From an optimization exercise on the open Yosys and OpenROAD flow, aimed at small area; shortcuts taken in it are not production practice.
At most, simulation tests tie the RTL to the original design; equivalence was not proved.
Not every run is shown, and edits may drop behaviour that the tests do not exercise.
No functional check of the RTL was part of runs 2 and 11.
Power is estimated from default activity; no workload was simulated. No driver is modelled on the clock port, so clocking that relies on it looks cheaper here than on a real chip.

[design/flow/config.mk]
export PLATFORM = sky130hd
export DESIGN_NAME = cam
export DESIGN_NICKNAME = cam
export VERILOG_FILES = /design/flow/design.v
export SDC_FILE = /design/flow/constraint.sdc
export NUM_CORES = 4
export LEC_CHECK = 0
export CAP_MARGIN = 20
export CORE_MARGIN = 2
export CORE_UTILIZATION = 40
export SETUP_SLACK_MARGIN = 0.3
export SLEW_MARGIN = 20
[design/flow/constraint.sdc]
create_clock -name core_clock -period 10.0 [get_ports {clk_i}]
set_input_delay 2.0000 -clock core_clock [delete_from_list [all_inputs] [get_ports {clk_i}]]
set_output_delay 2.0000 -clock core_clock [all_outputs]
set_load 0.01 [all_outputs]
[design/flow/design.v]
typedef logic [31:0] ThirtyTwoInput;
module ThirtyTwoByThirtyTwoMux(input ThirtyTwoInput [31:0] data_i, 
	input [4:0] selector_bits,
	output logic[31:0] data_o);
	generate
	   for(genvar iter=0;iter<32;iter++)begin
	      ThirtyTwoToOneMux muxArray(
					 .input_lines(
	{data_i[31][iter], data_i[30][iter], data_i[29][iter], data_i[28][iter],
	 data_i[27][iter], data_i[26][iter], data_i[25][iter], data_i[24][iter],
	 data_i[23][iter], data_i[22][iter], data_i[21][iter], data_i[20][iter],
	 data_i[19][iter], data_i[18][iter], data_i[17][iter], data_i[16][iter],
	 data_i[15][iter], data_i[14][iter], data_i[13][iter], data_i[12][iter],
	 data_i[11][iter], data_i[10][iter], data_i[ 9][iter], data_i[ 8][iter],
	 data_i[ 7][iter], data_i[ 6][iter], data_i[ 5][iter], data_i[ 4][iter],
	 data_i[ 3][iter], data_i[ 2][iter], data_i[ 1][iter], data_i[ 0][iter]
	                                               }),
					 .selector_bits(selector_bits),
					 .output_line(data_o[iter]));
	   end
	endgenerate
endmodule	 
module FourToOneMux(
		    input [3:0]  input_lines,
		    input [1:0]  selector_bits,
		    output logic output_line);
   always_comb begin
      case (selector_bits)
	2'b00: output_line = input_lines[0];
	2'b01: output_line = input_lines[1];
	2'b10: output_line = input_lines[2];
	2'b11: output_line = input_lines[3];  
      endcase
   end
endmodule
module EightToOneMux(
	input [7:0]input_lines,
	input [2:0]selector_bits,
	output logic output_line);
	logic muxZeroOut;
	logic muxOneOut;
	FourToOneMux mux0(
		.input_lines(input_lines[3:0]),
		.selector_bits(selector_bits[1:0]),
		.output_line(muxZeroOut));
	FourToOneMux mux1(
		.input_lines(input_lines[7:4]),
		.selector_bits(selector_bits[1:0]),
		.output_line(muxOneOut));
	always_comb begin
	   output_line =  
			  (muxOneOut & selector_bits[2])
	                  |
			  (muxZeroOut & (~selector_bits[2]));
	end
endmodule
module ThirtyTwoToOneMux(
	input [31:0] input_lines,
	input [4:0]  selector_bits,
	output logic output_line);
	logic muxZeroOut;
	logic muxOneOut;	
	logic muxTwoOut;
	logic muxThreeOut;
	logic[3:0] muxOutputs;
	EightToOneMux mux0(
		.input_lines(input_lines[7:0]),
		.selector_bits(selector_bits[2:0]),
		.output_line(muxZeroOut));
	EightToOneMux mux1(
		.input_lines(input_lines[15:8]),
		.selector_bits(selector_bits[2:0]),
		.output_line(muxOneOut));
	EightToOneMux mux2(
		.input_lines(input_lines[23:16]),
		.selector_bits(selector_bits[2:0]),
		.output_line(muxTwoOut));
	EightToOneMux mux3(
		.input_lines(input_lines[31:24]),
		.selector_bits(selector_bits[2:0]),
		.output_line(muxThreeOut));
	always_comb begin
		muxOutputs[0] = muxZeroOut;
		muxOutputs[1] = muxOneOut;
		muxOutputs[2] = muxTwoOut;
		muxOutputs[3] = muxThreeOut;
	end
	FourToOneMux mux4(
		.input_lines(muxOutputs),
		.selector_bits(selector_bits[4:3]),
		.output_line(output_line));
endmodule  
module priority_encoder(input[31:0] data_i,output logic[4:0] data_o, output logic valid_o);
	always_comb begin
		casex(data_i)
		  32'bxxxxxxxxxxxxxxxxxxxxxxxxxxxxxxx1: data_o= 5'b00000;
		  32'bxxxxxxxxxxxxxxxxxxxxxxxxxxxxxx10: data_o= 5'b00001; 
		  32'bxxxxxxxxxxxxxxxxxxxxxxxxxxxxx100: data_o= 5'b00010; 
		  32'bxxxxxxxxxxxxxxxxxxxxxxxxxxxx1000: data_o= 5'b00011; 
		  32'bxxxxxxxxxxxxxxxxxxxxxxxxxxx10000: data_o= 5'b00100; 
		  32'bxxxxxxxxxxxxxxxxxxxxxxxxxx100000: data_o= 5'b00101; 
		  32'bxxxxxxxxxxxxxxxxxxxxxxxxx1000000: data_o= 5'b00110; 
		  32'bxxxxxxxxxxxxxxxxxxxxxxxx10000000: data_o= 5'b00111; 
		  32'bxxxxxxxxxxxxxxxxxxxxxxx100000000: data_o= 5'b01000; 
		  32'bxxxxxxxxxxxxxxxxxxxxxx1000000000: data_o= 5'b01001; 
		  32'bxxxxxxxxxxxxxxxxxxxxx10000000000: data_o= 5'b01010; 
		  32'bxxxxxxxxxxxxxxxxxxxx100000000000: data_o= 5'b01011; 
		  32'bxxxxxxxxxxxxxxxxxxx1000000000000: data_o= 5'b01100; 
		  32'bxxxxxxxxxxxxxxxxxx10000000000000: data_o= 5'b01101; 
		  32'bxxxxxxxxxxxxxxxxx100000000000000: data_o= 5'b01110; 
		  32'bxxxxxxxxxxxxxxxx1000000000000000: data_o= 5'b01111; 
		  32'bxxxxxxxxxxxxxxx10000000000000000: data_o= 5'b10000; 
		  32'bxxxxxxxxxxxxxx100000000000000000: data_o= 5'b10001; 
		  32'bxxxxxxxxxxxxx1000000000000000000: data_o= 5'b10010; 
		  32'bxxxxxxxxxxxx10000000000000000000: data_o= 5'b10011; 
		  32'bxxxxxxxxxxx100000000000000000000: data_o= 5'b10100; 
		  32'bxxxxxxxxxx1000000000000000000000: data_o= 5'b10101; 
		  32'bxxxxxxxxx10000000000000000000000: data_o= 5'b10110; 
		  32'bxxxxxxxx100000000000000000000000: data_o= 5'b10111; 
		  32'bxxxxxxx1000000000000000000000000: data_o= 5'b11000; 
		  32'bxxxxxx10000000000000000000000000: data_o= 5'b11001; 
		  32'bxxxxx100000000000000000000000000: data_o= 5'b11010; 
		  32'bxxxx1000000000000000000000000000: data_o= 5'b11011; 
		  32'bxxx10000000000000000000000000000: data_o= 5'b11100; 
		  32'bxx100000000000000000000000000000: data_o= 5'b11101; 
		  32'bx1000000000000000000000000000000: data_o= 5'b11110; 
		  default: data_o= 5'b11111; 
		endcase  
	   if(data_i == '0) valid_o = '0;
	   else valid_o = '1;
	end  
endmodule
module cam_decoder #(parameter WIDTH = 32,
		     parameter ADDR_WIDTH = 5,
	             parameter DEPTH = (1<<ADDR_WIDTH)
		    )
   (
    input 			write_enable_i,
    input [ADDR_WIDTH - 1 : 0] 	write_index_i,
    output logic [DEPTH - 1 :0 ] write_enable_o
    );
   logic [DEPTH -1 : 0] 	en_addr_write; 
   always_comb begin      
	for(int iter = 0; iter < DEPTH; iter++) begin
		en_addr_write[iter] = (iter == write_index_i);
		write_enable_o[iter] = en_addr_write[iter] & write_enable_i;
	end  
   end  
endmodule  
module flipflop
(
    input 	 clk,
    input 	 reset, 
    input 	 data_i,
    input 	 write_enable_i,
    input 	 search_enable_i,
    input 	 search_i,
    output reg 	 data_o,
    output logic match_o
);
   always_ff @(posedge clk) begin
      if (reset) data_o <= '0;
      else if (write_enable_i) data_o <= data_i;
   end
   always_comb begin
      match_o = search_enable_i & (search_i == data_o);
   end
endmodule
module row #(parameter WIDTH=32)
(
 input 			clk,
 input 			reset, 
 input [WIDTH-1:0] 	data_i,
 input 			write_enable_i,
 input 			search_enable_i,
 input [WIDTH-1:0] 	search_data_i,
 output reg [WIDTH-1:0] data_o,
 output 		match_o,
 output reg 		read_valid_o 		
);
   logic [WIDTH-1:0]      match;
   always_ff @(posedge clk) begin
      if (reset) read_valid_o <= '0;
      else if (write_enable_i) read_valid_o <= '1;
   end
   generate 
      for (genvar j = 0; j < WIDTH; j++) begin
         flipflop membit(.clk,
			 .reset,
                         .data_i(data_i[j]),
                         .write_enable_i,
                         .search_enable_i,
                         .search_i(search_data_i[j]),
                         .data_o(data_o[j]),
                         .match_o(match[j])
                        );
      end                
   endgenerate
   logic combined;
   always_comb begin
      combined = &match;
   end
   assign match_o = combined & read_valid_o;
endmodule
module cam #(parameter WIDTH = 32,parameter ADDR_WIDTH = 5)
  (
   input 			clk_i, 
   input 			rst_i,
   input 			read_enable_i, 
   input [ADDR_WIDTH - 1 : 0 ] 	read_index_i,
   input 			write_enable_i,
   input [ADDR_WIDTH - 1 : 0 ] 	write_index_i,
   input [WIDTH - 1 : 0 ] 	write_data_i,
   input 			search_enable_i, 
   input [WIDTH - 1 : 0 ] 	search_data_i,
   output logic			read_valid_o,
   output [WIDTH - 1 : 0] 	read_value_o,
   output 			search_valid_o,
   output [ADDR_WIDTH - 1 : 0 ] search_index_o
   );  
   wire [ADDR_WIDTH - 1 : 0 ] 	read_index;
   wire [WIDTH - 1 : 0] 	dec_write_enable;
   typedef logic [31:0] 	ThirtyTwoInput;
   ThirtyTwoInput [WIDTH - 1 : 0] row_out_into_mux;
   wire [ADDR_WIDTH - 1 : 0 ] 	selector_bits;
   wire [WIDTH - 1 : 0] 	input_line;
   logic [WIDTH - 1 : 0] 	match;   
   logic [WIDTH - 1 : 0] 	readlogic;
   cam_decoder decoder(.*,.write_enable_o(dec_write_enable));
   generate 
      for (genvar j = 0; j < WIDTH; j++) begin
         row		 membit(.clk(clk_i),
				.reset(rst_i),
				.data_i(write_data_i), 
				.write_enable_i(dec_write_enable[j]),
				.search_enable_i,
				.search_data_i, 
				.data_o(row_out_into_mux[j]), 
				.match_o(match[j]),
				.read_valid_o(readlogic[j])
				);
      end                
   endgenerate
   always_comb begin
      read_valid_o = readlogic[read_index_i];
   end
   ThirtyTwoByThirtyTwoMux mux(.data_i(row_out_into_mux),.selector_bits(read_index_i),.data_o(read_value_o) );
   priority_encoder priority_en(.data_i(match),.data_o(search_index_o),.valid_o(search_valid_o));
endmodule  
[design/flow/run.sh]
#!/bin/bash
# synth_recipe.tcl (not shown) runs the flow's synth.tcl, then flattens the netlist and writes it again
# the make line also repeats each setting of config.mk as NAME=value (left out here)
make -C /OpenROAD-flow-scripts/flow DESIGN_CONFIG=/design/flow/config.mk WORK_HOME=/design/flow/orfs CLKGATE_MAP_FILE= SYNTH_SCRIPT=/design/flow/synth_recipe.tcl finish
Fig. 1: run 1, register map, names as in the netlist
(1 px per um) Other cells in grey.
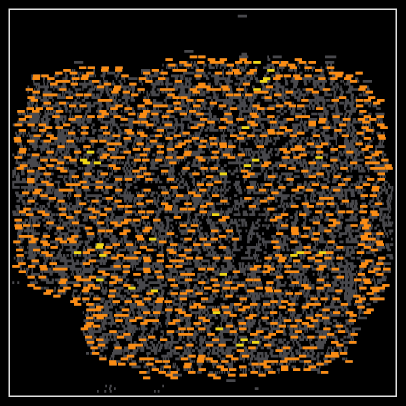
yellow -> genblk1.membit.read_valid_o  # placed flops 32
orange -> genblk1.membit.genblk1.membit.data_o  # placed flops 1024, where widely spread
area occupied by registers: 21100 um2
sequential share of cell area: 33.1%
final core utilization: 44.3%

Fig. 2: run 1, routed metal per tile
(1 px per um) 39 x 39 tiles, from black (low) to pale yellow (high), scaled to the fullest tile. Values are wire area over tile area, all layers added.
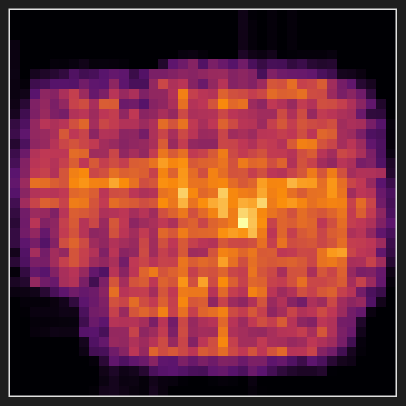
emptiest ninth of the die = lower left
nearly empty tiles = 23%
mean over tiles = 0.35
Post-Route WL: 283000 um
DR vias: 56721
Overall Global Routing Usage: 36.7%
mean routed wirelength per cell: 31.3 um

==> results.tsv, run 1 <==
stage	metric	value	unit
routing	ant_nets	0	
sta	final_hold_viol_count	0	
sta	layout_worst_path_cycle_share	88.5	%
setup_path	critical_path_class	input port to output port	
sta	max_slew_margin	4.31	%
setup_path	critPathCaptureType	output port	
logic_synthesis	synth_top_area_share	36.3	%
cts	cts_sinks	1056	
finish	signal_buffers	322	
cts	cts_buffers	114	
logic_synthesis	yosysWarnings	8	
logic_synthesis	synth.area.mux_share	8.83	%
setup_path	slowest_delay	1.15	ns
finish	clockNetworkAreaShare	6.02	%
setup_path	regToRegEndpoint	genblk1[12].membit.read_valid_o$_SDFFE_PP0P_	
finish	instances_no_fill	9026	
finish	antenna_cells	8	
finish	multi_input_area	33700	um2
global_routing	use_met1	47.6	%
setup_path	worstPathMaxFanout	12	
setup_path	path_cells	buf_2, buf_4, xor2_1, nor4_1, nand4_1, nor4_1, o21ba_2, nor2_1, o32ai_1, a211o_1, clkdlybuf4s50_1	
cts	clk_latency	0.77	ns
routing	top_layer	met5	
logic_synthesis	synth_xor_xnor_area_share	15.3	%
sta	fin_setup_tns	0	ns
floorplanning	fp.dieH	386	um
finish	mostFrequentLayoutCell	nand2_1	
floorplanning	tap_cells	1903	
routing	met3_length	46300	um
global_routing	top_usage_layer	met2	
logic_synthesis	yosysMostFrequentCell	nand2_1	
cts	clk_pin_slew	0.06	ns
setup_path	cp.depth	11	
setup_path	cp.required	8.00	ns
logic_synthesis	synth.area.top_cells	dfxtp_1, nand2_1, a21oi_1	
finish	largest-register	genblk1.membit.genblk1.membit.data_o	
logic_synthesis	async_flop_share	0	%
sta	grt_setup_unrepaired	no	
finish	fillers	14244	
cts	cts_hold_buf	0	
pwr	power_frac_comb	12.4	%
pwr	total_power	9.98	mW
min_path	min_from	genblk1[25].membit.genblk1[14].membit.data_o$_SDFFE_PP0P_	
finish	mostFrequentLayoutCells	nand2_1, a21oi_1, dfxtp_1	
floorplanning	core	144000	um2
global_routing	grt_pass1_wl	390000	um
pwr	seq_power_share	42.8	%
setup_path	r2r_slack	9.06	ns
finish	multi_input_gates	5522	
logic_synthesis	yosysUniqueCellTypes	61	
floorplanning	start_util	40.4	%
finish	biggestCellCategory	multi-input combinational cells	
cts	cts_tree	done	
finish	largest_reg_flops	1024	
cts	root_buffer	clkbuf_16	
cts	cts_resized	0	
pwr	pg_seq	4.27	mW
global_routing	met3_usage	14.7	%
setup_path	setup.worst_path.start	search_data_i[1]	
sta	drv_slew	0	
floorplanning	rows	139	
place	port_buffers	116	
cts	cts_setup_buffers	0	
finish	top_regs	genblk1.membit.genblk1.membit.data_o x1024, genblk1.membit.read_valid_o x32	
setup_path	endpoint	search_index_o[0]	
logic_synthesis	synthSimpleGateAreaFrac	19.1	%
routing	first_pass_iters	6	
routing	drt_iter0_markers	9448	
place	place_congestion	1.10	
routing	met1_length	104000	um
cts	clockBufferDepth	3	
setup_path	crit_slowest_cell	nor4_1	
sta	setup_ws	1.15	ns
global_routing	grt_max_degree	218	
logic_synthesis	synth_fa_ha_area_share	0	%
place	post-dp-hpwl	184000	um
routing	viasPerCell	6.28	
global_routing	overflow	0	
global_routing	grt_pass1_vias	51758	
setup_path	path_buf_inv	3	
place	dpl-instance-area	59900	um2
finish	clkbuf_count	170	
setup_path	startpoint_type	input port	
pwr	powerClk	4.46	mW
logic_synthesis	synth-main-ff-cell	dfxtp_1	
finish	multi_input_area_share	52.9	%
pwr	comb-power	1.24	mW
finish	final_cell_area	63800	um2
pwr	power_leakage	21.7	nW
finish	synthToLayoutAreaGrowth	9.56	%
logic_synthesis	synth_top_area_cell	dfxtp_1	
sta	skew	0	ns
global_routing	use_met2	49.9	%
status	status	finished clean	
routing	drc_errors	0	
logic_synthesis	syn_area	58200	um2
place	pre_cts_ws	1.57	ns
finish	seq_cells	1056	
pwr	p_per_area	156	nW/um2
floorplanning	io_pins	118	
finish	buf_share	4.08	%
sta	setup_viol	0	
sta	fmax	113	MHz
min_path	holdPathEnd	genblk1[25].membit.genblk1[14].membit.data_o$_SDFFE_PP0P_	
cts	h-tree-depth	3	
logic_synthesis	synth_compound_area_share	14.5	%
sta	period_minus_slack	8.85	ns
logic_synthesis	synth_top_family_by_area	simple AND/OR/NAND/NOR gates	
floorplanning	die_w	386	um
logic_synthesis	yosysSeqAreaShare	36.3	%
global_routing	antenna_found_initial	20	
pwr	peakVddDrop	0.141	mV
place	dp.cells	8815	
pwr	p_sw	2.87	mW
setup_path	worstReg2RegStart	genblk1[12].membit.read_valid_o$_SDFFE_PP0P_	
routing	wl_met2	111000	um
setup_path	cp.arrival	6.85	ns
setup_path	crit_family	buffers and inverters	
pwr	power.internal	7.11	mW
sta	worst_slew_pin_slew	1.43	ns
logic_synthesis	netlist_instances	7306	
pwr	swShare	28.7	%
min_path	holdCritPathClass	flip-flop to flip-flop	
logic_synthesis	yosys-top-cells-count	nand2_1, a21oi_1, dfxtp_1	
pwr	top_power_group	clock	
flow_run	maxCapViolCount	0	
logic_synthesis	avgSynthCellArea	7.97	um2
sta	whs	0.467	ns
finish	fin_nets	7108	
logic_synthesis	ys_ff_latch	1056	
min_path	hold_depth	2	
finish	drive_gt1_share	11.3	%
setup_path	r2r_cells	2	
floorplanning	dieArea	149000	um2
Fig. 3: run 1, nets reached from selected ports
(1 px per um)
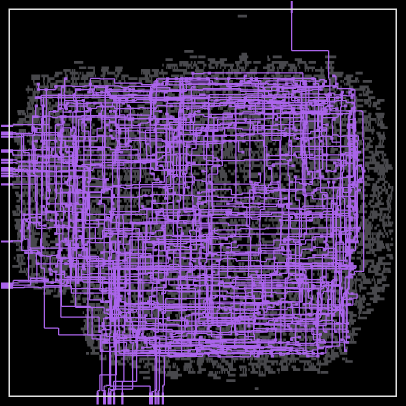
purple -> search_data_i  # bits 32, direction input, edge 19 left, 12 bottom, 1 top, end cells 1025, buffers 103, wire 43.8 mm

--- run 2 (diff from run 1) ---
==> design/flow/design.v (replaced) <==
module read_col (input [31:0] sel, input [31:0] d, output y);
   assign y = |(sel & d);
endmodule
module row_match (input [31:0] q, input [31:0] s, input v, output m);
   assign m = v & (q == s);
endmodule
module cam #(parameter WIDTH = 32, parameter ADDR_WIDTH = 5)
  (
   input                         clk_i,
   input                         rst_i,
   input                         read_enable_i,
   input  [ADDR_WIDTH - 1 : 0]   read_index_i,
   input                         write_enable_i,
   input  [ADDR_WIDTH - 1 : 0]   write_index_i,
   input  [WIDTH - 1 : 0]        write_data_i,
   input                         search_enable_i,
   input  [WIDTH - 1 : 0]        search_data_i,
   output logic                  read_valid_o,
   output logic [WIDTH - 1 : 0]  read_value_o,
   output logic                  search_valid_o,
   output logic [ADDR_WIDTH - 1 : 0] search_index_o
   );
   localparam DEPTH = 1 << ADDR_WIDTH;
   logic [DEPTH - 1 : 0][WIDTH - 1 : 0] mem;
   logic [WIDTH - 1 : 0][DEPTH - 1 : 0] mem_t;
   logic [DEPTH - 1 : 0] valid;
   logic [DEPTH - 1 : 0] wen;
   logic [DEPTH - 1 : 0] rsel;
   logic [DEPTH - 1 : 0] match;
   generate
      for (genvar j = 0; j < DEPTH; j++) begin : g_row
         assign wen[j] = write_enable_i & (write_index_i == j);
         always_ff @(posedge clk_i)
           if (wen[j]) mem[j] <= write_data_i;
         always_ff @(posedge clk_i)
           if (rst_i) valid[j] <= 1'b0;
           else if (wen[j]) valid[j] <= 1'b1;
         assign rsel[j]  = (read_index_i == j);
         row_match u_match (.q(mem[j]), .s(search_data_i), .v(valid[j]), .m(match[j]));
         for (genvar b = 0; b < WIDTH; b++) begin : g_t
            assign mem_t[b][j] = mem[j][b];
         end
      end
      for (genvar b = 0; b < WIDTH; b++) begin : g_col
         read_col u_col (.sel(rsel), .d(mem_t[b]), .y(read_value_o[b]));
      end
   endgenerate
   assign read_valid_o = |(rsel & valid);
   always_comb begin
      search_valid_o = search_enable_i & (|match);
      search_index_o = '0;
      for (int j = DEPTH - 1; j >= 0; j--)
        if (match[j]) search_index_o = j[ADDR_WIDTH - 1 : 0];
   end
endmodule
--- a/design/flow/config.mk
+++ b/design/flow/config.mk
@@ -9,4 +9,6 @@
 export CORE_MARGIN = 2
-export CORE_UTILIZATION = 40
+export CORE_UTILIZATION = 60
 export SETUP_SLACK_MARGIN = 0.3
 export SLEW_MARGIN = 20
+export SYNTH_HIERARCHICAL = 1
+export SYNTH_MINIMUM_KEEP_SIZE = 0
Fig. 4: run 2, register map, names as in the netlist
(1.5 px per um) Other cells in grey.
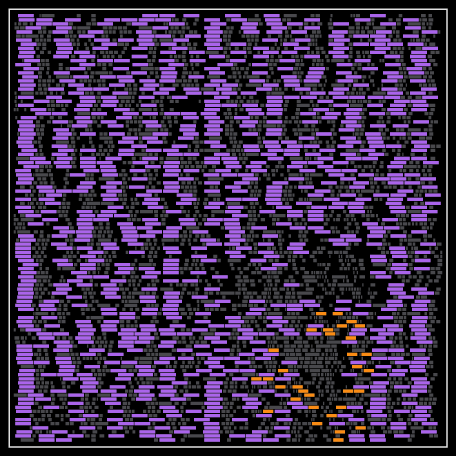
purple -> mem  # placed flops 1024, where widely spread
orange -> valid  # placed flops 32, where lower right

==> run 2 against run 1 <==
Combinational power fell by 43%. Non-clock buffer count fell by 86. Still clean on timing, DRC and antenna. Highest routed layer unchanged. Largest power group is now registers. Clock skew did not move. Critical path type unchanged. Clock-buffer cell count fell by 42. Fmax rose by 3.9%.
==> results.tsv, run 2 <==
stage	metric	value	unit
logic_synthesis	synthSimpleGateAreaFrac	9.07	%
logic_synthesis	synth_fa_ha_area_share	0	%
finish	clockNetworkAreaShare	5.97	%
pwr	total_power	9.52	mW
place	dpl-instance-area	52900	um2
floorplanning	tap_cells	1070	
routing	wl_per_cell	34.0	um
routing	drt_iter0_markers	4136	
logic_synthesis	ys_ff_latch	1056	
logic_synthesis	yosys-top-cells-count	edfxtp_1, xor2_1, a22oi_1	
status	status	finished clean	
global_routing	grt_util_all_layers	39.3	%
pwr	p_sw	2.21	mW
setup_path	critPathCaptureType	output port	
min_path	min_from	valid[10]$_SDFFE_PP0P_	
floorplanning	io_pins	118	
setup_path	cp.arrival	6.52	ns
cts	cts_hold_buf	0	
finish	multi_input_gates	2353	
routing	wl_met2	79200	um
finish	instances_no_fill	4925	
routing	drc_errors	0	
sta	fin_setup_tns	0	ns
place	place_congestion	0.991	
flow_run	maxCapViolCount	0	
setup_path	worstReg2RegStart	valid[5]$_SDFFE_PP0P_	
setup_path	cp.depth	11	
sta	final_hold_viol_count	0	
logic_synthesis	synth_top_family_by_area	XOR/XNOR gates	
finish	mostFrequentLayoutCells	edfxtp_1, xor2_1, a22oi_1	
pwr	comb-power	713	uW
global_routing	antenna_found_initial	8	
floorplanning	die_w	291	um
finish	antenna_cells	6	
finish	clkbuf_count	128	
cts	cts_tree	done	
logic_synthesis	synth_top_area_share	62.3	%
finish	final_util	69.1	%
place	pre_cts_ws	1.59	ns
floorplanning	start_util	60.4	%
logic_synthesis	synth_xor_xnor_area_share	18.2	%
finish	top_regs	mem x1024, valid x32	
logic_synthesis	async_flop_share	0	%
place	port_buffers	116	
logic_synthesis	yosysWarnings	7	
global_routing	grt_pass1_wl	235000	um
pwr	powerClk	3.87	mW
setup_path	setup.worst_path.start	search_data_i[2]	
finish	final_cell_area	56400	um2
finish	buf_share	3.59	%
cts	h-tree-depth	3	
sta	layout_worst_path_cycle_share	85.2	%
finish	mostFrequentLayoutCell	edfxtp_1	
routing	ant_nets	0	
setup_path	worstPathMaxFanout	26	
min_path	holdCritPathClass	flip-flop to flip-flop	
cts	cts_setup_buffers	0	
min_path	hold_depth	2	
cts	cts_sinks	1056	
logic_synthesis	netlist_instances	3437	
setup_path	r2r_cells	2	
cts	clockBufferDepth	3	
logic_synthesis	avgSynthCellArea	14.4	um2
global_routing	met3_usage	8.31	%
sta	setup_ws	1.48	ns
logic_synthesis	synth_compound_area_share	8.78	%
sta	skew	0	ns
global_routing	grt_max_degree	34	
min_path	holdPathEnd	valid[10]$_SDFFE_PP0P_	
cts	clk_latency	0.67	ns
pwr	pg_seq	4.94	mW
sta	max_slew_margin	12.2	%
logic_synthesis	yosysMostFrequentCell	edfxtp_1	
global_routing	overflow	0	
finish	largest-register	mem	
floorplanning	rows	105	
routing	num_vias	33978	
logic_synthesis	syn_area	49300	um2
cts	cts_resized	0	
global_routing	grt_pass1_vias	33753	
finish	biggestCellCategory	registers	
finish	largest_reg_flops	1024	
sta	worst_slew_pin_slew	1.31	ns
finish	final-seq-area	31400	um2
finish	fillers	5695	
cts	clk_pin_slew	0.06	ns
Fig. 5: run 2, routed metal, one colour a layer
(2 px per um) Only two layers are drawn.
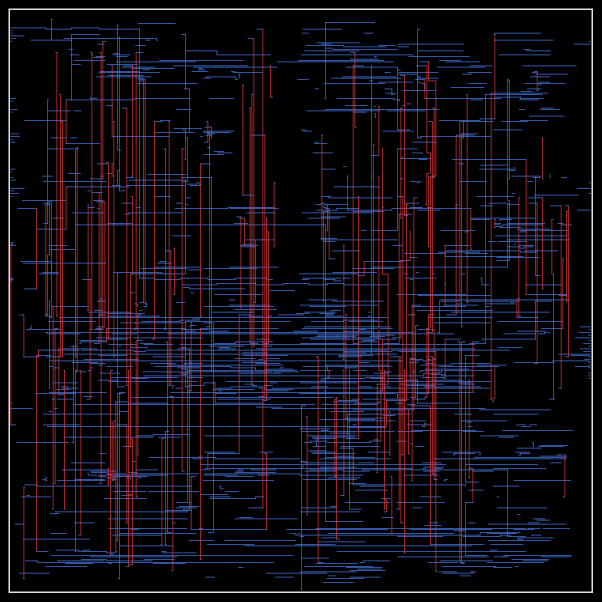
red -> M4  # wire length 13500 um
blue -> M3  # wire length 16800 um

--- run 3 (diff from run 2) ---
--- a/design/flow/design.v
+++ b/design/flow/design.v
@@ -1,3 +1,18 @@
+module aoi222 (input a1, a2, b1, b2, c1, c2, output y);
+   assign y = ~((a1 & a2) | (b1 & b2) | (c1 & c2));
+endmodule
+module ao221 (input a1, a2, b1, b2, c, output y);
+   assign y = (a1 & a2) | (b1 & b2) | c;
+endmodule
 module read_col (input [31:0] sel, input [31:0] d, output y);
-   assign y = |(sel & d);
+   logic [9:0] t;
+   logic [2:0] u;
+   for (genvar k = 0; k < 10; k++) begin : g_t
+      aoi222 u_t (.a1(sel[3*k]), .a2(d[3*k]), .b1(sel[3*k+1]), .b2(d[3*k+1]),
+                  .c1(sel[3*k+2]), .c2(d[3*k+2]), .y(t[k]));
+   end
+   assign u[0] = ~&t[3:0];
+   assign u[1] = ~&t[7:4];
+   assign u[2] = ~&t[9:8];
+   ao221 u_last (.a1(sel[30]), .a2(d[30]), .b1(sel[31]), .b2(d[31]), .c(|u), .y(y));
 endmodule
--- a/design/flow/config.mk
+++ b/design/flow/config.mk
@@ -7,7 +7,10 @@
 export LEC_CHECK = 0
-export CAP_MARGIN = 20
+export CAP_MARGIN = 0
 export CORE_MARGIN = 2
 export CORE_UTILIZATION = 60
+export CTS_BUF_LIST = sky130_fd_sc_hd__clkbuf_8
+export CTS_CLUSTER_DIAMETER = 50
+export CTS_CLUSTER_SIZE = 16
 export SETUP_SLACK_MARGIN = 0.3
-export SLEW_MARGIN = 20
+export SLEW_MARGIN = 0
 export SYNTH_HIERARCHICAL = 1
Fig. 6: run 3, the clock network
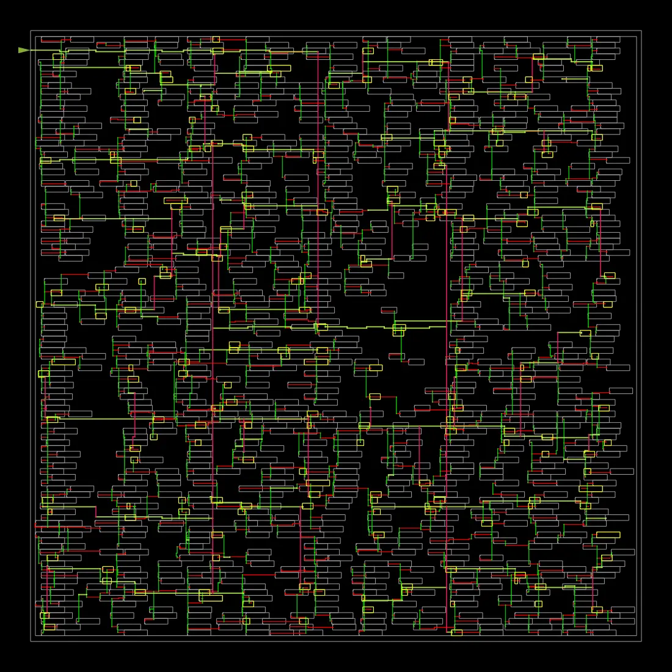
Clock Latency Late Sink: 0.76 ns
FFs & Latches: 1056
clk_skew: 0 ns

==> run 3 against run 2 <==
Still clean on timing, DRC and antenna. Clock-buffer cell count decreased by 15. Synthesized cell count shrank 5.6%. Via count decreased by 4.3%. Sequential share of layout area is 2.1 points higher. Register-to-register slack got worse by 0.12 ns. Design area shrank 3.6%. Critical endpoint is now search_index_o[0]. Largest cell class unchanged. Highest routed layer unchanged.
==> results.tsv, run 3 <==
stage	metric	value	unit
logic_synthesis	synth-main-ff-cell	edfxtp_1	
logic_synthesis	synth_top_area_cell	edfxtp_1	
routing	wl_per_cell	31.8	um
logic_synthesis	syn_area	48500	um2
setup_path	r2r_slack	9.23	ns
logic_synthesis	synth_top_family_by_area	XOR/XNOR gates	
min_path	min_from	valid[6]$_SDFFE_PP0P_	
finish	seq_share	57.7	%
finish	final-seq-area	31400	um2
finish	multi_input_area_share	31.8	%
cts	h-tree-depth	3	
global_routing	grt_max_degree	34	
routing	met1_length	56100	um
logic_synthesis	avgSynthCellArea	15.0	um2
place	dpl-instance-area	51900	um2
cts	clk_pin_slew	0.09	ns
finish	mostFrequentLayoutCell	edfxtp_1	
setup_path	endpoint	search_index_o[0]	
pwr	swShare	25.5	%
cts	cts_hold_buf	0	
floorplanning	io_pins	118	
routing	first_pass_iters	9	
routing	top_layer	met5	
logic_synthesis	yosysUniqueCellTypes	49	
logic_synthesis	synth_top_area_share	63.4	%
finish	instances_no_fill	4718	
finish	top_regs	mem x1024, valid x32	
pwr	comb-power	726	uW
pwr	power.internal	6.51	mW
sta	setup_viol	0	
logic_synthesis	synth_compound_area_share	7.93	%
routing	drt_iter0_markers	5246	
setup_path	r2r_cells	2	
global_routing	top_usage_layer	met2	
sta	setup_ws	1.62	ns
sta	worst_slew_pin_slew	1.26	ns
cts	cts_resized	0	
finish	fillers	5626	
setup_path	cp.depth	11	
pwr	peakVddDrop	0.154	mV
pwr	top_power_group	registers	
place	port_buffers	116	
routing	ant_nets	0	
min_path	holdPathEnd	valid[6]$_SDFFE_PP0P_	
finish	antenna_cells	6	
setup_path	slowest_delay	0.74	ns
global_routing	grt_pass1_vias	31720	
routing	met3_length	15400	um
min_path	holdCritPathClass	flip-flop to flip-flop	
setup_path	crit_slowest_cell	nor4_1	
place	post-dp-hpwl	100000	um
setup_path	cp.arrival	6.38	ns
finish	drive_gt1_share	12.0	%
cts	cts_setup_buffers	0	
routing	wl_met2	71500	um
global_routing	use_met1	47.8	%
cts	cts_buffers	111	
pwr	pg_seq	4.93	mW
sta	max_slew_margin	15.5	%
min_path	hold_depth	2	
logic_synthesis	netlist_instances	3245	
setup_path	critical_path_class	input port to output port	
floorplanning	dieArea	83200	um2
logic_synthesis	synthSimpleGateAreaFrac	8.56	%
cts	cts_tree	done	
finish	largest-register	mem	
cts	cts_sinks	1056	
setup_path	startpoint_type	input port	
finish	fin_nets	3643	
global_routing	grt_pass1_wl	214000	um
finish	buf_share	3.37	%
global_routing	grt_util_all_layers	35.7	%
finish	mostFrequentLayoutCells	edfxtp_1, xor2_1, a222oi_1	
global_routing	met3_usage	5.93	%
logic_synthesis	yosys-top-cells-count	edfxtp_1, xor2_1, a222oi_1	
finish	clockNetworkAreaShare	4.54	%
place	place_congestion	1.02	
logic_synthesis	yosysWarnings	7	
pwr	seq_power_share	56.5	%
pwr	p_sw	2.23	mW
flow_run	maxCapViolCount	0	
setup_path	worstPathMaxFanout	21	
pwr	power_leakage	17.9	nW
routing	viasPerCell	6.89	
finish	multi_input_area	17300	um2
logic_synthesis	synth_xor_xnor_area_share	18.5	%
floorplanning	die_w	288	um
pwr	p_per_area	161	nW/um2
finish	largest_reg_flops	1024	
routing	wl	150000	um
global_routing	antenna_found_initial	6	
finish	clkbuf_count	113	
setup_path	path_cells	buf_2, xor2_1, nor4_1, nand4_1, nor3_2, nor2b_1, o21bai_1, a221oi_1, o221ai_1, a221oi_1, clkdlybuf4s50_1	
sta	fin_setup_tns	0	ns
sta	whs	0.521	ns
finish	multi_input_gates	2161	
finish	final_cell_area	54400	um2
floorplanning	tap_cells	1060	
global_routing	use_met2	58.9	%
floorplanning	core	80300	um2
logic_synthesis	synth.area.mux_share	0.0722	%
setup_path	regToRegEndpoint	valid[1]$_SDFFE_PP0P_	
setup_path	setup.worst_path.start	search_data_i[28]	
status	status	finished clean	
setup_path	cp.required	8.00	ns
floorplanning	start_util	60.5	%
pwr	power_frac_comb	8.3	%
sta	layout_worst_path_cycle_share	83.8	%
cts	clockBufferDepth	3	
sta	period_minus_slack	8.38	ns
finish	synthToLayoutAreaGrowth	12.0	%
global_routing	overflow	0	
sta	fmax	119	MHz
logic_synthesis	synth.area.top_cells	edfxtp_1, xor2_1, a222oi_1	
sta	grt_setup_unrepaired	no	
logic_synthesis	synth_fa_ha_area_share	0	%
logic_synthesis	async_flop_share	0	%
logic_synthesis	ys_ff_latch	1056	
sta	final_hold_viol_count	0	
setup_path	path_buf_inv	2	
place	dp.cells	4511	
setup_path	critPathCaptureType	output port	
cts	root_buffer	clkbuf_8	
place	pre_cts_ws	1.72	ns
routing	drc_errors	0	
floorplanning	rows	104	
pwr	powerClk	3.08	mW
setup_path	crit_family	simple AND/OR/NAND/NOR gates	
logic_synthesis	yosysMostFrequentCell	edfxtp_1	
logic_synthesis	yosysSeqAreaShare	64.7	%
Fig. 7: run 3, nets reached from selected ports
(1.5 px per um)
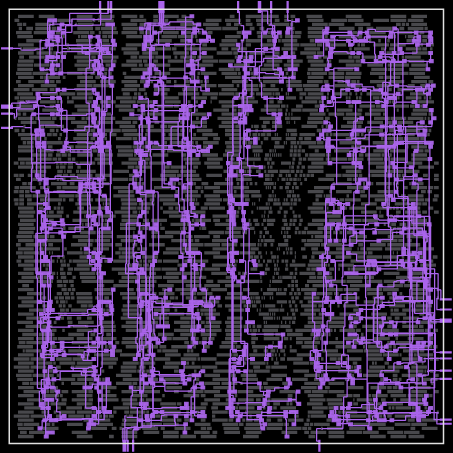
purple -> search_data_i  # bits 32, direction input, edge 12 top, 10 right, 5 bottom, 5 left, end cells 1024, buffers 60, wire 17000 um

--- run 4 (diff from run 3) ---
--- a/design/flow/config.mk
+++ b/design/flow/config.mk
@@ -10,5 +10,5 @@
 export CORE_UTILIZATION = 60
-export CTS_BUF_LIST = sky130_fd_sc_hd__clkbuf_8
-export CTS_CLUSTER_DIAMETER = 50
-export CTS_CLUSTER_SIZE = 16
+export CTS_BUF_LIST = sky130_fd_sc_hd__clkbuf_16
+export CTS_CLUSTER_DIAMETER = 80
+export CTS_CLUSTER_SIZE = 28
 export SETUP_SLACK_MARGIN = 0.3
Fig. 8: run 4, nets reached from selected ports
(1.5 px per um)
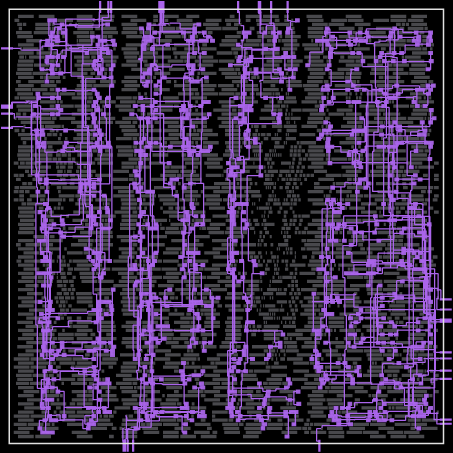
purple -> search_data_i  # bits 32, direction input, edge 12 top, 10 right, 5 bottom, 5 left, end cells 1024, buffers 60, wire 17000 um
PortBufs: 116
Ports: 118

==> run 4 against run 3 <==
Register-to-register slack better by 0.02 ns. Design area down 1.6%. Global-route usage down 0.43 points. Worst hold slack better by 0.0059 ns. Critical path type unchanged. Final cell count down 2.6%. Non-clock buffer count unchanged. Routed wire length down 0.85%. Clock skew unchanged.
==> results.tsv, run 4 <==
stage	metric	value	unit
logic_synthesis	netlist_instances	3245	
cts	cts_hold_buf	0	
place	post-dp-hpwl	100000	um
min_path	min_from	valid[11]$_SDFFE_PP0P_	
sta	final_hold_viol_count	0	
min_path	holdPathEnd	valid[11]$_SDFFE_PP0P_	
pwr	swShare	23.8	%
logic_synthesis	yosysWarnings	7	
setup_path	cp.required	8.00	ns
cts	cts_setup_buffers	0	
finish	multi_input_gates	2161	
status	status	finished clean	
flow_run	maxCapViolCount	0	
cts	cts_resized	0	
finish	clkbuf_count	52	
logic_synthesis	avgSynthCellArea	15.0	um2
sta	grt_setup_unrepaired	no	
pwr	power_leakage	17.5	nW
place	dp.cells	4511	
routing	met1_length	55500	um
sta	fin_setup_tns	0	ns
pwr	total_power	8.11	mW
finish	largest-register	mem	
routing	wl_met2	71400	um
logic_synthesis	synthSimpleGateAreaFrac	8.56	%
logic_synthesis	syn_area	48500	um2
pwr	p_per_area	152	nW/um2
routing	top_layer	met5	
setup_path	setup.worst_path.start	search_data_i[28]	
cts	cts_buffers	49	
sta	fmax	118	MHz
finish	fillers	5677	
finish	antenna_cells	1	
logic_synthesis	synth_xor_xnor_area_share	18.5	%
finish	signal_buffers	227	
sta	worst_slew_pin_slew	1.32	ns
global_routing	use_met2	58.8	%
floorplanning	dieArea	83200	um2
routing	met3_length	15200	um
finish	mostFrequentLayoutCell	edfxtp_1	
floorplanning	rows	104	
logic_synthesis	synth.area.mux_share	0.0722	%
pwr	p_sw	1.93	mW
pwr	top_power_group	registers	
logic_synthesis	ys_ff_latch	1056	
logic_synthesis	synth-main-ff-cell	edfxtp_1	
setup_path	slowest_delay	0.69	ns
pwr	power.internal	6.18	mW
global_routing	use_met1	47.8	%
finish	instances_no_fill	4595	
floorplanning	fp.dieH	288	um
setup_path	worstReg2RegStart	valid[1]$_SDFFE_PP0P_	
setup_path	startpoint_type	input port	
finish	top_regs	mem x1024, valid x32	
sta	layout_worst_path_cycle_share	84.5	%
global_routing	overflow	0	
setup_path	endpoint	search_index_o[0]	
min_path	holdCritPathClass	flip-flop to flip-flop	
global_routing	top_usage_layer	met2	
finish	buf_share	3.43	%
logic_synthesis	synth_compound_area_share	7.93	%
finish	multi_input_area_share	32.4	%
finish	fin_nets	3581	
global_routing	met3_usage	4.68	%
finish	final_util	66.6	%
finish	multi_input_area	17300	um2
logic_synthesis	synth_top_area_cell	edfxtp_1	
setup_path	regToRegEndpoint	valid[1]$_SDFFE_PP0P_	
finish	drive_gt1_share	9.05	%
sta	setup_ws	1.55	ns
routing	viasPerCell	6.99	
cts	cts_tree	done	
finish	biggestCellCategory	registers	
logic_synthesis	synth_fa_ha_area_share	0	%
floorplanning	core	80300	um2
setup_path	r2r_cells	2	
routing	ant_nets	0	
routing	drc_errors	0	
global_routing	grt_max_degree	34	
finish	final-seq-area	31400	um2
logic_synthesis	yosysMostFrequentCell	edfxtp_1	
floorplanning	start_util	60.5	%
logic_synthesis	yosysSeqAreaShare	64.7	%
finish	clockNetworkAreaShare	3.00	%
routing	first_pass_iters	9	
place	pre_cts_ws	1.72	ns
cts	clk_latency	0.65	ns
global_routing	antenna_found_initial	2	
logic_synthesis	synth.area.top_cells	edfxtp_1, xor2_1, a222oi_1	
finish	synthToLayoutAreaGrowth	10.2	%
pwr	powerClk	2.45	mW
pwr	comb-power	726	uW
Fig. 9: run 4, routed metal, one colour a layer
(2 px per um) Only two layers are drawn.
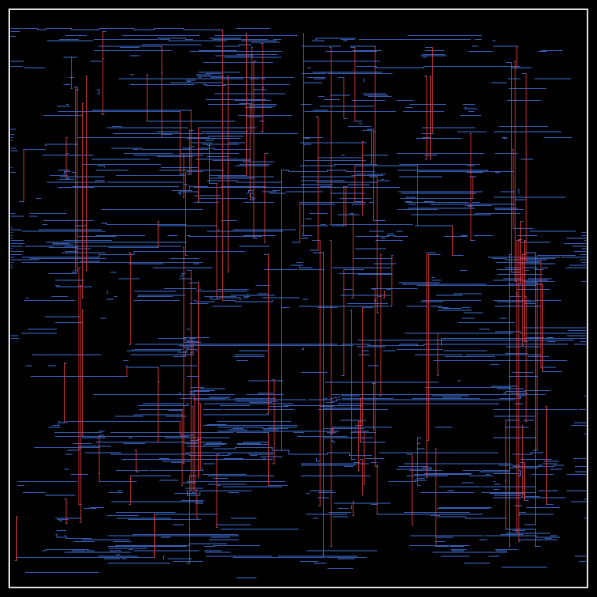
blue -> M3  # wire length 15200 um
red -> M4  # wire length 6460 um
Post-Route WL: 149000 um
Overall Global Routing Usage: 35.3%
mean routed wirelength per cell: 32.3 um
DR vias: 32115

--- run 5 (diff from run 4) ---
==> design/flow/flow/run.sh (new file) <==
#!/bin/bash
# Own flow: the standard layout (standard.sh), with these changes:
#  - the port buffers are sky130 buf_2 cells instead of the resizer's default
#  - clock tree: larger sink clusters on clkbuf_16, no dummy loads
#  - power recovery after global routing downsizes cells with slack to spare
# Each step's full output goes to the ORFS logs under orfs/logs/, and
# standard.sh's own output to standard.log in this folder.
set -euo pipefail
export BUFFER_PORTS_ARGS="-buffer_cell sky130_fd_sc_hd__buf_2"
export CTS_ARGS="-sink_clustering_enable -repair_clock_nets -sink_clustering_size 28 -sink_clustering_max_diameter 80 -buf_list sky130_fd_sc_hd__clkbuf_16 -dont_use_dummy_load"
export RECOVER_POWER=100
bash standard.sh finish > standard.log 2>&1
==> design/flow/standard.sh (new file) <==
#!/bin/bash
# synth_recipe.tcl (not shown) runs the flow's synth.tcl, then flattens the netlist and writes it again
# the make line also repeats each setting of config.mk as NAME=value (left out here)
make -C /OpenROAD-flow-scripts/flow DESIGN_CONFIG=/design/flow/config.mk WORK_HOME=/design/flow/orfs CLKGATE_MAP_FILE= SYNTH_SCRIPT=/design/flow/synth_recipe.tcl "${@:-finish}"
--- a/design/flow/config.mk
+++ b/design/flow/config.mk
@@ -10,5 +10,2 @@
 export CORE_UTILIZATION = 60
-export CTS_BUF_LIST = sky130_fd_sc_hd__clkbuf_16
-export CTS_CLUSTER_DIAMETER = 80
-export CTS_CLUSTER_SIZE = 28
 export SETUP_SLACK_MARGIN = 0.3
removed: design/flow/run.sh
Fig. 10: run 5, routed metal per tile
(1 px per um) 29 x 29 tiles, from black (low) to pale yellow (high), scaled to the fullest tile. Values are wire area over tile area, all layers added.
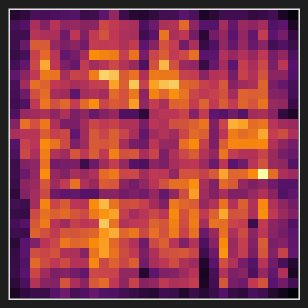
fullest tile = 0.69
nearly empty tiles = 0.10%
mean over tiles = 0.31

==> run 5 against run 4 <==
First-iteration DRC count decreased by 6.0%. Utilization decreased by 1.5 points. Die area unchanged. Clock skew unchanged. Largest cell class unchanged. Fmax decreased by 5.9%. Synthesized cell count unchanged. The layout now fails its checks (max-capacitance violations, max-slew violations).
==> results.tsv, run 5 <==
stage	metric	value	unit
status	status	failed layout checks	
status	violatedChecks	max-capacitance violations, max-slew violations	
pwr	swShare	23.2	%
min_path	holdPathEnd	valid[8]$_SDFFE_PP0P_	
routing	first_pass_iters	14	
floorplanning	die_w	288	um
min_path	min_from	valid[8]$_SDFFE_PP0P_	
pwr	seq_power_share	63.4	%
logic_synthesis	synth_top_family_by_area	XOR/XNOR gates	
routing	met1_length	55500	um
global_routing	grt_pass1_vias	31080	
logic_synthesis	synthSimpleGateAreaFrac	8.56	%
cts	clk_pin_slew	0.11	ns
finish	antenna_cells	5	
logic_synthesis	synth.area.top_cells	edfxtp_1, xor2_1, a222oi_1	
finish	multi_input_gates	2161	
pwr	p_per_area	149	nW/um2
global_routing	overflow	0	
setup_path	worstPathMaxFanout	21	
setup_path	path_common_cell	clkbuf_1	
finish	clockNetworkAreaShare	2.35	%
sta	final_hold_viol_count	0	
routing	ant_nets	0	
finish	multi_input_area	17200	um2
routing	num_vias	31908	
sta	skew	0	ns
logic_synthesis	yosysWarnings	7	
finish	seq_cells	1056	
logic_synthesis	yosys-top-cells-count	edfxtp_1, xor2_1, a222oi_1	
logic_synthesis	yosysUniqueCellTypes	49	
setup_path	critical_path_class	input port to output port	
sta	period_minus_slack	8.98	ns
sta	max_slew_margin	-148	%
global_routing	grt_max_degree	34	
routing	drt_iter0_markers	4919	
finish	buf_share	2.02	%
global_routing	antenna_found_initial	7	
cts	cts_tree	done	
pwr	top_power_group	registers	
finish	mostFrequentLayoutCell	edfxtp_1	
place	dpl-instance-area	51300	um2
global_routing	use_met2	60.1	%
finish	largest_reg_flops	1024	
setup_path	endpoint	search_index_o[0]	
floorplanning	core	80300	um2
routing	viasPerCell	7.03	
flow_run	maxCapViolCount	65	
logic_synthesis	synth_xor_xnor_area_share	18.5	%
pwr	peakVddDrop	0.178	mV
finish	fillers	5825	
cts	cts_setup_buffers	0	
pwr	comb-power	681	uW
logic_synthesis	synth_top_area_cell	edfxtp_1	
logic_synthesis	synth.area.mux_share	0.0722	%
cts	cts_buffers	49	
setup_path	path_cells	clkbuf_1, clkbuf_1, xor2_1, nor4_1, nand4_1, nor3_2, a21oi_1, nor2_1, nor3_1, a221oi_1, buf_2	
logic_synthesis	async_flop_share	0	%
cts	cts_sinks	1056	
setup_path	path_buf_inv	3	
pwr	total_power	7.80	mW
global_routing	grt_pass1_wl	212000	um
cts	clk_latency	0.65	ns
logic_synthesis	yosysSeqAreaShare	64.7	%
routing	wl_met2	72800	um
logic_synthesis	synth_fa_ha_area_share	0	%
routing	top_layer	met5	
pwr	power_leakage	16.9	nW
place	port_buffers	116	
sta	drv_slew	2133	
place	post-dp-hpwl	101000	um
setup_path	worstReg2RegStart	valid[30]$_SDFFE_PP0P_	
floorplanning	fp.dieH	288	um
sta	fin_setup_tns	0	ns
setup_path	setup.worst_path.start	search_data_i[28]	
place	place_congestion	0.971	
setup_path	regToRegEndpoint	valid[30]$_SDFFE_PP0P_	
cts	clockBufferDepth	3	
pwr	powerClk	2.18	mW
finish	signal_buffers	204	
logic_synthesis	synth-main-ff-cell	edfxtp_1	
sta	setup_ws	1.02	ns
sta	setup_viol	0	
logic_synthesis	yosysMostFrequentCell	edfxtp_1	
floorplanning	start_util	60.5	%
global_routing	met3_usage	5.36	%
min_path	hold_depth	2	
min_path	holdCritPathClass	flip-flop to flip-flop	
setup_path	slowest_delay	1.29	ns
sta	whs	0.512	ns
finish	top_regs	mem x1024, valid x32	
finish	drive_gt1_share	7.08	%
cts	cts_resized	0	
sta	layout_worst_path_cycle_share	89.8	%
sta	worst_slew_pin_slew	3.71	ns
setup_path	cp.depth	11	
floorplanning	io_pins	118	
routing	met3_length	14800	um
pwr	power.internal	5.99	mW
pwr	power_frac_comb	8.7	%
setup_path	r2r_cells	2	
finish	biggestCellCategory	registers	
finish	synthToLayoutAreaGrowth	7.66	%
finish	largest-register	mem	
logic_synthesis	syn_area	48500	um2
setup_path	crit_family	buffers and inverters	
logic_synthesis	synth_top_area_share	63.4	%
routing	wl	150000	um
place	pre_cts_ws	2.22	ns
setup_path	cp.required	8.00	ns
setup_path	cp.arrival	6.98	ns
routing	drc_errors	0	
finish	clkbuf_count	49	
finish	fin_nets	3558	
logic_synthesis	ys_ff_latch	1056	
setup_path	r2r_slack	9.15	ns
global_routing	grt_util_all_layers	35.7	%
cts	cts_hold_buf	0	
finish	final_cell_area	52300	um2
finish	multi_input_area_share	32.9	%
global_routing	use_met1	47.0	%
setup_path	crit_slowest_cell	clkbuf_1	
logic_synthesis	synth_edf_count	1024	
finish	mostFrequentLayoutCells	edfxtp_1, xor2_1, a222oi_1	
logic_synthesis	synth_compound_area_share	7.93	%
cts	root_buffer	clkbuf_16	
setup_path	critPathCaptureType	output port	
global_routing	top_usage_layer	met2	
cts	h-tree-depth	2	
floorplanning	tap_cells	1060	
finish	inv_count	7	
floorplanning	rows	104	
floorplanning	dieArea	83200	um2
pwr	p_sw	1.81	mW
sta	fmax	111	MHz
sta	grt_setup_unrepaired	no	
logic_synthesis	netlist_instances	3245	
finish	instances_no_fill	4542	
routing	wl_per_cell	33.1	um
logic_synthesis	avgSynthCellArea	15.0	um2
pwr	clkPwrFrac	27.9	%
setup_path	startpoint_type	input port	
place	dp.cells	4488	
Fig. 11: run 5, register map, names as in the netlist
(1.5 px per um) Other cells in grey.
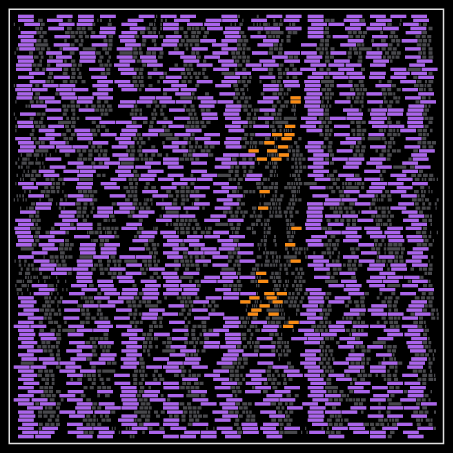
orange -> valid  # placed flops 32, where centre
purple -> mem  # placed flops 1024, where widely spread
area occupied by registers: 31400 um2
Power Sequential: 4.94 mW
final core utilization: 65.1%
sequential share of cell area: 60.1%

--- run 6 (diff from run 5) ---
--- a/design/flow/flow/run.sh
+++ b/design/flow/flow/run.sh
@@ -4,3 +4,2 @@
 #  - clock tree: larger sink clusters on clkbuf_16, no dummy loads
-#  - power recovery after global routing downsizes cells with slack to spare
 # Each step's full output goes to the ORFS logs under orfs/logs/, and
@@ -10,3 +9,2 @@
 export CTS_ARGS="-sink_clustering_enable -repair_clock_nets -sink_clustering_size 28 -sink_clustering_max_diameter 80 -buf_list sky130_fd_sc_hd__clkbuf_16 -dont_use_dummy_load"
-export RECOVER_POWER=100
 bash standard.sh finish > standard.log 2>&1
Fig. 12: run 6, routed metal, one colour a layer
(2 px per um) Only two layers are drawn.
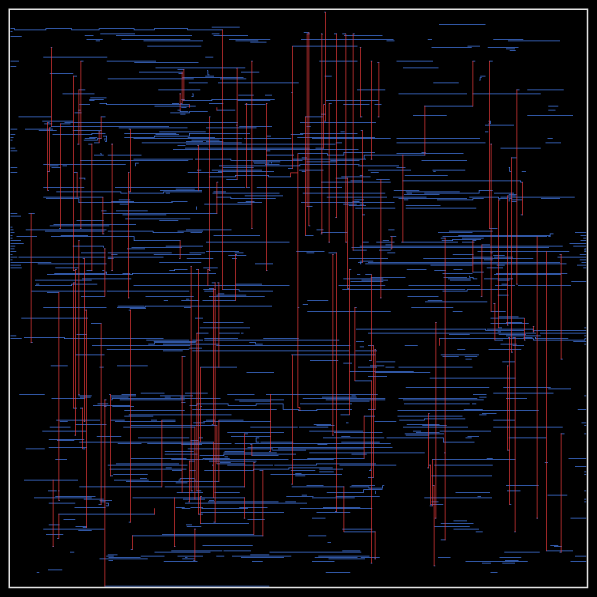
red -> M4  # wire length 6860 um
blue -> M3  # wire length 14400 um
Post-Route WL: 150000 um
mean routed wirelength per cell: 33.0 um
DR vias: 31743
Overall Global Routing Usage: 35.7%

==> run 6 against run 5 <==
The run now finishes clean. Clock power about the same. First-iteration DRC count is 5.2% higher. Power barely moved. Critical path type unchanged.
==> results.tsv, run 6 <==
stage	metric	value	unit
logic_synthesis	yosysUniqueCellTypes	49	
routing	drt_iter0_markers	5177	
sta	max_slew_margin	13.4	%
sta	setup_viol	0	
sta	whs	0.515	ns
sta	layout_worst_path_cycle_share	79.5	%
status	status	finished clean	
finish	inv_count	7	
logic_synthesis	avgSynthCellArea	15.0	um2
finish	largest_reg_flops	1024	
cts	cts_hold_buf	0	
logic_synthesis	yosys-top-cells-count	edfxtp_1, xor2_1, a222oi_1	
cts	h-tree-depth	2	
setup_path	crit_slowest_cell	nor4_1	
routing	top_layer	met5	
floorplanning	fp.dieH	288	um
finish	drive_gt1_share	10.3	%
routing	drc_errors	0	
finish	final-seq-area	31400	um2
global_routing	antenna_found_initial	10	
sta	skew	0	ns
logic_synthesis	synth.area.top_cells	edfxtp_1, xor2_1, a222oi_1	
setup_path	startpoint_type	input port	
pwr	swShare	23.2	%
setup_path	crit_family	simple AND/OR/NAND/NOR gates	
routing	first_pass_iters	10	
global_routing	grt_pass1_vias	31080	
min_path	min_from	valid[8]$_SDFFE_PP0P_	
flow_run	maxCapViolCount	0	
setup_path	critPathCaptureType	output port	
cts	cts_setup_buffers	0	
pwr	pg_seq	4.93	mW
finish	top_regs	mem x1024, valid x32	
logic_synthesis	synth_xor_xnor_area_share	18.5	%
logic_synthesis	synth_fa_ha_area_share	0	%
routing	wl_met2	72800	um
global_routing	grt_max_degree	34	
setup_path	slowest_delay	0.85	ns
logic_synthesis	synth_compound_area_share	7.93	%
sta	fin_setup_tns	0	ns
global_routing	use_met2	60.1	%
setup_path	regToRegEndpoint	valid[30]$_SDFFE_PP0P_	
sta	drv_slew	0	
finish	seq_cells	1056	
logic_synthesis	yosysWarnings	7	
setup_path	setup.worst_path.start	search_data_i[1]	
logic_synthesis	synth_top_area_cell	edfxtp_1	
logic_synthesis	synth-main-ff-cell	edfxtp_1	
sta	period_minus_slack	7.95	ns
cts	clockBufferDepth	3	
floorplanning	dieArea	83200	um2
pwr	power_frac_comb	8.9	%
global_routing	top_usage_layer	met2	
pwr	p_sw	1.81	mW
routing	ant_nets	0	
finish	fillers	5736	
setup_path	worstPathMaxFanout	18	
setup_path	cp.arrival	5.95	ns
sta	grt_setup_unrepaired	no	
routing	met3_length	14400	um
logic_synthesis	synth.area.mux_share	0.0722	%
place	dp.cells	4488	
setup_path	worstReg2RegStart	valid[30]$_SDFFE_PP0P_	
global_routing	met3_usage	5.36	%
setup_path	r2r_slack	9.23	ns
floorplanning	start_util	60.5	%
floorplanning	core	80300	um2
finish	clockNetworkAreaShare	2.33	%
routing	met1_length	55900	um
setup_path	path_common_cell	buf_2	
cts	clk_pin_slew	0.11	ns
floorplanning	rows	104	
cts	cts_sinks	1056	
logic_synthesis	netlist_instances	3245	
logic_synthesis	synth_top_area_share	63.4	%
finish	multi_input_gates	2161	
finish	multi_input_area	17300	um2
place	port_buffers	116	
place	dpl-instance-area	51300	um2
pwr	seq_power_share	63.3	%
global_routing	use_met1	47.0	%
pwr	power.internal	5.99	mW
setup_path	critical_path_class	input port to output port	
setup_path	endpoint	search_index_o[0]	
min_path	hold_depth	2	
floorplanning	die_w	288	um
logic_synthesis	synth_top_family_by_area	XOR/XNOR gates	
finish	signal_buffers	204	
place	pre_cts_ws	2.22	ns
setup_path	path_cells	buf_2, buf_4, xor2_1, nor4_1, nand4_1, nor3_2, nor3_1, o21ai_0, o221ai_1, a221oi_1, buf_2	
finish	seq_share	59.7	%
logic_synthesis	synth_edf_count	1024	
routing	viasPerCell	6.98	
global_routing	overflow	0	
finish	final_cell_area	52500	um2
floorplanning	tap_cells	1060	
logic_synthesis	yosysSeqAreaShare	64.7	%
finish	fin_nets	3558	
finish	antenna_cells	8	
setup_path	path_buf_inv	3	
global_routing	grt_pass1_wl	212000	um
finish	multi_input_area_share	32.9	%
finish	biggestCellCategory	registers	
finish	mostFrequentLayoutCell	edfxtp_1	
place	place_congestion	0.971	
cts	cts_resized	0	
logic_synthesis	yosysMostFrequentCell	edfxtp_1	
pwr	clkPwrFrac	27.9	%
floorplanning	io_pins	118	
sta	final_hold_viol_count	0	
place	post-dp-hpwl	101000	um
pwr	power_leakage	17.2	nW
cts	cts_tree	done	
finish	mostFrequentLayoutCells	edfxtp_1, xor2_1, a222oi_1	
logic_synthesis	ys_ff_latch	1056	
sta	fmax	126	MHz
logic_synthesis	synthSimpleGateAreaFrac	8.56	%
sta	worst_slew_pin_slew	1.30	ns
pwr	p_per_area	148	nW/um2
finish	buf_share	2.36	%
setup_path	cp.depth	11	
setup_path	r2r_cells	2	
min_path	holdPathEnd	valid[8]$_SDFFE_PP0P_	
logic_synthesis	async_flop_share	0	%
min_path	holdCritPathClass	flip-flop to flip-flop	
cts	root_buffer	clkbuf_16	
finish	final_util	65.4	%
sta	setup_ws	2.05	ns
pwr	comb-power	691	uW
pwr	peakVddDrop	0.178	mV
pwr	total_power	7.80	mW
pwr	top_power_group	registers	
finish	instances_no_fill	4545	
finish	largest-register	mem	
setup_path	cp.required	8.00	ns
finish	synthToLayoutAreaGrowth	8.25	%
logic_synthesis	syn_area	48500	um2
Fig. 13: run 6, the clock network
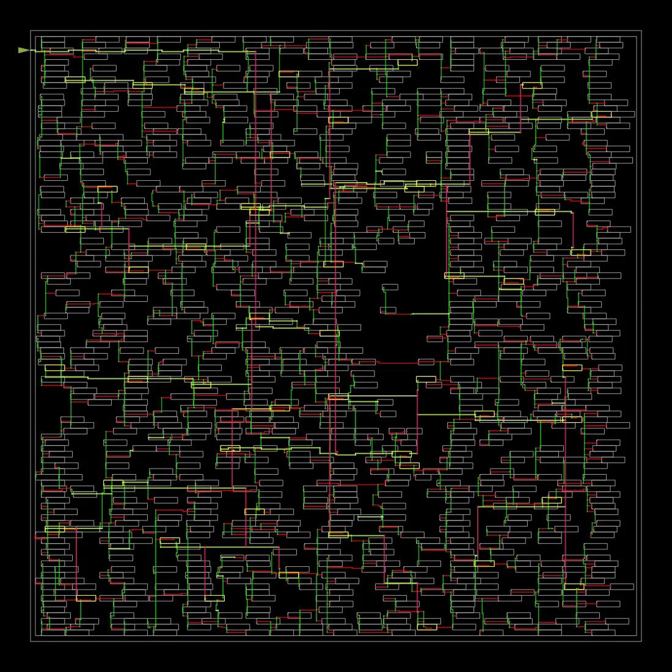
clock buf count: 49
clk pwr: 2.18 mW
CTS buffer count: 49
Clock Latency Late Sink: 0.65 ns

--- run 7 (diff from run 6) ---
==> design/flow/flow/run.sh (replaced) <==
#!/bin/bash
# Own flow: the standard layout (standard.sh), with these changes:
#  - the port buffers are sky130 buf_1 cells instead of the resizer's default
#  - clock tree: larger sink clusters on clkbuf_16, no dummy loads
# Each step's full output goes to the ORFS logs under orfs/logs/, and
# standard.sh's own output to standard.log in this folder.
set -euo pipefail
export BUFFER_PORTS_ARGS="-buffer_cell sky130_fd_sc_hd__buf_1"
export CTS_ARGS="-sink_clustering_enable -repair_clock_nets -sink_clustering_size 28 -sink_clustering_max_diameter 80 -buf_list sky130_fd_sc_hd__clkbuf_16 -dont_use_dummy_load"
bash standard.sh finish > standard.log 2>&1
Fig. 14: run 7, nets reached from selected ports
(1.5 px per um)
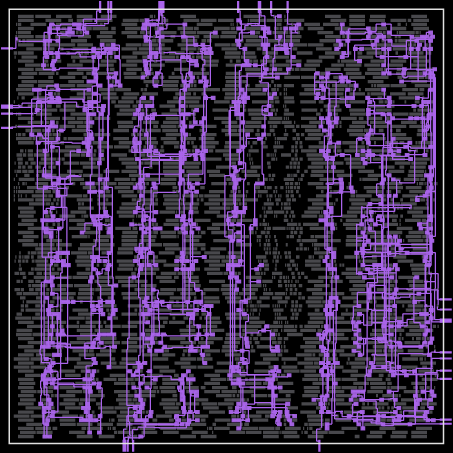
purple -> search_data_i  # bits 32, direction input, edge 12 top, 10 right, 5 bottom, 5 left, end cells 1024, buffers 63, wire 15700 um

==> run 7 against run 6 <==
Combinational power shrank 0.7%. Setup slack got worse by 0.035 ns. Die area stayed put.
==> results.tsv, run 7 <==
stage	metric	value	unit
routing	viasPerCell	6.96	
cts	cts_setup_buffers	0	
pwr	peakVddDrop	0.200	mV
sta	layout_worst_path_cycle_share	79.9	%
cts	h-tree-depth	2	
cts	cts_sinks	1056	
finish	instances_no_fill	4576	
sta	fin_setup_tns	0	ns
finish	largest_reg_flops	1024	
logic_synthesis	netlist_instances	3245	
floorplanning	tap_cells	1060	
finish	buf_share	2.67	%
place	port_buffers	116	
finish	mostFrequentLayoutCell	edfxtp_1	
logic_synthesis	synth_top_area_share	63.4	%
logic_synthesis	yosysMostFrequentCell	edfxtp_1	
sta	max_slew_margin	10.6	%
global_routing	top_usage_layer	met2	
min_path	holdPathEnd	valid[8]$_SDFFE_PP0P_	
sta	worst_slew_pin_slew	1.34	ns
setup_path	cp.required	8.00	ns
setup_path	endpoint	search_index_o[0]	
setup_path	worstPathMaxFanout	18	
floorplanning	die_w	288	um
place	place_congestion	0.999	
cts	cts_tree	done	
pwr	p_sw	1.80	mW
finish	multi_input_area	17300	um2
setup_path	slowest_delay	0.78	ns
pwr	total_power	7.77	mW
min_path	min_from	valid[8]$_SDFFE_PP0P_	
sta	fmax	125	MHz
finish	drive_gt1_share	8.80	%
sta	period_minus_slack	7.99	ns
finish	synthToLayoutAreaGrowth	8.52	%
pwr	swShare	23.1	%
cts	root_buffer	clkbuf_16	
cts	clockBufferDepth	3	
pwr	p_per_area	148	nW/um2
setup_path	r2r_cells	2	
pwr	power.internal	5.97	mW
finish	largest-register	mem	
logic_synthesis	async_flop_share	0	%
routing	drt_iter0_markers	5263	
pwr	seq_power_share	63.5	%
place	pre_cts_ws	2.21	ns
floorplanning	dieArea	83200	um2
setup_path	path_cells	clkbuf_2, buf_4, xor2_1, nor4_1, nand4_1, nor3_2, a21oi_1, o21ai_0, o221ai_1, a221oi_1, buf_1	
logic_synthesis	yosysWarnings	7	
routing	met3_length	15300	um
logic_synthesis	avgSynthCellArea	15.0	um2
global_routing	grt_pass1_vias	31057	
logic_synthesis	synth_xor_xnor_area_share	18.5	%
sta	whs	0.509	ns
logic_synthesis	synth_top_family_by_area	XOR/XNOR gates	
status	status	finished clean	
finish	multi_input_gates	2161	
logic_synthesis	synth.area.top_cells	edfxtp_1, xor2_1, a222oi_1	
setup_path	path_buf_inv	3	
floorplanning	io_pins	118	
floorplanning	rows	104	
logic_synthesis	synth.area.mux_share	0.0722	%
cts	clk_latency	0.65	ns
cts	cts_buffers	48	
setup_path	setup.worst_path.start	search_data_i[28]	
routing	wl_per_cell	32.3	um
setup_path	crit_slowest_cell	nor4_1	
routing	drc_errors	0	
place	dpl-instance-area	51500	um2
pwr	clkPwrFrac	27.7	%
cts	cts_hold_buf	0	
min_path	hold_depth	2	
setup_path	regToRegEndpoint	valid[28]$_SDFFE_PP0P_	
floorplanning	start_util	60.5	%
logic_synthesis	yosys-top-cells-count	edfxtp_1, xor2_1, a222oi_1	
place	post-dp-hpwl	99800	um
global_routing	antenna_found_initial	2	
Fig. 15: run 7, register map, names as in the netlist
(1.5 px per um) Other cells in grey.
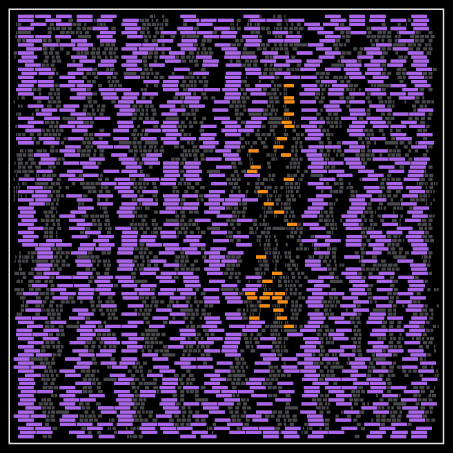
purple -> mem  # placed flops 1024, where widely spread
orange -> valid  # placed flops 32
sequential share of cell area: 59.6%
Power Sequential: 4.93 mW
final core utilization: 65.6%

--- run 8 (diff from run 7) ---
==> design/flow/flow/run.sh (replaced) <==
#!/bin/bash
# Own flow: the standard layout (standard.sh), with these changes:
#  - the port buffers are sky130 buf_2 cells instead of the resizer's default
#  - clock tree: larger sink clusters on clkbuf_16, no dummy loads
# Each step's full output goes to the ORFS logs under orfs/logs/, and
# standard.sh's own output to standard.log in this folder.
set -euo pipefail
export BUFFER_PORTS_ARGS="-buffer_cell sky130_fd_sc_hd__buf_2"
export CTS_ARGS="-sink_clustering_enable -repair_clock_nets -sink_clustering_size 30 -sink_clustering_max_diameter 90 -buf_list sky130_fd_sc_hd__clkbuf_16 -dont_use_dummy_load"
bash standard.sh finish > standard.log 2>&1
--- a/design/flow/config.mk
+++ b/design/flow/config.mk
@@ -9,3 +9,3 @@
 export CORE_MARGIN = 2
-export CORE_UTILIZATION = 60
+export CORE_UTILIZATION = 67
 export SETUP_SLACK_MARGIN = 0.3
Fig. 16: run 8, the clock network
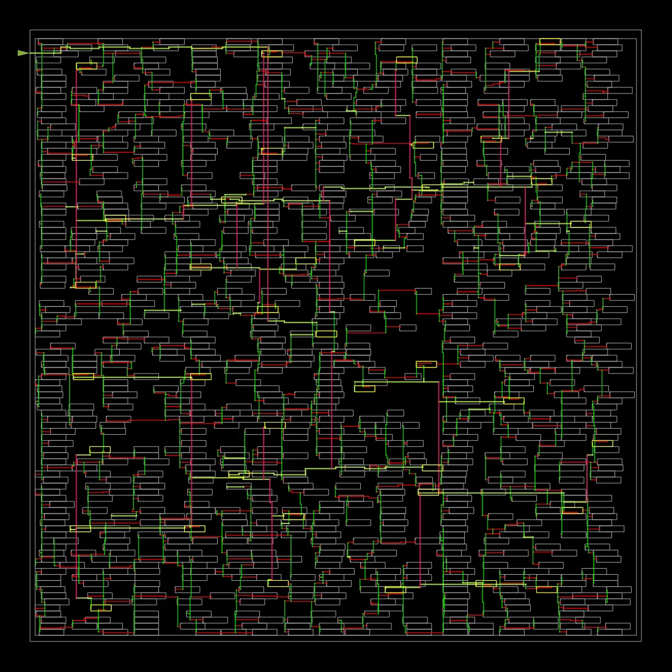
clk pwr: 1.99 mW
CTS Sinks: 1056
CTS buffer count: 41
clock buf count: 41

==> run 8 against run 7 <==
Setup slack worse by 0.049 ns. Worst hold slack better by 0.0052 ns. Clock-buffer cell count decreased by 7. Sequential cell count is the same. Fmax is 0.60% lower. Largest cell class unchanged.
==> results.tsv, run 8 <==
stage	metric	value	unit
status	status	finished clean	
global_routing	grt_pass1_wl	206000	um
pwr	total_power	7.61	mW
routing	met3_length	17100	um
finish	synthToLayoutAreaGrowth	7.42	%
finish	instances_no_fill	4417	
logic_synthesis	syn_area	48500	um2
cts	clk_pin_slew	0.11	ns
flow_run	maxCapViolCount	0	
finish	top_regs	mem x1024, valid x32	
setup_path	critical_path_class	input port to output port	
setup_path	crit_family	simple AND/OR/NAND/NOR gates	
min_path	min_from	valid[31]$_SDFFE_PP0P_	
pwr	comb-power	683	uW
sta	period_minus_slack	8.04	ns
logic_synthesis	yosysSeqAreaShare	64.7	%
pwr	seq_power_share	64.9	%
pwr	swShare	23.0	%
global_routing	antenna_found_initial	8	
setup_path	r2r_slack	9.24	ns
routing	wl_per_cell	32.7	um
floorplanning	dieArea	74600	um2
finish	mostFrequentLayoutCell	edfxtp_1	
setup_path	worstReg2RegStart	valid[28]$_SDFFE_PP0P_	
sta	grt_setup_unrepaired	no	
routing	drc_errors	0	
routing	viasPerCell	7.32	
setup_path	cp.arrival	6.04	ns
logic_synthesis	synth_top_area_cell	edfxtp_1	
finish	seq_cells	1056	
cts	h-tree-depth	2	
pwr	top_power_group	registers	
global_routing	grt_pass1_vias	31202	
finish	antenna_cells	6	
cts	cts_setup_buffers	0	
logic_synthesis	yosys-top-cells-count	edfxtp_1, xor2_1, a222oi_1	
routing	met1_length	50900	um
finish	seq_share	60.2	%
finish	mostFrequentLayoutCells	edfxtp_1, xor2_1, a222oi_1	
logic_synthesis	avgSynthCellArea	15.0	um2
setup_path	path_buf_inv	2	
routing	wl	144000	um
place	port_buffers	116	
setup_path	endpoint	search_index_o[0]	
sta	fin_setup_tns	0	ns
pwr	power_leakage	17.1	nW
logic_synthesis	synthSimpleGateAreaFrac	8.56	%
place	place_congestion	1.01	
floorplanning	start_util	67.8	%
cts	clockBufferDepth	3	
sta	layout_worst_path_cycle_share	80.4	%
setup_path	cp.required	8.00	ns
finish	final-seq-area	31400	um2
logic_synthesis	synth_compound_area_share	7.93	%
setup_path	startpoint_type	input port	
setup_path	worstPathMaxFanout	32	
routing	ant_nets	0	
routing	wl_met2	69500	um
global_routing	use_met2	63.1	%
sta	whs	0.515	ns
floorplanning	io_pins	118	
sta	setup_viol	0	
global_routing	grt_max_degree	34	
finish	buf_share	2.27	%
sta	setup_ws	1.96	ns
sta	max_slew_margin	13.7	%
logic_synthesis	synth_top_area_share	63.4	%
routing	drt_iter0_markers	5794	
logic_synthesis	yosysUniqueCellTypes	49	
floorplanning	die_w	273	um
finish	fillers	4649	
min_path	hold_depth	2	
global_routing	met3_usage	6.63	%
floorplanning	tap_cells	950	
cts	cts_tree	done	
finish	largest-register	mem	
logic_synthesis	synth.area.mux_share	0.0722	%
routing	first_pass_iters	11	
finish	inv_count	7	
min_path	holdCritPathClass	flip-flop to flip-flop	
pwr	p_sw	1.75	mW
logic_synthesis	netlist_instances	3245	
sta	skew	0	ns
setup_path	cp.depth	11	
logic_synthesis	async_flop_share	0	%
global_routing	overflow	0	
setup_path	crit_slowest_cell	buf_2	
finish	fin_nets	3542	
sta	drv_slew	0	
Fig. 17: run 8, routed metal per tile
(1.5 px per um) 27 x 27 tiles, from black (low) to pale yellow (high), scaled to the fullest tile. Values are wire area over tile area, all layers added.
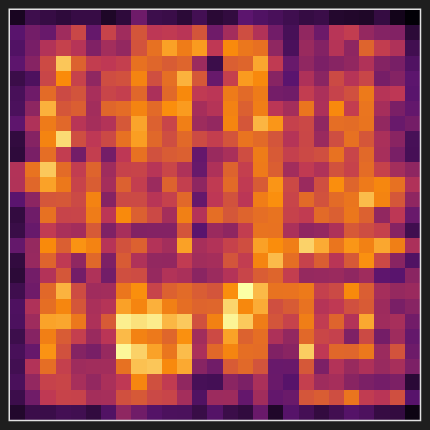
nearly empty tiles = 0.10%
fullest tile = 0.67
emptiest ninth of the die = upper right

--- run 9 (diff from run 8) ---
--- a/design/flow/config.mk
+++ b/design/flow/config.mk
@@ -9,3 +9,3 @@
 export CORE_MARGIN = 2
-export CORE_UTILIZATION = 67
+export CORE_UTILIZATION = 60
 export SETUP_SLACK_MARGIN = 0.3
Fig. 18: run 9, the clock network
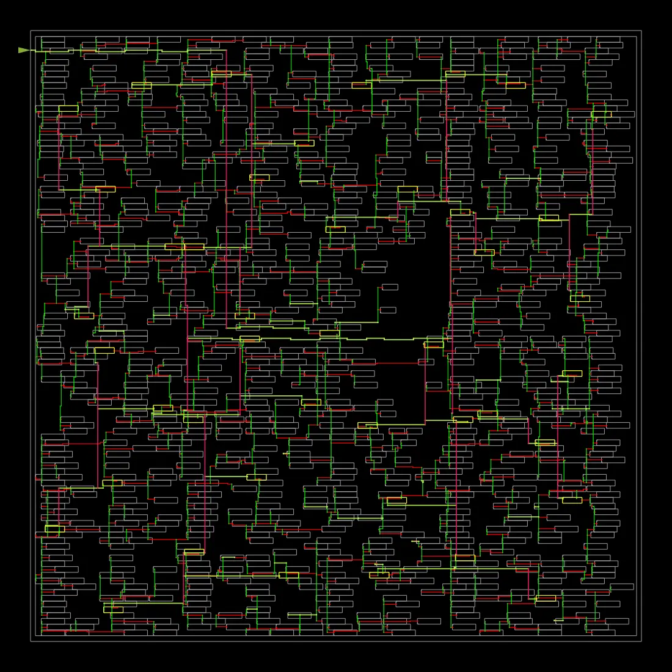
clock buf count: 43
CTS buffer count: 43
clk pwr: 2.05 mW
Clock Latency Late Sink: 0.64 ns

==> run 9 against run 8 <==
Die area up 11%. Combinational power up 1%. Final cell count up 2.6%. Power up 0.89%.
==> results.tsv, run 9 <==
stage	metric	value	unit
status	status	finished clean	
logic_synthesis	synth.area.mux_share	0.0722	%
floorplanning	start_util	60.5	%
cts	clockBufferDepth	3	
setup_path	path_buf_inv	3	
finish	final_cell_area	52400	um2
setup_path	path_cells	buf_2, buf_4, xor2_1, nor4_1, nand4_1, nor3_2, a21oi_1, o21ai_0, o221ai_1, a221oi_1, buf_2	
routing	drc_errors	0	
routing	wl	150000	um
setup_path	cp.arrival	5.97	ns
logic_synthesis	synth_xor_xnor_area_share	18.5	%
finish	fin_nets	3552	
finish	drive_gt1_share	10.1	%
logic_synthesis	ys_ff_latch	1056	
global_routing	use_met1	47.1	%
setup_path	cp.required	8.00	ns
global_routing	grt_pass1_wl	212000	um
cts	cts_hold_buf	0	
finish	largest-register	mem	
logic_synthesis	synth-main-ff-cell	edfxtp_1	
setup_path	critical_path_class	input port to output port	
global_routing	grt_max_degree	34	
finish	seq_share	59.9	%
global_routing	met3_usage	5.17	%
sta	layout_worst_path_cycle_share	79.7	%
floorplanning	fp.dieH	288	um
routing	met3_length	14400	um
pwr	total_power	7.68	mW
min_path	holdCritPathClass	flip-flop to flip-flop	
cts	cts_sinks	1056	
setup_path	regToRegEndpoint	valid[30]$_SDFFE_PP0P_	
routing	first_pass_iters	10	
finish	fillers	5762	
cts	root_buffer	clkbuf_16	
global_routing	antenna_found_initial	9	
floorplanning	die_w	288	um
logic_synthesis	async_flop_share	0	%
min_path	holdPathEnd	valid[8]$_SDFFE_PP0P_	
finish	final_util	65.2	%
pwr	power_frac_comb	9.0	%
cts	h-tree-depth	2	
pwr	peakVddDrop	0.188	mV
setup_path	cp.depth	11	
logic_synthesis	synth_top_area_share	63.4	%
cts	cts_setup_buffers	0	
routing	viasPerCell	7.01	
finish	multi_input_area	17300	um2
routing	ant_nets	0	
sta	max_slew_margin	14.1	%
logic_synthesis	syn_area	48500	um2
flow_run	maxCapViolCount	0	
sta	setup_ws	2.03	ns
finish	clockNetworkAreaShare	2.05	%
sta	final_hold_viol_count	0	
cts	cts_resized	0	
pwr	p_per_area	147	nW/um2
finish	mostFrequentLayoutCell	edfxtp_1	
pwr	pg_seq	4.93	mW
logic_synthesis	yosys-top-cells-count	edfxtp_1, xor2_1, a222oi_1	
finish	mostFrequentLayoutCells	edfxtp_1, xor2_1, a222oi_1	
finish	synthToLayoutAreaGrowth	7.91	%
global_routing	overflow	0	
pwr	top_power_group	registers	
place	port_buffers	116	
logic_synthesis	netlist_instances	3245	
global_routing	grt_pass1_vias	31062	
pwr	comb-power	691	uW
pwr	swShare	23.3	%
logic_synthesis	synth_top_area_cell	edfxtp_1	
setup_path	worstPathMaxFanout	18	
logic_synthesis	synth_fa_ha_area_share	0	%
logic_synthesis	yosysMostFrequentCell	edfxtp_1	
sta	fin_setup_tns	0	ns
finish	multi_input_area_share	33.1	%
finish	biggestCellCategory	registers	
logic_synthesis	yosysWarnings	7	
sta	worst_slew_pin_slew	1.29	ns
logic_synthesis	yosysUniqueCellTypes	49	
setup_path	worstReg2RegStart	valid[30]$_SDFFE_PP0P_	
pwr	clkPwrFrac	26.7	%
sta	fmax	126	MHz
sta	setup_viol	0	
setup_path	setup.worst_path.start	search_data_i[1]	
place	dpl-instance-area	51300	um2
logic_synthesis	yosysSeqAreaShare	64.7	%
finish	multi_input_gates	2161	
logic_synthesis	synth_edf_count	1024	
floorplanning	io_pins	118	
pwr	p_sw	1.78	mW
logic_synthesis	avgSynthCellArea	15.0	um2
place	dp.cells	4488	
setup_path	slowest_delay	0.81	ns
logic_synthesis	synth.area.top_cells	edfxtp_1, xor2_1, a222oi_1	
floorplanning	dieArea	83200	um2
setup_path	r2r_slack	9.23	ns
global_routing	use_met2	60.1	%
sta	period_minus_slack	7.97	ns
logic_synthesis	synthSimpleGateAreaFrac	8.56	%
finish	inv_count	7	
place	place_congestion	0.971	
finish	instances_no_fill	4533	
setup_path	crit_slowest_cell	nor4_1	
finish	largest_reg_flops	1024	
sta	grt_setup_unrepaired	no	
min_path	hold_depth	2	
place	post-dp-hpwl	101000	um
cts	cts_tree	done	
floorplanning	rows	104	
place	pre_cts_ws	2.22	ns
global_routing	top_usage_layer	met2	
pwr	seq_power_share	64.3	%
finish	buf_share	2.37	%
setup_path	r2r_cells	2	
pwr	power_leakage	17.1	nW
sta	drv_slew	0	
sta	whs	0.511	ns
logic_synthesis	synth_top_family_by_area	XOR/XNOR gates	
logic_synthesis	synth_compound_area_share	7.93	%
finish	seq_cells	1056	
Fig. 19: run 9, routed metal per tile
(1 px per um) 29 x 29 tiles, from black (low) to pale yellow (high), scaled to the fullest tile. Values are wire area over tile area, all layers added.
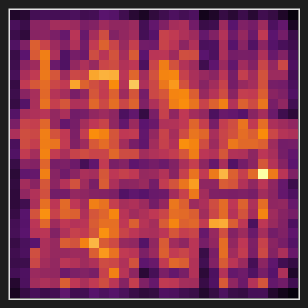
mean over tiles = 0.30
tiles over half the peak = 33%
fullest tile = 0.72
nearly empty tiles = 0.10%
DR vias: 31773
mean routed wirelength per cell: 33.1 um

--- run 10 (diff from run 9) ---
--- a/design/flow/flow/run.sh
+++ b/design/flow/flow/run.sh
@@ -8,3 +8,3 @@
 export BUFFER_PORTS_ARGS="-buffer_cell sky130_fd_sc_hd__buf_2"
-export CTS_ARGS="-sink_clustering_enable -repair_clock_nets -sink_clustering_size 30 -sink_clustering_max_diameter 90 -buf_list sky130_fd_sc_hd__clkbuf_16 -dont_use_dummy_load"
+export CTS_ARGS="-sink_clustering_enable -repair_clock_nets -sink_clustering_size 34 -sink_clustering_max_diameter 70 -buf_list sky130_fd_sc_hd__clkbuf_16 -dont_use_dummy_load"
 bash standard.sh finish > standard.log 2>&1
--- a/design/flow/config.mk
+++ b/design/flow/config.mk
@@ -9,3 +9,3 @@
 export CORE_MARGIN = 2
-export CORE_UTILIZATION = 60
+export CORE_UTILIZATION = 67
 export SETUP_SLACK_MARGIN = 0.3
Fig. 20: run 10, routed metal per tile
(1.5 px per um) 27 x 27 tiles, from black (low) to pale yellow (high), scaled to the fullest tile. Values are wire area over tile area, all layers added.
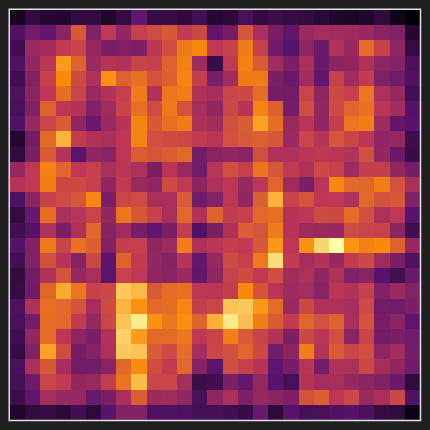
tiles over half the peak = 42%
mean over tiles = 0.34
nearly empty tiles = 0.10%
fullest tile = 0.73
mean routed wirelength per cell: 32.6 um
Post-Route WL: 144000 um
Overall Global Routing Usage: 38.5%
DR vias: 32235

==> run 10 against run 9 <==
Design area about the same. Still clean on timing, DRC and antenna. Synthesized cell count unchanged. Clock skew unchanged. Fmax down 0.50%. Routed wire length down 3.7%. Largest cell class unchanged. Setup slack worse by 0.040 ns. Via count up 1.5%. Combinational power down 1%. Area after synthesis unchanged. Die area down 10%. Global-route usage up 2.8 points.
==> results.tsv, run 10 <==
stage	metric	value	unit
pwr	clkPwrFrac	27.7	%
finish	fillers	4642	
sta	layout_worst_path_cycle_share	80.1	%
global_routing	top_usage_layer	met2	
finish	fin_nets	3550	
global_routing	antenna_found_initial	11	
setup_path	worstPathMaxFanout	32	
logic_synthesis	async_flop_share	0	%
floorplanning	fp.dieH	273	um
finish	seq_cells	1056	
setup_path	r2r_cells	2	
logic_synthesis	avgSynthCellArea	15.0	um2
status	status	finished clean	
cts	cts_buffers	49	
routing	first_pass_iters	9	
finish	multi_input_area	17300	um2
finish	synthToLayoutAreaGrowth	7.84	%
logic_synthesis	synth_top_area_cell	edfxtp_1	
floorplanning	io_pins	118	
setup_path	cp.required	8.00	ns
logic_synthesis	yosys-top-cells-count	edfxtp_1, xor2_1, a222oi_1	
logic_synthesis	synth_fa_ha_area_share	0	%
cts	root_buffer	clkbuf_16	
routing	drt_iter0_markers	5614	
place	place_congestion	1.01	
place	post-dp-hpwl	98000	um
routing	ant_nets	0	
logic_synthesis	ys_ff_latch	1056	
routing	met3_length	16900	um
logic_synthesis	syn_area	48500	um2
finish	mostFrequentLayoutCell	edfxtp_1	
logic_synthesis	synth.area.mux_share	0.0722	%
global_routing	use_met2	63.4	%
setup_path	r2r_slack	9.24	ns
finish	final_util	73.1	%
cts	clk_latency	0.63	ns
pwr	total_power	7.77	mW
min_path	min_from	valid[31]$_SDFFE_PP0P_	
pwr	powerClk	2.15	mW
place	port_buffers	116	
logic_synthesis	synth_compound_area_share	7.93	%
pwr	power.internal	5.99	mW
global_routing	grt_pass1_vias	31226	
sta	drv_slew	0	
logic_synthesis	synth_top_family_by_area	XOR/XNOR gates	
finish	instances_no_fill	4427	
sta	fin_setup_tns	0	ns
sta	skew	0	ns
cts	cts_sinks	1056	
setup_path	critical_path_class	input port to output port	
pwr	power_leakage	17.1	nW
floorplanning	rows	98	
cts	cts_tree	done	
pwr	top_power_group	registers	
finish	signal_buffers	196	
finish	seq_share	60.0	%
place	dpl-instance-area	51100	um2
pwr	p_sw	1.78	mW
finish	drive_gt1_share	10.1	%
logic_synthesis	yosysMostFrequentCell	edfxtp_1	
sta	worst_slew_pin_slew	1.26	ns
floorplanning	die_w	273	um
cts	clockBufferDepth	3	
finish	clkbuf_count	49	
routing	top_layer	met5	
setup_path	endpoint	search_index_o[0]	
sta	max_slew_margin	15.8	%
finish	multi_input_area_share	33.1	%
setup_path	startpoint_type	input port	
finish	biggestCellCategory	registers	
sta	grt_setup_unrepaired	no	
routing	viasPerCell	7.28	
finish	mostFrequentLayoutCells	edfxtp_1, xor2_1, a222oi_1	
cts	h-tree-depth	2	
logic_synthesis	yosysSeqAreaShare	64.7	%
setup_path	crit_slowest_cell	buf_2	
routing	wl_met2	69200	um
min_path	holdPathEnd	valid[31]$_SDFFE_PP0P_	
pwr	power_frac_comb	8.8	%
floorplanning	dieArea	74600	um2
finish	largest_reg_flops	1024	
floorplanning	start_util	67.8	%
pwr	swShare	22.9	%
Fig. 21: run 10, register map, names as in the netlist
(1.5 px per um) Other cells in grey.
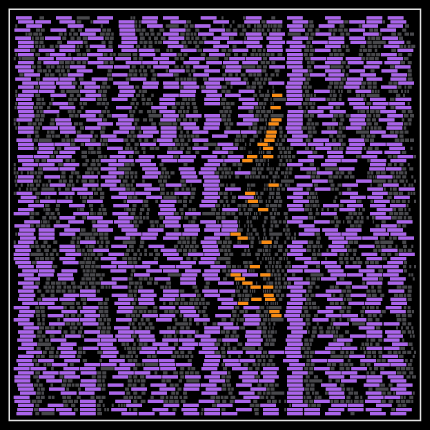
orange -> valid  # placed flops 32
purple -> mem  # placed flops 1024, where widely spread

--- run 11 (diff from run 10) ---
--- a/design/flow/design.v
+++ b/design/flow/design.v
@@ -18,4 +18,4 @@
 endmodule
-module row_match (input [31:0] q, input [31:0] s, input v, output m);
-   assign m = v & (q == s);
+module row_match (input [31:0] q, input [31:0] s, input v, output m_n);
+   assign m_n = ~(v & (q == s));
 endmodule
@@ -43,3 +43,5 @@
    logic [DEPTH - 1 : 0] rsel;
+   logic [DEPTH - 1 : 0] match_n;
    logic [DEPTH - 1 : 0] match;
+   assign match = ~match_n;
    generate
@@ -53,3 +55,3 @@
          assign rsel[j]  = (read_index_i == j);
-         row_match u_match (.q(mem[j]), .s(search_data_i), .v(valid[j]), .m(match[j]));
+         row_match u_match (.q(mem[j]), .s(search_data_i), .v(valid[j]), .m_n(match_n[j]));
          for (genvar b = 0; b < WIDTH; b++) begin : g_t
--- a/design/flow/flow/run.sh
+++ b/design/flow/flow/run.sh
@@ -8,3 +8,3 @@
 export BUFFER_PORTS_ARGS="-buffer_cell sky130_fd_sc_hd__buf_2"
-export CTS_ARGS="-sink_clustering_enable -repair_clock_nets -sink_clustering_size 34 -sink_clustering_max_diameter 70 -buf_list sky130_fd_sc_hd__clkbuf_16 -dont_use_dummy_load"
+export CTS_ARGS="-sink_clustering_enable -repair_clock_nets -sink_clustering_size 30 -sink_clustering_max_diameter 90 -buf_list sky130_fd_sc_hd__clkbuf_16 -dont_use_dummy_load"
 bash standard.sh finish > standard.log 2>&1
Fig. 22: run 11, routed metal, one colour a layer
(2 px per um) Only two layers are drawn.
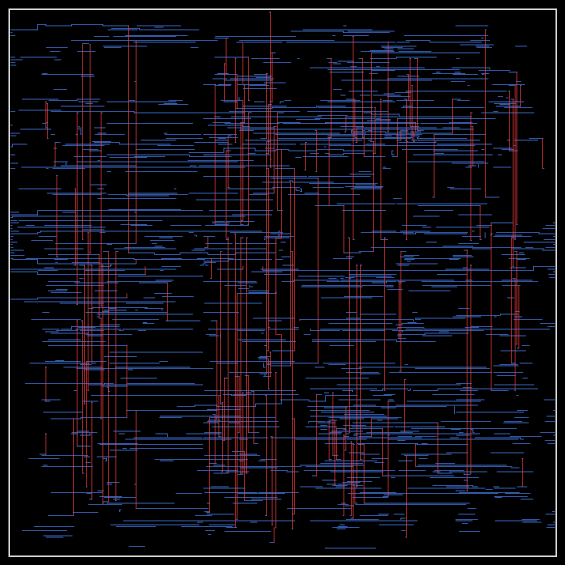
red -> M4  # wire length 7370 um
blue -> M3  # wire length 16700 um
Overall Global Routing Usage: 38.4%
mean routed wirelength per cell: 32.8 um
DR vias: 32032
Post-Route WL: 144000 um

==> run 11 against run 10 <==
Combinational power increased by 6.3%. Highest routed layer unchanged. Routed wire length decreased by 0.34%. Worst hold slack improved by 0.0044 ns. Clock power decreased by 7%. Critical endpoint is now search_index_o[1]. Largest power group unchanged. Sequential power about the same. Area after synthesis decreased by 0.30%. Sequential share of layout area increased by 0.47 points. Via count decreased by 0.63%.
==> results.tsv, run 11 <==
stage	metric	value	unit
status	status	finished clean	
logic_synthesis	synth_edf_count	1024	
finish	antenna_cells	4	
setup_path	setup.worst_path.start	search_data_i[11]	
logic_synthesis	yosysMostFrequentCell	edfxtp_1	
place	port_buffers	116	
cts	clk_latency	0.61	ns
finish	drive_gt1_share	8.81	%
logic_synthesis	synth_top_area_share	63.5	%
place	place_congestion	1.00	
finish	multi_input_area_share	33.0	%
floorplanning	die_w	273	um
setup_path	critPathCaptureType	output port	
logic_synthesis	synthSimpleGateAreaFrac	8.26	%
finish	mostFrequentLayoutCell	edfxtp_1	
setup_path	worstReg2RegStart	valid[22]$_SDFFE_PP0P_	
floorplanning	start_util	67.7	%
finish	final-seq-area	31400	um2
setup_path	endpoint	search_index_o[1]	
routing	ant_nets	0	
finish	mostFrequentLayoutCells	edfxtp_1, xnor2_1, a222oi_1	
global_routing	grt_pass1_vias	30819	
min_path	min_from	valid[30]$_SDFFE_PP0P_	
place	post-dp-hpwl	96400	um
routing	met1_length	50500	um
pwr	power_frac_comb	9.5	%
finish	clkbuf_count	42	
sta	whs	0.512	ns
place	dpl-instance-area	50900	um2
pwr	top_power_group	registers	
routing	drt_iter0_markers	5803	
cts	cts_tree	done	
finish	biggestCellCategory	registers	
sta	setup_viol	0	
floorplanning	dieArea	74400	um2
setup_path	cp.arrival	6.24	ns
routing	met3_length	16700	um
pwr	swShare	22.9	%
sta	final_hold_viol_count	0	
cts	cts_buffers	42	
logic_synthesis	yosysWarnings	7	
pwr	pg_seq	4.93	mW
pwr	p_per_area	148	nW/um2
finish	top_regs	mem x1024, valid x32	
setup_path	path_buf_inv	2	
setup_path	startpoint_type	input port	
pwr	clkPwrFrac	26.2	%
logic_synthesis	synth-main-ff-cell	edfxtp_1	
floorplanning	core	71500	um2
finish	instances_no_fill	4393	
cts	cts_sinks	1056	
setup_path	cp.required	8.00	ns
sta	drv_slew	0	
cts	cts_setup_buffers	0	
pwr	peakVddDrop	0.136	mV
global_routing	met3_usage	6.70	%
floorplanning	tap_cells	950	
sta	period_minus_slack	8.24	ns
floorplanning	io_pins	118	
place	pre_cts_ws	2.19	ns
cts	clk_pin_slew	0.12	ns
finish	seq_cells	1056	
finish	largest_reg_flops	1024	
finish	final_util	72.6	%
global_routing	antenna_found_initial	11	
finish	synthToLayoutAreaGrowth	7.32	%
global_routing	grt_max_degree	34	
logic_synthesis	netlist_instances	3229	
logic_synthesis	synth_fa_ha_area_share	0	%
logic_synthesis	synth.area.top_cells	edfxtp_1, xnor2_1, a222oi_1	
cts	cts_hold_buf	0	
sta	max_slew_margin	13.7	%
pwr	comb-power	726	uW
pwr	power.internal	5.92	mW
cts	cts_resized	0	
pwr	p_sw	1.76	mW
logic_synthesis	yosys-top-cells-count	edfxtp_1, xnor2_1, a222oi_1	
logic_synthesis	async_flop_share	0	%
finish	buf_share	2.12	%
routing	first_pass_iters	9	
flow_run	maxCapViolCount	0	
finish	clockNetworkAreaShare	2.02	%
setup_path	r2r_slack	9.25	ns
pwr	power_leakage	15.5	nW
logic_synthesis	synth_xor_xnor_area_share	18.5	%
min_path	holdPathEnd	valid[30]$_SDFFE_PP0P_	
cts	h-tree-depth	2	
sta	fmax	121	MHz
global_routing	overflow	0	
finish	multi_input_area	17200	um2
finish	fillers	4673	
finish	signal_buffers	185	
global_routing	grt_pass1_wl	206000	um
setup_path	crit_slowest_cell	a311oi_1	
finish	largest-register	mem	
min_path	hold_depth	2	
routing	top_layer	met5	
global_routing	use_met2	63.4	%
sta	layout_worst_path_cycle_share	82.4	%
global_routing	use_met1	50.6	%
sta	grt_setup_unrepaired	no	
logic_synthesis	synth_compound_area_share	7.89	%
setup_path	critical_path_class	input port to output port	
setup_path	path_cells	buf_2, xnor2_1, nand4_1, nor4_1, nand3_1, nand2_1, a311oi_1, a311oi_1, o31ai_1, a21oi_1, buf_2	
setup_path	r2r_cells	1	
routing	wl_met2	69300	um
logic_synthesis	yosysUniqueCellTypes	57	
finish	fin_nets	3520	
logic_synthesis	ys_ff_latch	1056	
cts	root_buffer	clkbuf_16	
sta	worst_slew_pin_slew	1.29	ns
logic_synthesis	synth_top_area_cell	edfxtp_1	
global_routing	top_usage_layer	met2	
sta	setup_ws	1.76	ns
logic_synthesis	yosysSeqAreaShare	64.9	%
logic_synthesis	synth_top_family_by_area	XOR/XNOR gates	
pwr	powerClk	2.01	mW
Fig. 23: run 11, routed metal per tile
(1.5 px per um) 27 x 27 tiles, from black (low) to pale yellow (high), scaled to the fullest tile. Values are wire area over tile area, all layers added.
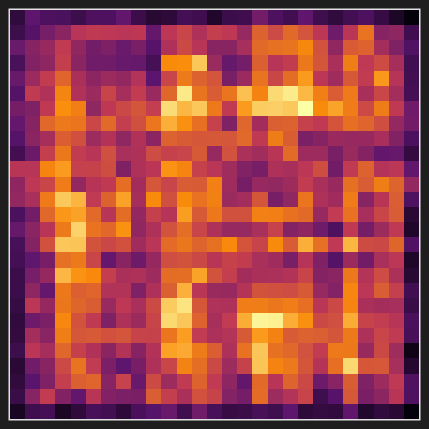
tiles over half the peak = 49%
fullest tile = 0.69
nearly empty tiles = 0.30%
mean over tiles = 0.34

--- run 12 (diff from run 11) ---
--- a/design/flow/design.v
+++ b/design/flow/design.v
@@ -17,2 +17,16 @@
    ao221 u_last (.a1(sel[30]), .a2(d[30]), .b1(sel[31]), .b2(d[31]), .c(|u), .y(y));
+endmodule
+module sel_and2 (input a, input b, output y);
+   assign y = a & b;
+endmodule
+module cam_decoder (input en, input [4:0] idx, output logic [31:0] dec);
+   logic [3:0] lo;
+   logic [7:0] hi;
+   always_comb begin
+      for (int k = 0; k < 4; k++) lo[k] = en & (idx[1:0] == k);
+      for (int k = 0; k < 8; k++) hi[k] = (idx[4:2] == k);
+   end
+   for (genvar j = 0; j < 32; j++) begin : g_dec
+      sel_and2 u_and (.a(lo[j % 4]), .b(hi[j / 4]), .y(dec[j]));
+   end
 endmodule
@@ -48,3 +62,2 @@
       for (genvar j = 0; j < DEPTH; j++) begin : g_row
-         assign wen[j] = write_enable_i & (write_index_i == j);
          always_ff @(posedge clk_i)
@@ -54,3 +67,2 @@
            else if (wen[j]) valid[j] <= 1'b1;
-         assign rsel[j]  = (read_index_i == j);
          row_match u_match (.q(mem[j]), .s(search_data_i), .v(valid[j]), .m_n(match_n[j]));
@@ -64,2 +76,4 @@
    endgenerate
+   cam_decoder u_wdec (.en(write_enable_i), .idx(write_index_i), .dec(wen));
+   cam_decoder u_rdec (.en(1'b1), .idx(read_index_i), .dec(rsel));
    assign read_valid_o = |(rsel & valid);
--- a/design/flow/config.mk
+++ b/design/flow/config.mk
@@ -9,3 +9,3 @@
 export CORE_MARGIN = 2
-export CORE_UTILIZATION = 67
+export CORE_UTILIZATION = 75
 export SETUP_SLACK_MARGIN = 0.3
Fig. 24: run 12, routed metal, one colour a layer
(2 px per um) Only two layers are drawn.
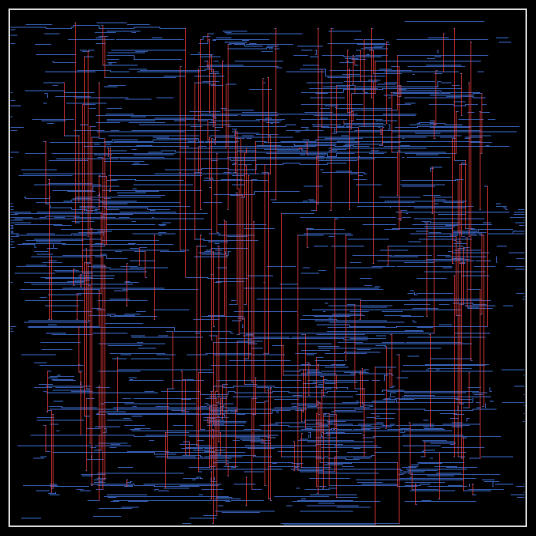
blue -> M3  # wire length 19000 um
red -> M4  # wire length 9220 um
Post-Route WL: 143000 um
DR vias: 32624
mean routed wirelength per cell: 33.6 um

==> run 12 against run 11 <==
Still clean on timing, DRC and antenna. First-iteration DRC count increased by 10%. Clock-buffer cell count fell by 1. Sequential power hardly changed. Global-route usage grew 4.6 points. Largest power group unchanged. Highest routed layer unchanged.
==> results.tsv, run 12 <==
stage	metric	value	unit
setup_path	slowest_delay	0.73	ns
finish	seq_cells	1056	
sta	setup_viol	0	
setup_path	crit_family	compound AO/OA/AOI/OAI gates	
global_routing	use_met2	69.7	%
status	status	finished clean	
sta	max_slew_margin	15.6	%
sta	skew	0	ns
global_routing	use_met1	56.6	%
global_routing	antenna_found_initial	9	
finish	final-seq-area	31400	um2
routing	met3_length	19000	um
place	place_congestion	1.00	
logic_synthesis	synth.area.top_cells	edfxtp_1, xnor2_1, a222oi_1	
setup_path	worstPathMaxFanout	17	
cts	cts_setup_buffers	0	
pwr	peakVddDrop	0.182	mV
global_routing	grt_util_all_layers	43.0	%
pwr	pg_seq	4.94	mW
pwr	top_power_group	registers	
finish	seq_share	61.0	%
logic_synthesis	yosysUniqueCellTypes	47	
place	dp.cells	4214	
routing	top_layer	met5	
place	pre_cts_ws	2.38	ns
finish	antenna_cells	7	
logic_synthesis	syn_area	48300	um2
floorplanning	rows	93	
setup_path	path_cells	buf_2, buf_4, xnor2_1, nand4_1, nor4_1, nand3_1, a31oi_1, o211ai_1, a311oi_1, o22ai_1, buf_2	
finish	fillers	3441	
cts	clockBufferDepth	3	
flow_run	maxCapViolCount	0	
setup_path	critical_path_class	input port to output port	
logic_synthesis	yosysMostFrequentCell	edfxtp_1	
pwr	swShare	22.3	%
logic_synthesis	avgSynthCellArea	15.2	um2
routing	viasPerCell	7.65	
logic_synthesis	yosys-top-cells-count	edfxtp_1, xnor2_1, a222oi_1	
finish	fin_nets	3481	
floorplanning	io_pins	118	
setup_path	startpoint_type	input port	
routing	drt_iter0_markers	6397	
place	port_buffers	116	
cts	cts_sinks	1056	
global_routing	top_usage_layer	met2	
min_path	holdCritPathClass	flip-flop to flip-flop	
setup_path	r2r_cells	2	
pwr	power_frac_comb	8.6	%
logic_synthesis	synthSimpleGateAreaFrac	8.44	%
finish	largest_reg_flops	1024	
setup_path	critPathCaptureType	output port	
finish	final_cell_area	51500	um2
logic_synthesis	synth_top_area_share	63.7	%
setup_path	cp.depth	11	
finish	multi_input_area_share	32.9	%
sta	period_minus_slack	7.91	ns
pwr	total_power	7.56	mW
sta	final_hold_viol_count	0	
routing	drc_errors	0	
logic_synthesis	yosysSeqAreaShare	65.0	%
global_routing	grt_pass1_wl	207000	um
finish	multi_input_gates	2122	
finish	final_util	80.4	%
logic_synthesis	synth_xor_xnor_area_share	18.6	%
routing	first_pass_iters	10	
pwr	p_per_area	147	nW/um2
logic_synthesis	synth_fa_ha_area_share	0	%
finish	instances_no_fill	4262	
logic_synthesis	synth_top_family_by_area	XOR/XNOR gates	
cts	cts_hold_buf	0	
setup_path	endpoint	search_index_o[1]	
floorplanning	tap_cells	855	
finish	biggestCellCategory	registers	
setup_path	path_common_cell	buf_2	
logic_synthesis	synth_compound_area_share	7.91	%
pwr	seq_power_share	65.2	%
finish	synthToLayoutAreaGrowth	6.56	%
floorplanning	start_util	75.5	%
logic_synthesis	synth-main-ff-cell	edfxtp_1	
sta	fin_setup_tns	0	ns
finish	largest-register	mem	
sta	layout_worst_path_cycle_share	79.1	%
setup_path	cp.arrival	5.91	ns
finish	drive_gt1_share	7.56	%
global_routing	grt_max_degree	34	
global_routing	met3_usage	7.81	%
min_path	min_from	valid[10]$_SDFFE_PP0P_	
cts	clk_pin_slew	0.11	ns
cts	cts_resized	0	
finish	inv_count	6	
finish	top_regs	mem x1024, valid x32	
pwr	p_sw	1.69	mW
min_path	hold_depth	2	
setup_path	worstReg2RegStart	valid[20]$_SDFFE_PP0P_	
cts	root_buffer	clkbuf_16	
min_path	holdPathEnd	valid[10]$_SDFFE_PP0P_	
setup_path	regToRegEndpoint	valid[20]$_SDFFE_PP0P_	
global_routing	grt_pass1_vias	31706	
setup_path	crit_slowest_cell	a311oi_1	
global_routing	overflow	0	
pwr	power.internal	5.88	mW
setup_path	path_buf_inv	3	
finish	signal_buffers	175	
setup_path	r2r_slack	9.24	ns
cts	h-tree-depth	2	
floorplanning	dieArea	66400	um2
routing	met1_length	47300	um
floorplanning	core	64000	um2
finish	clockNetworkAreaShare	1.99	%
sta	drv_slew	0	
floorplanning	die_w	258	um
finish	buf_share	1.99	%
routing	ant_nets	0	
sta	whs	0.512	ns
setup_path	cp.required	8.00	ns
finish	mostFrequentLayoutCells	edfxtp_1, xnor2_1, a222oi_1	
place	post-dp-hpwl	94300	um
sta	grt_setup_unrepaired	no	
logic_synthesis	synth.area.mux_share	0	%
floorplanning	fp.dieH	258	um
logic_synthesis	async_flop_share	0	%
pwr	clkPwrFrac	26.2	%
logic_synthesis	ys_ff_latch	1056	
cts	cts_tree	done	
finish	multi_input_area	16900	um2
Fig. 25: run 12, the clock network
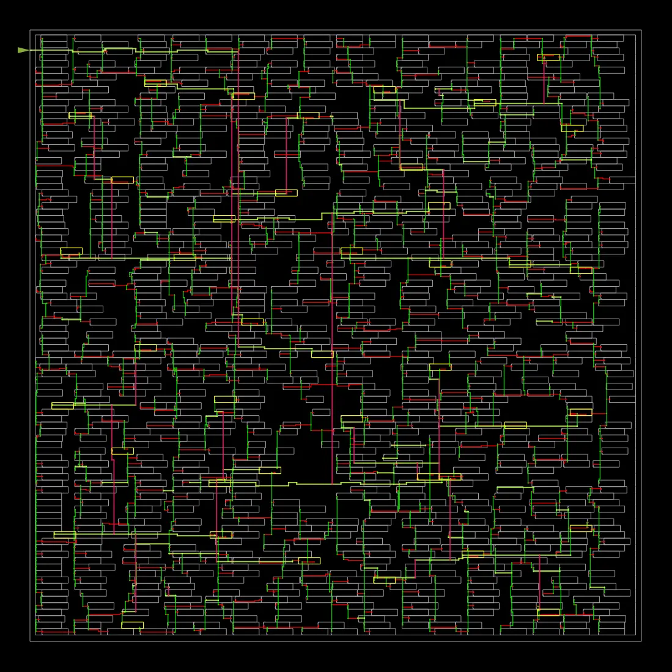
clock buf count: 41
Clock Latency Late Sink: 0.62 ns
clk pwr: 1.98 mW
CTS buffer count: 41

--- run 13 (diff from run 12) ---
--- a/design/flow/config.mk
+++ b/design/flow/config.mk
@@ -9,3 +9,3 @@
 export CORE_MARGIN = 2
-export CORE_UTILIZATION = 75
+export CORE_UTILIZATION = 67
 export SETUP_SLACK_MARGIN = 0.3
Fig. 26: run 13, routed metal, one colour a layer
(2 px per um) Only two layers are drawn.
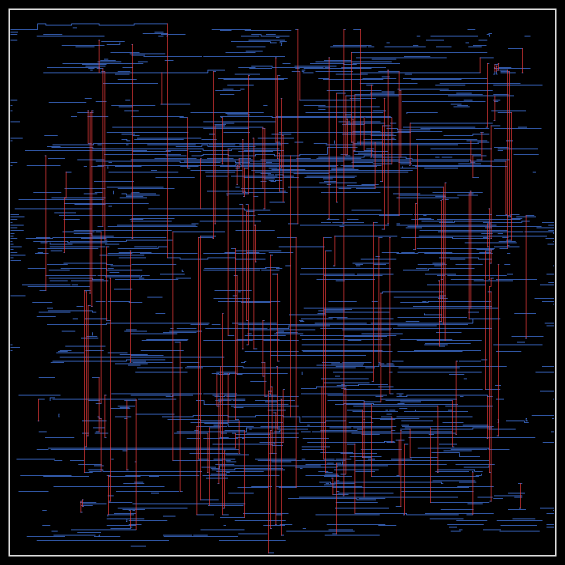
red -> M4  # wire length 7650 um
blue -> M3  # wire length 18200 um
mean routed wirelength per cell: 33.5 um
Post-Route WL: 146000 um
DR vias: 32011
Overall Global Routing Usage: 39.2%

==> run 13 against run 12 <==
Area after synthesis stayed put. Global-route usage is 3.8 points lower. Setup slack better by 0.23 ns. Synthesized cell count stayed put. Utilization is 8.1 points lower.
==> results.tsv, run 13 <==
stage	metric	value	unit
logic_synthesis	synth_edf_count	1024	
min_path	holdCritPathClass	flip-flop to flip-flop	
floorplanning	rows	98	
logic_synthesis	yosysSeqAreaShare	65.0	%
finish	mostFrequentLayoutCell	edfxtp_1	
logic_synthesis	synth.area.mux_share	0	%
pwr	swShare	22.5	%
sta	worst_slew_pin_slew	1.29	ns
setup_path	slowest_delay	0.70	ns
place	dp.cells	4311	
routing	met1_length	50600	um
finish	largest_reg_flops	1024	
finish	drive_gt1_share	7.70	%
sta	layout_worst_path_cycle_share	76.8	%
floorplanning	dieArea	74200	um2
finish	antenna_cells	2	
setup_path	cp.arrival	5.68	ns
setup_path	crit_slowest_cell	a311oi_1	
pwr	power.internal	5.88	mW
setup_path	r2r_cells	2	
logic_synthesis	yosys-top-cells-count	edfxtp_1, xnor2_1, a222oi_1	
pwr	top_power_group	registers	
pwr	seq_power_share	65.0	%
routing	drc_errors	0	
setup_path	cp.required	8.00	ns
finish	top_regs	mem x1024, valid x32	
logic_synthesis	synthSimpleGateAreaFrac	8.44	%
setup_path	critical_path_class	input port to output port	
floorplanning	core	71400	um2
logic_synthesis	ys_ff_latch	1056	
finish	final_cell_area	51600	um2
finish	multi_input_gates	2122	
global_routing	use_met2	63.7	%
place	place_congestion	1.00	
routing	wl_met2	69600	um
setup_path	setup.worst_path.start	search_data_i[16]	
setup_path	path_common_cell	buf_2	
status	status	finished clean	
routing	viasPerCell	7.35	
setup_path	regToRegEndpoint	valid[20]$_SDFFE_PP0P_	
logic_synthesis	yosysWarnings	8	
finish	multi_input_area	16900	um2
place	port_buffers	116	
place	post-dp-hpwl	95600	um
cts	cts_hold_buf	0	
logic_synthesis	avgSynthCellArea	15.2	um2
routing	first_pass_iters	8	
global_routing	met3_usage	6.73	%
cts	clockBufferDepth	3	
setup_path	worstReg2RegStart	valid[20]$_SDFFE_PP0P_	
setup_path	worstPathMaxFanout	25	
sta	final_hold_viol_count	0	
logic_synthesis	yosysMostFrequentCell	edfxtp_1	
cts	clk_pin_slew	0.11	ns
routing	drt_iter0_markers	5991	
finish	final-seq-area	31400	um2
finish	clockNetworkAreaShare	1.99	%
finish	mostFrequentLayoutCells	edfxtp_1, xnor2_1, a222oi_1	
sta	fmax	130	MHz
cts	cts_setup_buffers	0	
min_path	hold_depth	2	
finish	fillers	4781	
logic_synthesis	netlist_instances	3184	
logic_synthesis	synth_top_family_by_area	XOR/XNOR gates	
cts	h-tree-depth	2	
logic_synthesis	syn_area	48300	um2
floorplanning	io_pins	118	
finish	final_util	72.3	%
pwr	peakVddDrop	0.228	mV
sta	grt_setup_unrepaired	no	
flow_run	maxCapViolCount	0	
cts	cts_sinks	1056	
floorplanning	die_w	272	um
floorplanning	tap_cells	950	
finish	seq_cells	1056	
logic_synthesis	synth_top_area_share	63.7	%
pwr	p_per_area	147	nW/um2
setup_path	critPathCaptureType	output port	
min_path	min_from	valid[8]$_SDFFE_PP0P_	
setup_path	startpoint_type	input port	
sta	fin_setup_tns	0	ns
setup_path	cp.depth	10	
setup_path	path_cells	buf_2, xnor2_1, nand4_1, nor4_1, nand3_1, a31oi_1, o211ai_1, a311oi_1, o22ai_1, buf_2	
pwr	p_sw	1.71	mW
place	pre_cts_ws	2.57	ns
cts	cts_tree	done	
logic_synthesis	async_flop_share	0	%
cts	cts_resized	0	
cts	root_buffer	clkbuf_16	
sta	max_slew_margin	13.6	%
global_routing	overflow	0	
setup_path	path_buf_inv	2	
sta	whs	0.510	ns
sta	period_minus_slack	7.68	ns
min_path	holdPathEnd	valid[8]$_SDFFE_PP0P_	
pwr	pg_seq	4.93	mW
finish	biggestCellCategory	registers	
finish	multi_input_area_share	32.8	%
routing	top_layer	met4	
setup_path	crit_family	compound AO/OA/AOI/OAI gates	
setup_path	endpoint	search_index_o[1]	
pwr	power_leakage	15.6	nW
finish	inv_count	6	
logic_synthesis	synth_compound_area_share	7.91	%
global_routing	top_usage_layer	met2	
logic_synthesis	synth.area.top_cells	edfxtp_1, xnor2_1, a222oi_1	
finish	instances_no_fill	4354	
sta	skew	0	ns
pwr	total_power	7.59	mW
pwr	power_frac_comb	8.6	%
logic_synthesis	synth-main-ff-cell	edfxtp_1	
logic_synthesis	synth_xor_xnor_area_share	18.6	%
place	dpl-instance-area	50600	um2
pwr	clkPwrFrac	26.4	%
sta	setup_viol	0	
floorplanning	start_util	67.7	%
logic_synthesis	synth_top_area_cell	edfxtp_1	
global_routing	grt_pass1_wl	208000	um
finish	clkbuf_count	41	
finish	synthToLayoutAreaGrowth	6.82	%
routing	met3_length	18200	um
finish	seq_share	60.9	%
logic_synthesis	synth_fa_ha_area_share	0	%
routing	ant_nets	0	
finish	buf_share	2.01	%
sta	setup_ws	2.32	ns
cts	cts_buffers	41	
global_routing	grt_pass1_vias	31119	
global_routing	use_met1	52.4	%
finish	signal_buffers	177	
floorplanning	fp.dieH	272	um
finish	largest-register	mem	
finish	fin_nets	3483	
global_routing	grt_max_degree	34	
sta	drv_slew	0	
setup_path	r2r_slack	9.20	ns
pwr	comb-power	651	uW
Fig. 27: run 13, the clock network
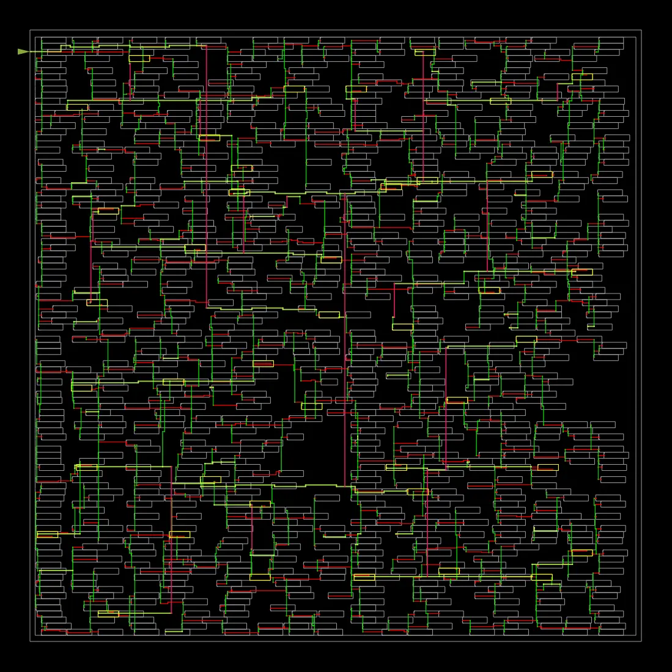
Clock Latency Late Sink: 0.61 ns
clk pwr: 2.00 mW

--- run 14 (diff from run 13) ---
--- a/design/flow/flow/run.sh
+++ b/design/flow/flow/run.sh
@@ -2,3 +2,5 @@
 # Own flow: the standard layout (standard.sh), with these changes:
-#  - the port buffers are sky130 buf_2 cells instead of the resizer's default
+#  - the port buffers are sky130 buf_2 cells instead of the resizer's default,
+#    and the output ports' buffers are then made buf_1 before the
+#    post-placement repair (flow/small_output_buffers.tcl)
 #  - clock tree: larger sink clusters on clkbuf_16, no dummy loads
@@ -8,2 +10,3 @@
 export BUFFER_PORTS_ARGS="-buffer_cell sky130_fd_sc_hd__buf_2"
+export PRE_RESIZE_TCL="$(pwd)/flow/small_output_buffers.tcl"
 export CTS_ARGS="-sink_clustering_enable -repair_clock_nets -sink_clustering_size 30 -sink_clustering_max_diameter 90 -buf_list sky130_fd_sc_hd__clkbuf_16 -dont_use_dummy_load"
==> design/flow/flow/small_output_buffers.tcl (new file) <==
# Before the post-placement repair (3_4): the buffers that drive output ports
# only drive the port's pin, so make them buf_1; repair_design, which runs
# right after this, sizes up any that then violate a limit.
set block [ord::get_db_block]
set n 0
foreach bterm [$block getBTerms] {
  if { [$bterm getIoType] != "OUTPUT" } { continue }
  set net [$bterm getNet]
  foreach iterm [$net getITerms] {
    if { ![$iterm isOutputSignal] } { continue }
    set inst [$iterm getInst]
    if { [[$inst getMaster] getName] == "sky130_fd_sc_hd__buf_2" } {
      replace_cell [$inst getName] sky130_fd_sc_hd__buf_1
      incr n
    }
  }
}
puts "small_output_buffers: $n output buffers made buf_1"
Fig. 28: run 14, the clock network
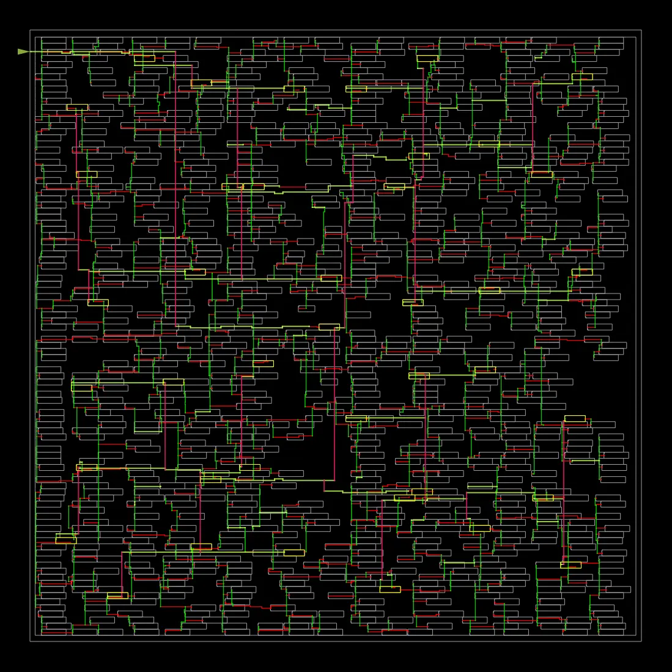
Clock Latency Late Sink: 0.64 ns

==> run 14 against run 13 <==
Worst hold slack worse by 0.0039 ns. Global-route usage down 0.18 points. Register-to-register slack better by 0.02 ns. Clock power about the same. Critical path depth unchanged. Fmax up 0.49%. Utilization down 0.065 points. Synthesized cell count unchanged. Sequential cell count unchanged. Largest power group unchanged.
==> results.tsv, run 14 <==
stage	metric	value	unit
place	pre_cts_ws	2.55	ns
cts	cts_sinks	1056	
cts	clockBufferDepth	3	
setup_path	cp.depth	10	
finish	mostFrequentLayoutCells	edfxtp_1, xnor2_1, a222oi_1	
setup_path	crit_slowest_cell	a311oi_1	
setup_path	regToRegEndpoint	valid[29]$_SDFFE_PP0P_	
routing	viasPerCell	7.29	
logic_synthesis	yosysSeqAreaShare	65.0	%
finish	fin_nets	3483	
floorplanning	rows	98	
sta	final_hold_viol_count	0	
finish	instances_no_fill	4355	
routing	drt_iter0_markers	5904	
min_path	min_from	valid[8]$_SDFFE_PP0P_	
finish	multi_input_area_share	32.8	%
setup_path	path_cells	buf_2, xnor2_1, nand4_1, nor4_1, nand3_1, a31oi_1, o211ai_1, a311oi_1, o22ai_1, buf_1	
routing	num_vias	31735	
global_routing	top_usage_layer	met2	
cts	clk_pin_slew	0.11	ns
setup_path	cp.required	8.00	ns
pwr	pg_seq	4.93	mW
pwr	peakVddDrop	0.167	mV
finish	clockNetworkAreaShare	1.99	%
finish	final-seq-area	31400	um2
place	post-dp-hpwl	95300	um
global_routing	grt_pass1_wl	207000	um
pwr	swShare	22.5	%
setup_path	path_buf_inv	2	
cts	cts_buffers	41	
finish	buf_share	1.92	%
logic_synthesis	synth_fa_ha_area_share	0	%
sta	grt_setup_unrepaired	no	
routing	drc_errors	0	
logic_synthesis	synth_edf_count	1024	
global_routing	grt_util_all_layers	39.0	%
setup_path	critPathCaptureType	output port	
routing	met1_length	50600	um
finish	top_regs	mem x1024, valid x32	
finish	final_cell_area	51500	um2
flow_run	maxCapViolCount	0	
place	place_congestion	1.00	
logic_synthesis	yosysUniqueCellTypes	47	
finish	multi_input_gates	2122	
logic_synthesis	netlist_instances	3184	
cts	cts_resized	0	
cts	cts_setup_buffers	0	
setup_path	r2r_cells	2	
setup_path	cp.arrival	5.64	ns
routing	wl	145000	um
global_routing	met3_usage	6.95	%
global_routing	overflow	0	
logic_synthesis	yosys-top-cells-count	edfxtp_1, xnor2_1, a222oi_1	
finish	inv_count	6	
cts	cts_tree	done	
logic_synthesis	yosysWarnings	8	
finish	clkbuf_count	41	
global_routing	use_met2	63.3	%
pwr	total_power	7.58	mW
sta	drv_slew	0	
logic_synthesis	synth.area.mux_share	0	%
finish	seq_cells	1056	
finish	largest_reg_flops	1024	
place	dp.cells	4311	
floorplanning	fp.dieH	272	um
routing	first_pass_iters	10	
finish	drive_gt1_share	6.55	%
finish	antenna_cells	3	
logic_synthesis	synth_compound_area_share	7.91	%
finish	mostFrequentLayoutCell	edfxtp_1	
min_path	holdPathEnd	valid[8]$_SDFFE_PP0P_	
floorplanning	start_util	67.7	%
finish	multi_input_area	16900	um2
pwr	power.internal	5.87	mW
sta	max_slew_margin	18.9	%
min_path	hold_depth	2	
pwr	clkPwrFrac	26.4	%
cts	cts_hold_buf	0	
setup_path	endpoint	search_index_o[1]	
finish	signal_buffers	177	
status	status	finished clean	
sta	skew	0	ns
Fig. 29: run 14, nets reached from selected ports
(1.5 px per um)
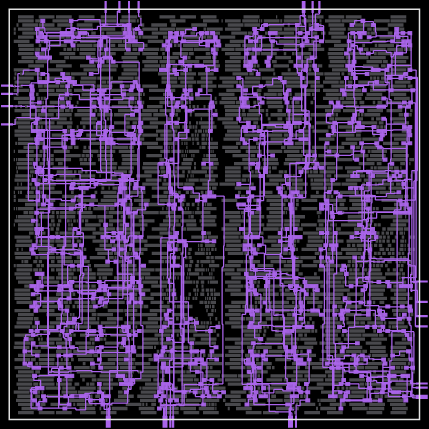
purple -> search_data_i  # bits 32, direction input, edge 12 bottom, 8 right, 8 top, 4 left, end cells 1024, buffers 58, wire 16900 um


==> notes/layouts.md <==
Pictures saved along the way, in no particular order.

Register map, names as in the netlist.
picture 1
(1.5 px per um) Other cells in grey.
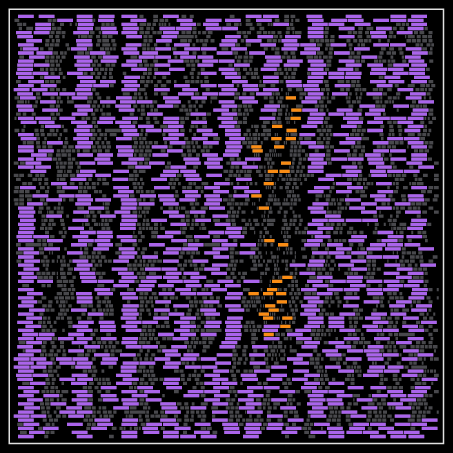
picture 2
(1.5 px per um) Other cells in grey.
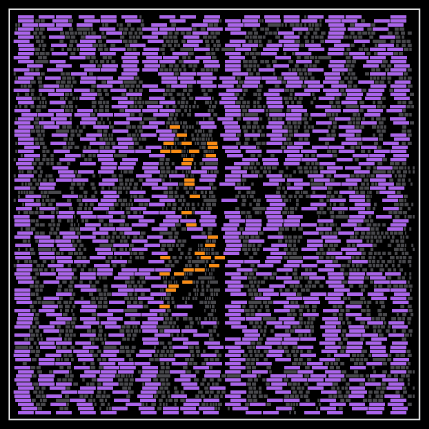
picture 3
(2 px per um) Other cells in grey.
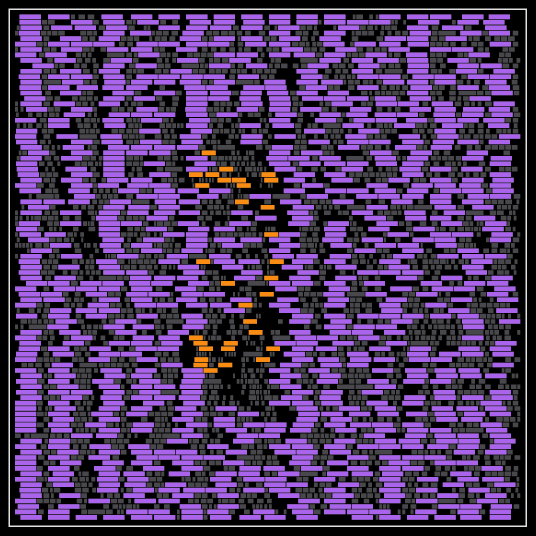
picture 4
(1.5 px per um) Other cells in grey.
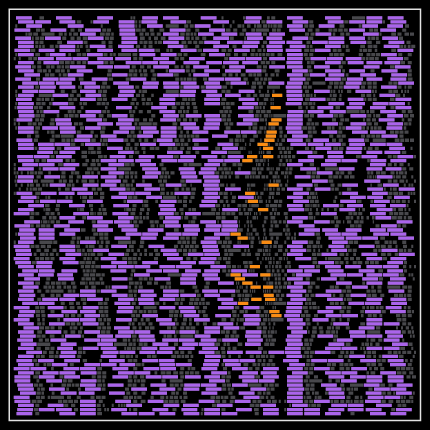
picture 5
(1.5 px per um) Other cells in grey.
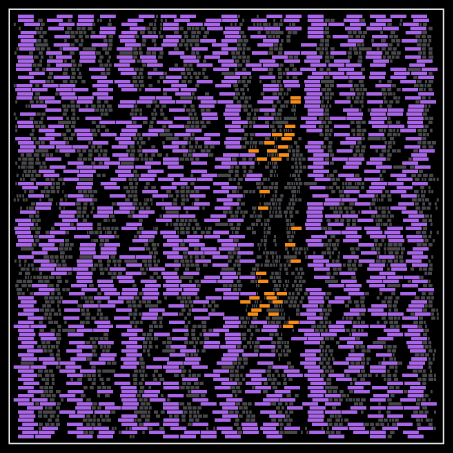
For run 13, see picture 2.
For run 12, see picture 3.
For run 8, see picture 4.
For run 3, see picture 1.
For run 6, see picture 5.


==> layout pictures side by side <==
Routed metal per tile.
shot_01.png
(1.5 px per um) 27 x 27 tiles, from black (low) to pale yellow (high), scaled to the fullest tile. Values are wire area over tile area, all layers added.
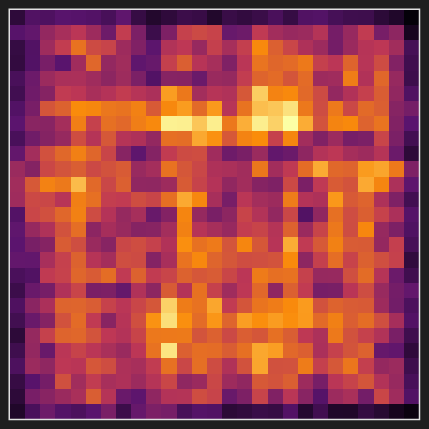
shot_02.png
(1 px per um) 29 x 29 tiles, from black (low) to pale yellow (high), scaled to the fullest tile. Values are wire area over tile area, all layers added.
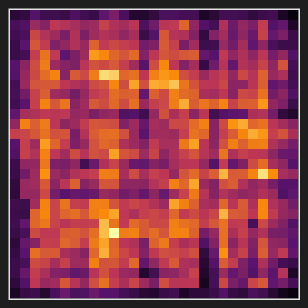
shot_03.png
(1.5 px per um) 26 x 26 tiles, from black (low) to pale yellow (high), scaled to the fullest tile. Values are wire area over tile area, all layers added.
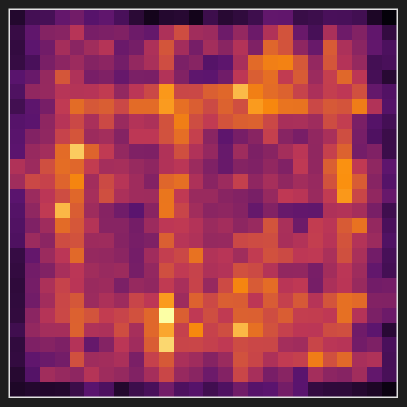
shot_04.png
(1 px per um) 29 x 29 tiles, from black (low) to pale yellow (high), scaled to the fullest tile. Values are wire area over tile area, all layers added.
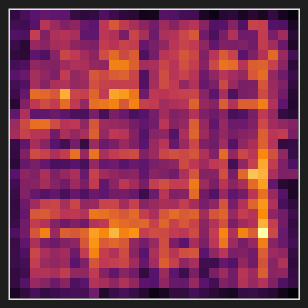
shot_05.png
(1 px per um) 29 x 29 tiles, from black (low) to pale yellow (high), scaled to the fullest tile. Values are wire area over tile area, all layers added.
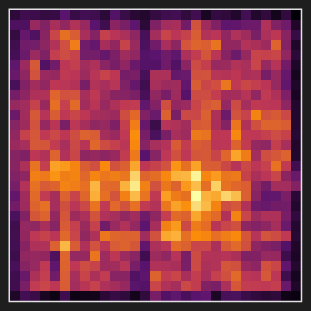
Run 13 is shot_01.png.
Run 2 is shot_05.png.
Run 12 is shot_03.png.
Run 6 is shot_02.png.
Run 7 is shot_04.png.

Key to shot_01.png:
tiles over half the peak = 47%
mean over tiles = 0.34
nearly empty tiles = 0.10%

what the ideal ports hide:
The results above use ideal ports. As a check the final layouts listed here were re-extracted and re-timed, cells and wires unchanged. Step 1 sets driving cells, clkbuf_16 on the clock port and buf_2 on the other inputs (assumed; they add their load-dependent delay and slew). Step 2 times the ports against the registers' clock, not the clock port: input delays grow and output delays shrink by t, the midpoint of the rising clock arrivals with the driver on. a / b / c = ideal / step 1 / step 2; a / b = the first two.
run | shift t [ns] | slack for setup (ns) | clock arrival spread, ns | slew violations | pins driven straight from the clock port
run 1 | 0.845 | 1.149 / 1.121 / 1.121 | 0.041 / 0.041 | 0 / 0 | 1
run 2 | 0.750 | 1.484 / 1.450 / 1.450 | 0.021 / 0.021 | 0 / 0 | 1
run 3 | 0.823 | 1.620 / 1.596 / 1.596 | 0.042 / 0.042 | 0 / 0 | 1
run 4 | 0.712 | 1.553 / 1.529 / 1.529 | 0.037 / 0.036 | 0 / 0 | 1
run 5 | 0.695 | 1.023 / 0.989 / 0.989 | 0.087 / 0.086 | 2133 / 2165 | 1
run 6 | 0.694 | 2.048 / 2.017 / 2.017 | 0.076 / 0.075 | 0 / 0 | 1
run 7 | 0.695 | 2.014 / 1.984 / 1.984 | 0.059 / 0.059 | 0 / 0 | 1
run 8 | 0.681 | 1.965 / 1.942 / 1.942 | 0.055 / 0.056 | 0 / 0 | 1
run 9 | 0.702 | 2.033 / 2.007 / 2.007 | 0.040 / 0.039 | 0 / 0 | 1
run 10 | 0.700 | 1.993 / 1.970 / 1.970 | 0.075 / 0.074 | 0 / 0 | 1
run 11 | 0.692 | 1.760 / 1.735 / 1.735 | 0.038 / 0.039 | 0 / 0 | 1
run 12 | 0.683 | 2.090 / 2.066 / 2.066 | 0.027 / 0.027 | 0 / 0 | 1
run 13 | 0.697 | 2.322 / 2.298 / 2.298 | 0.046 / 0.046 | 0 / 0 | 1
run 14 | 0.697 | 2.359 / 2.336 / 2.336 | 0.047 / 0.047 | 0 / 0 | 1
The drivers bring new slew violations in run 5.
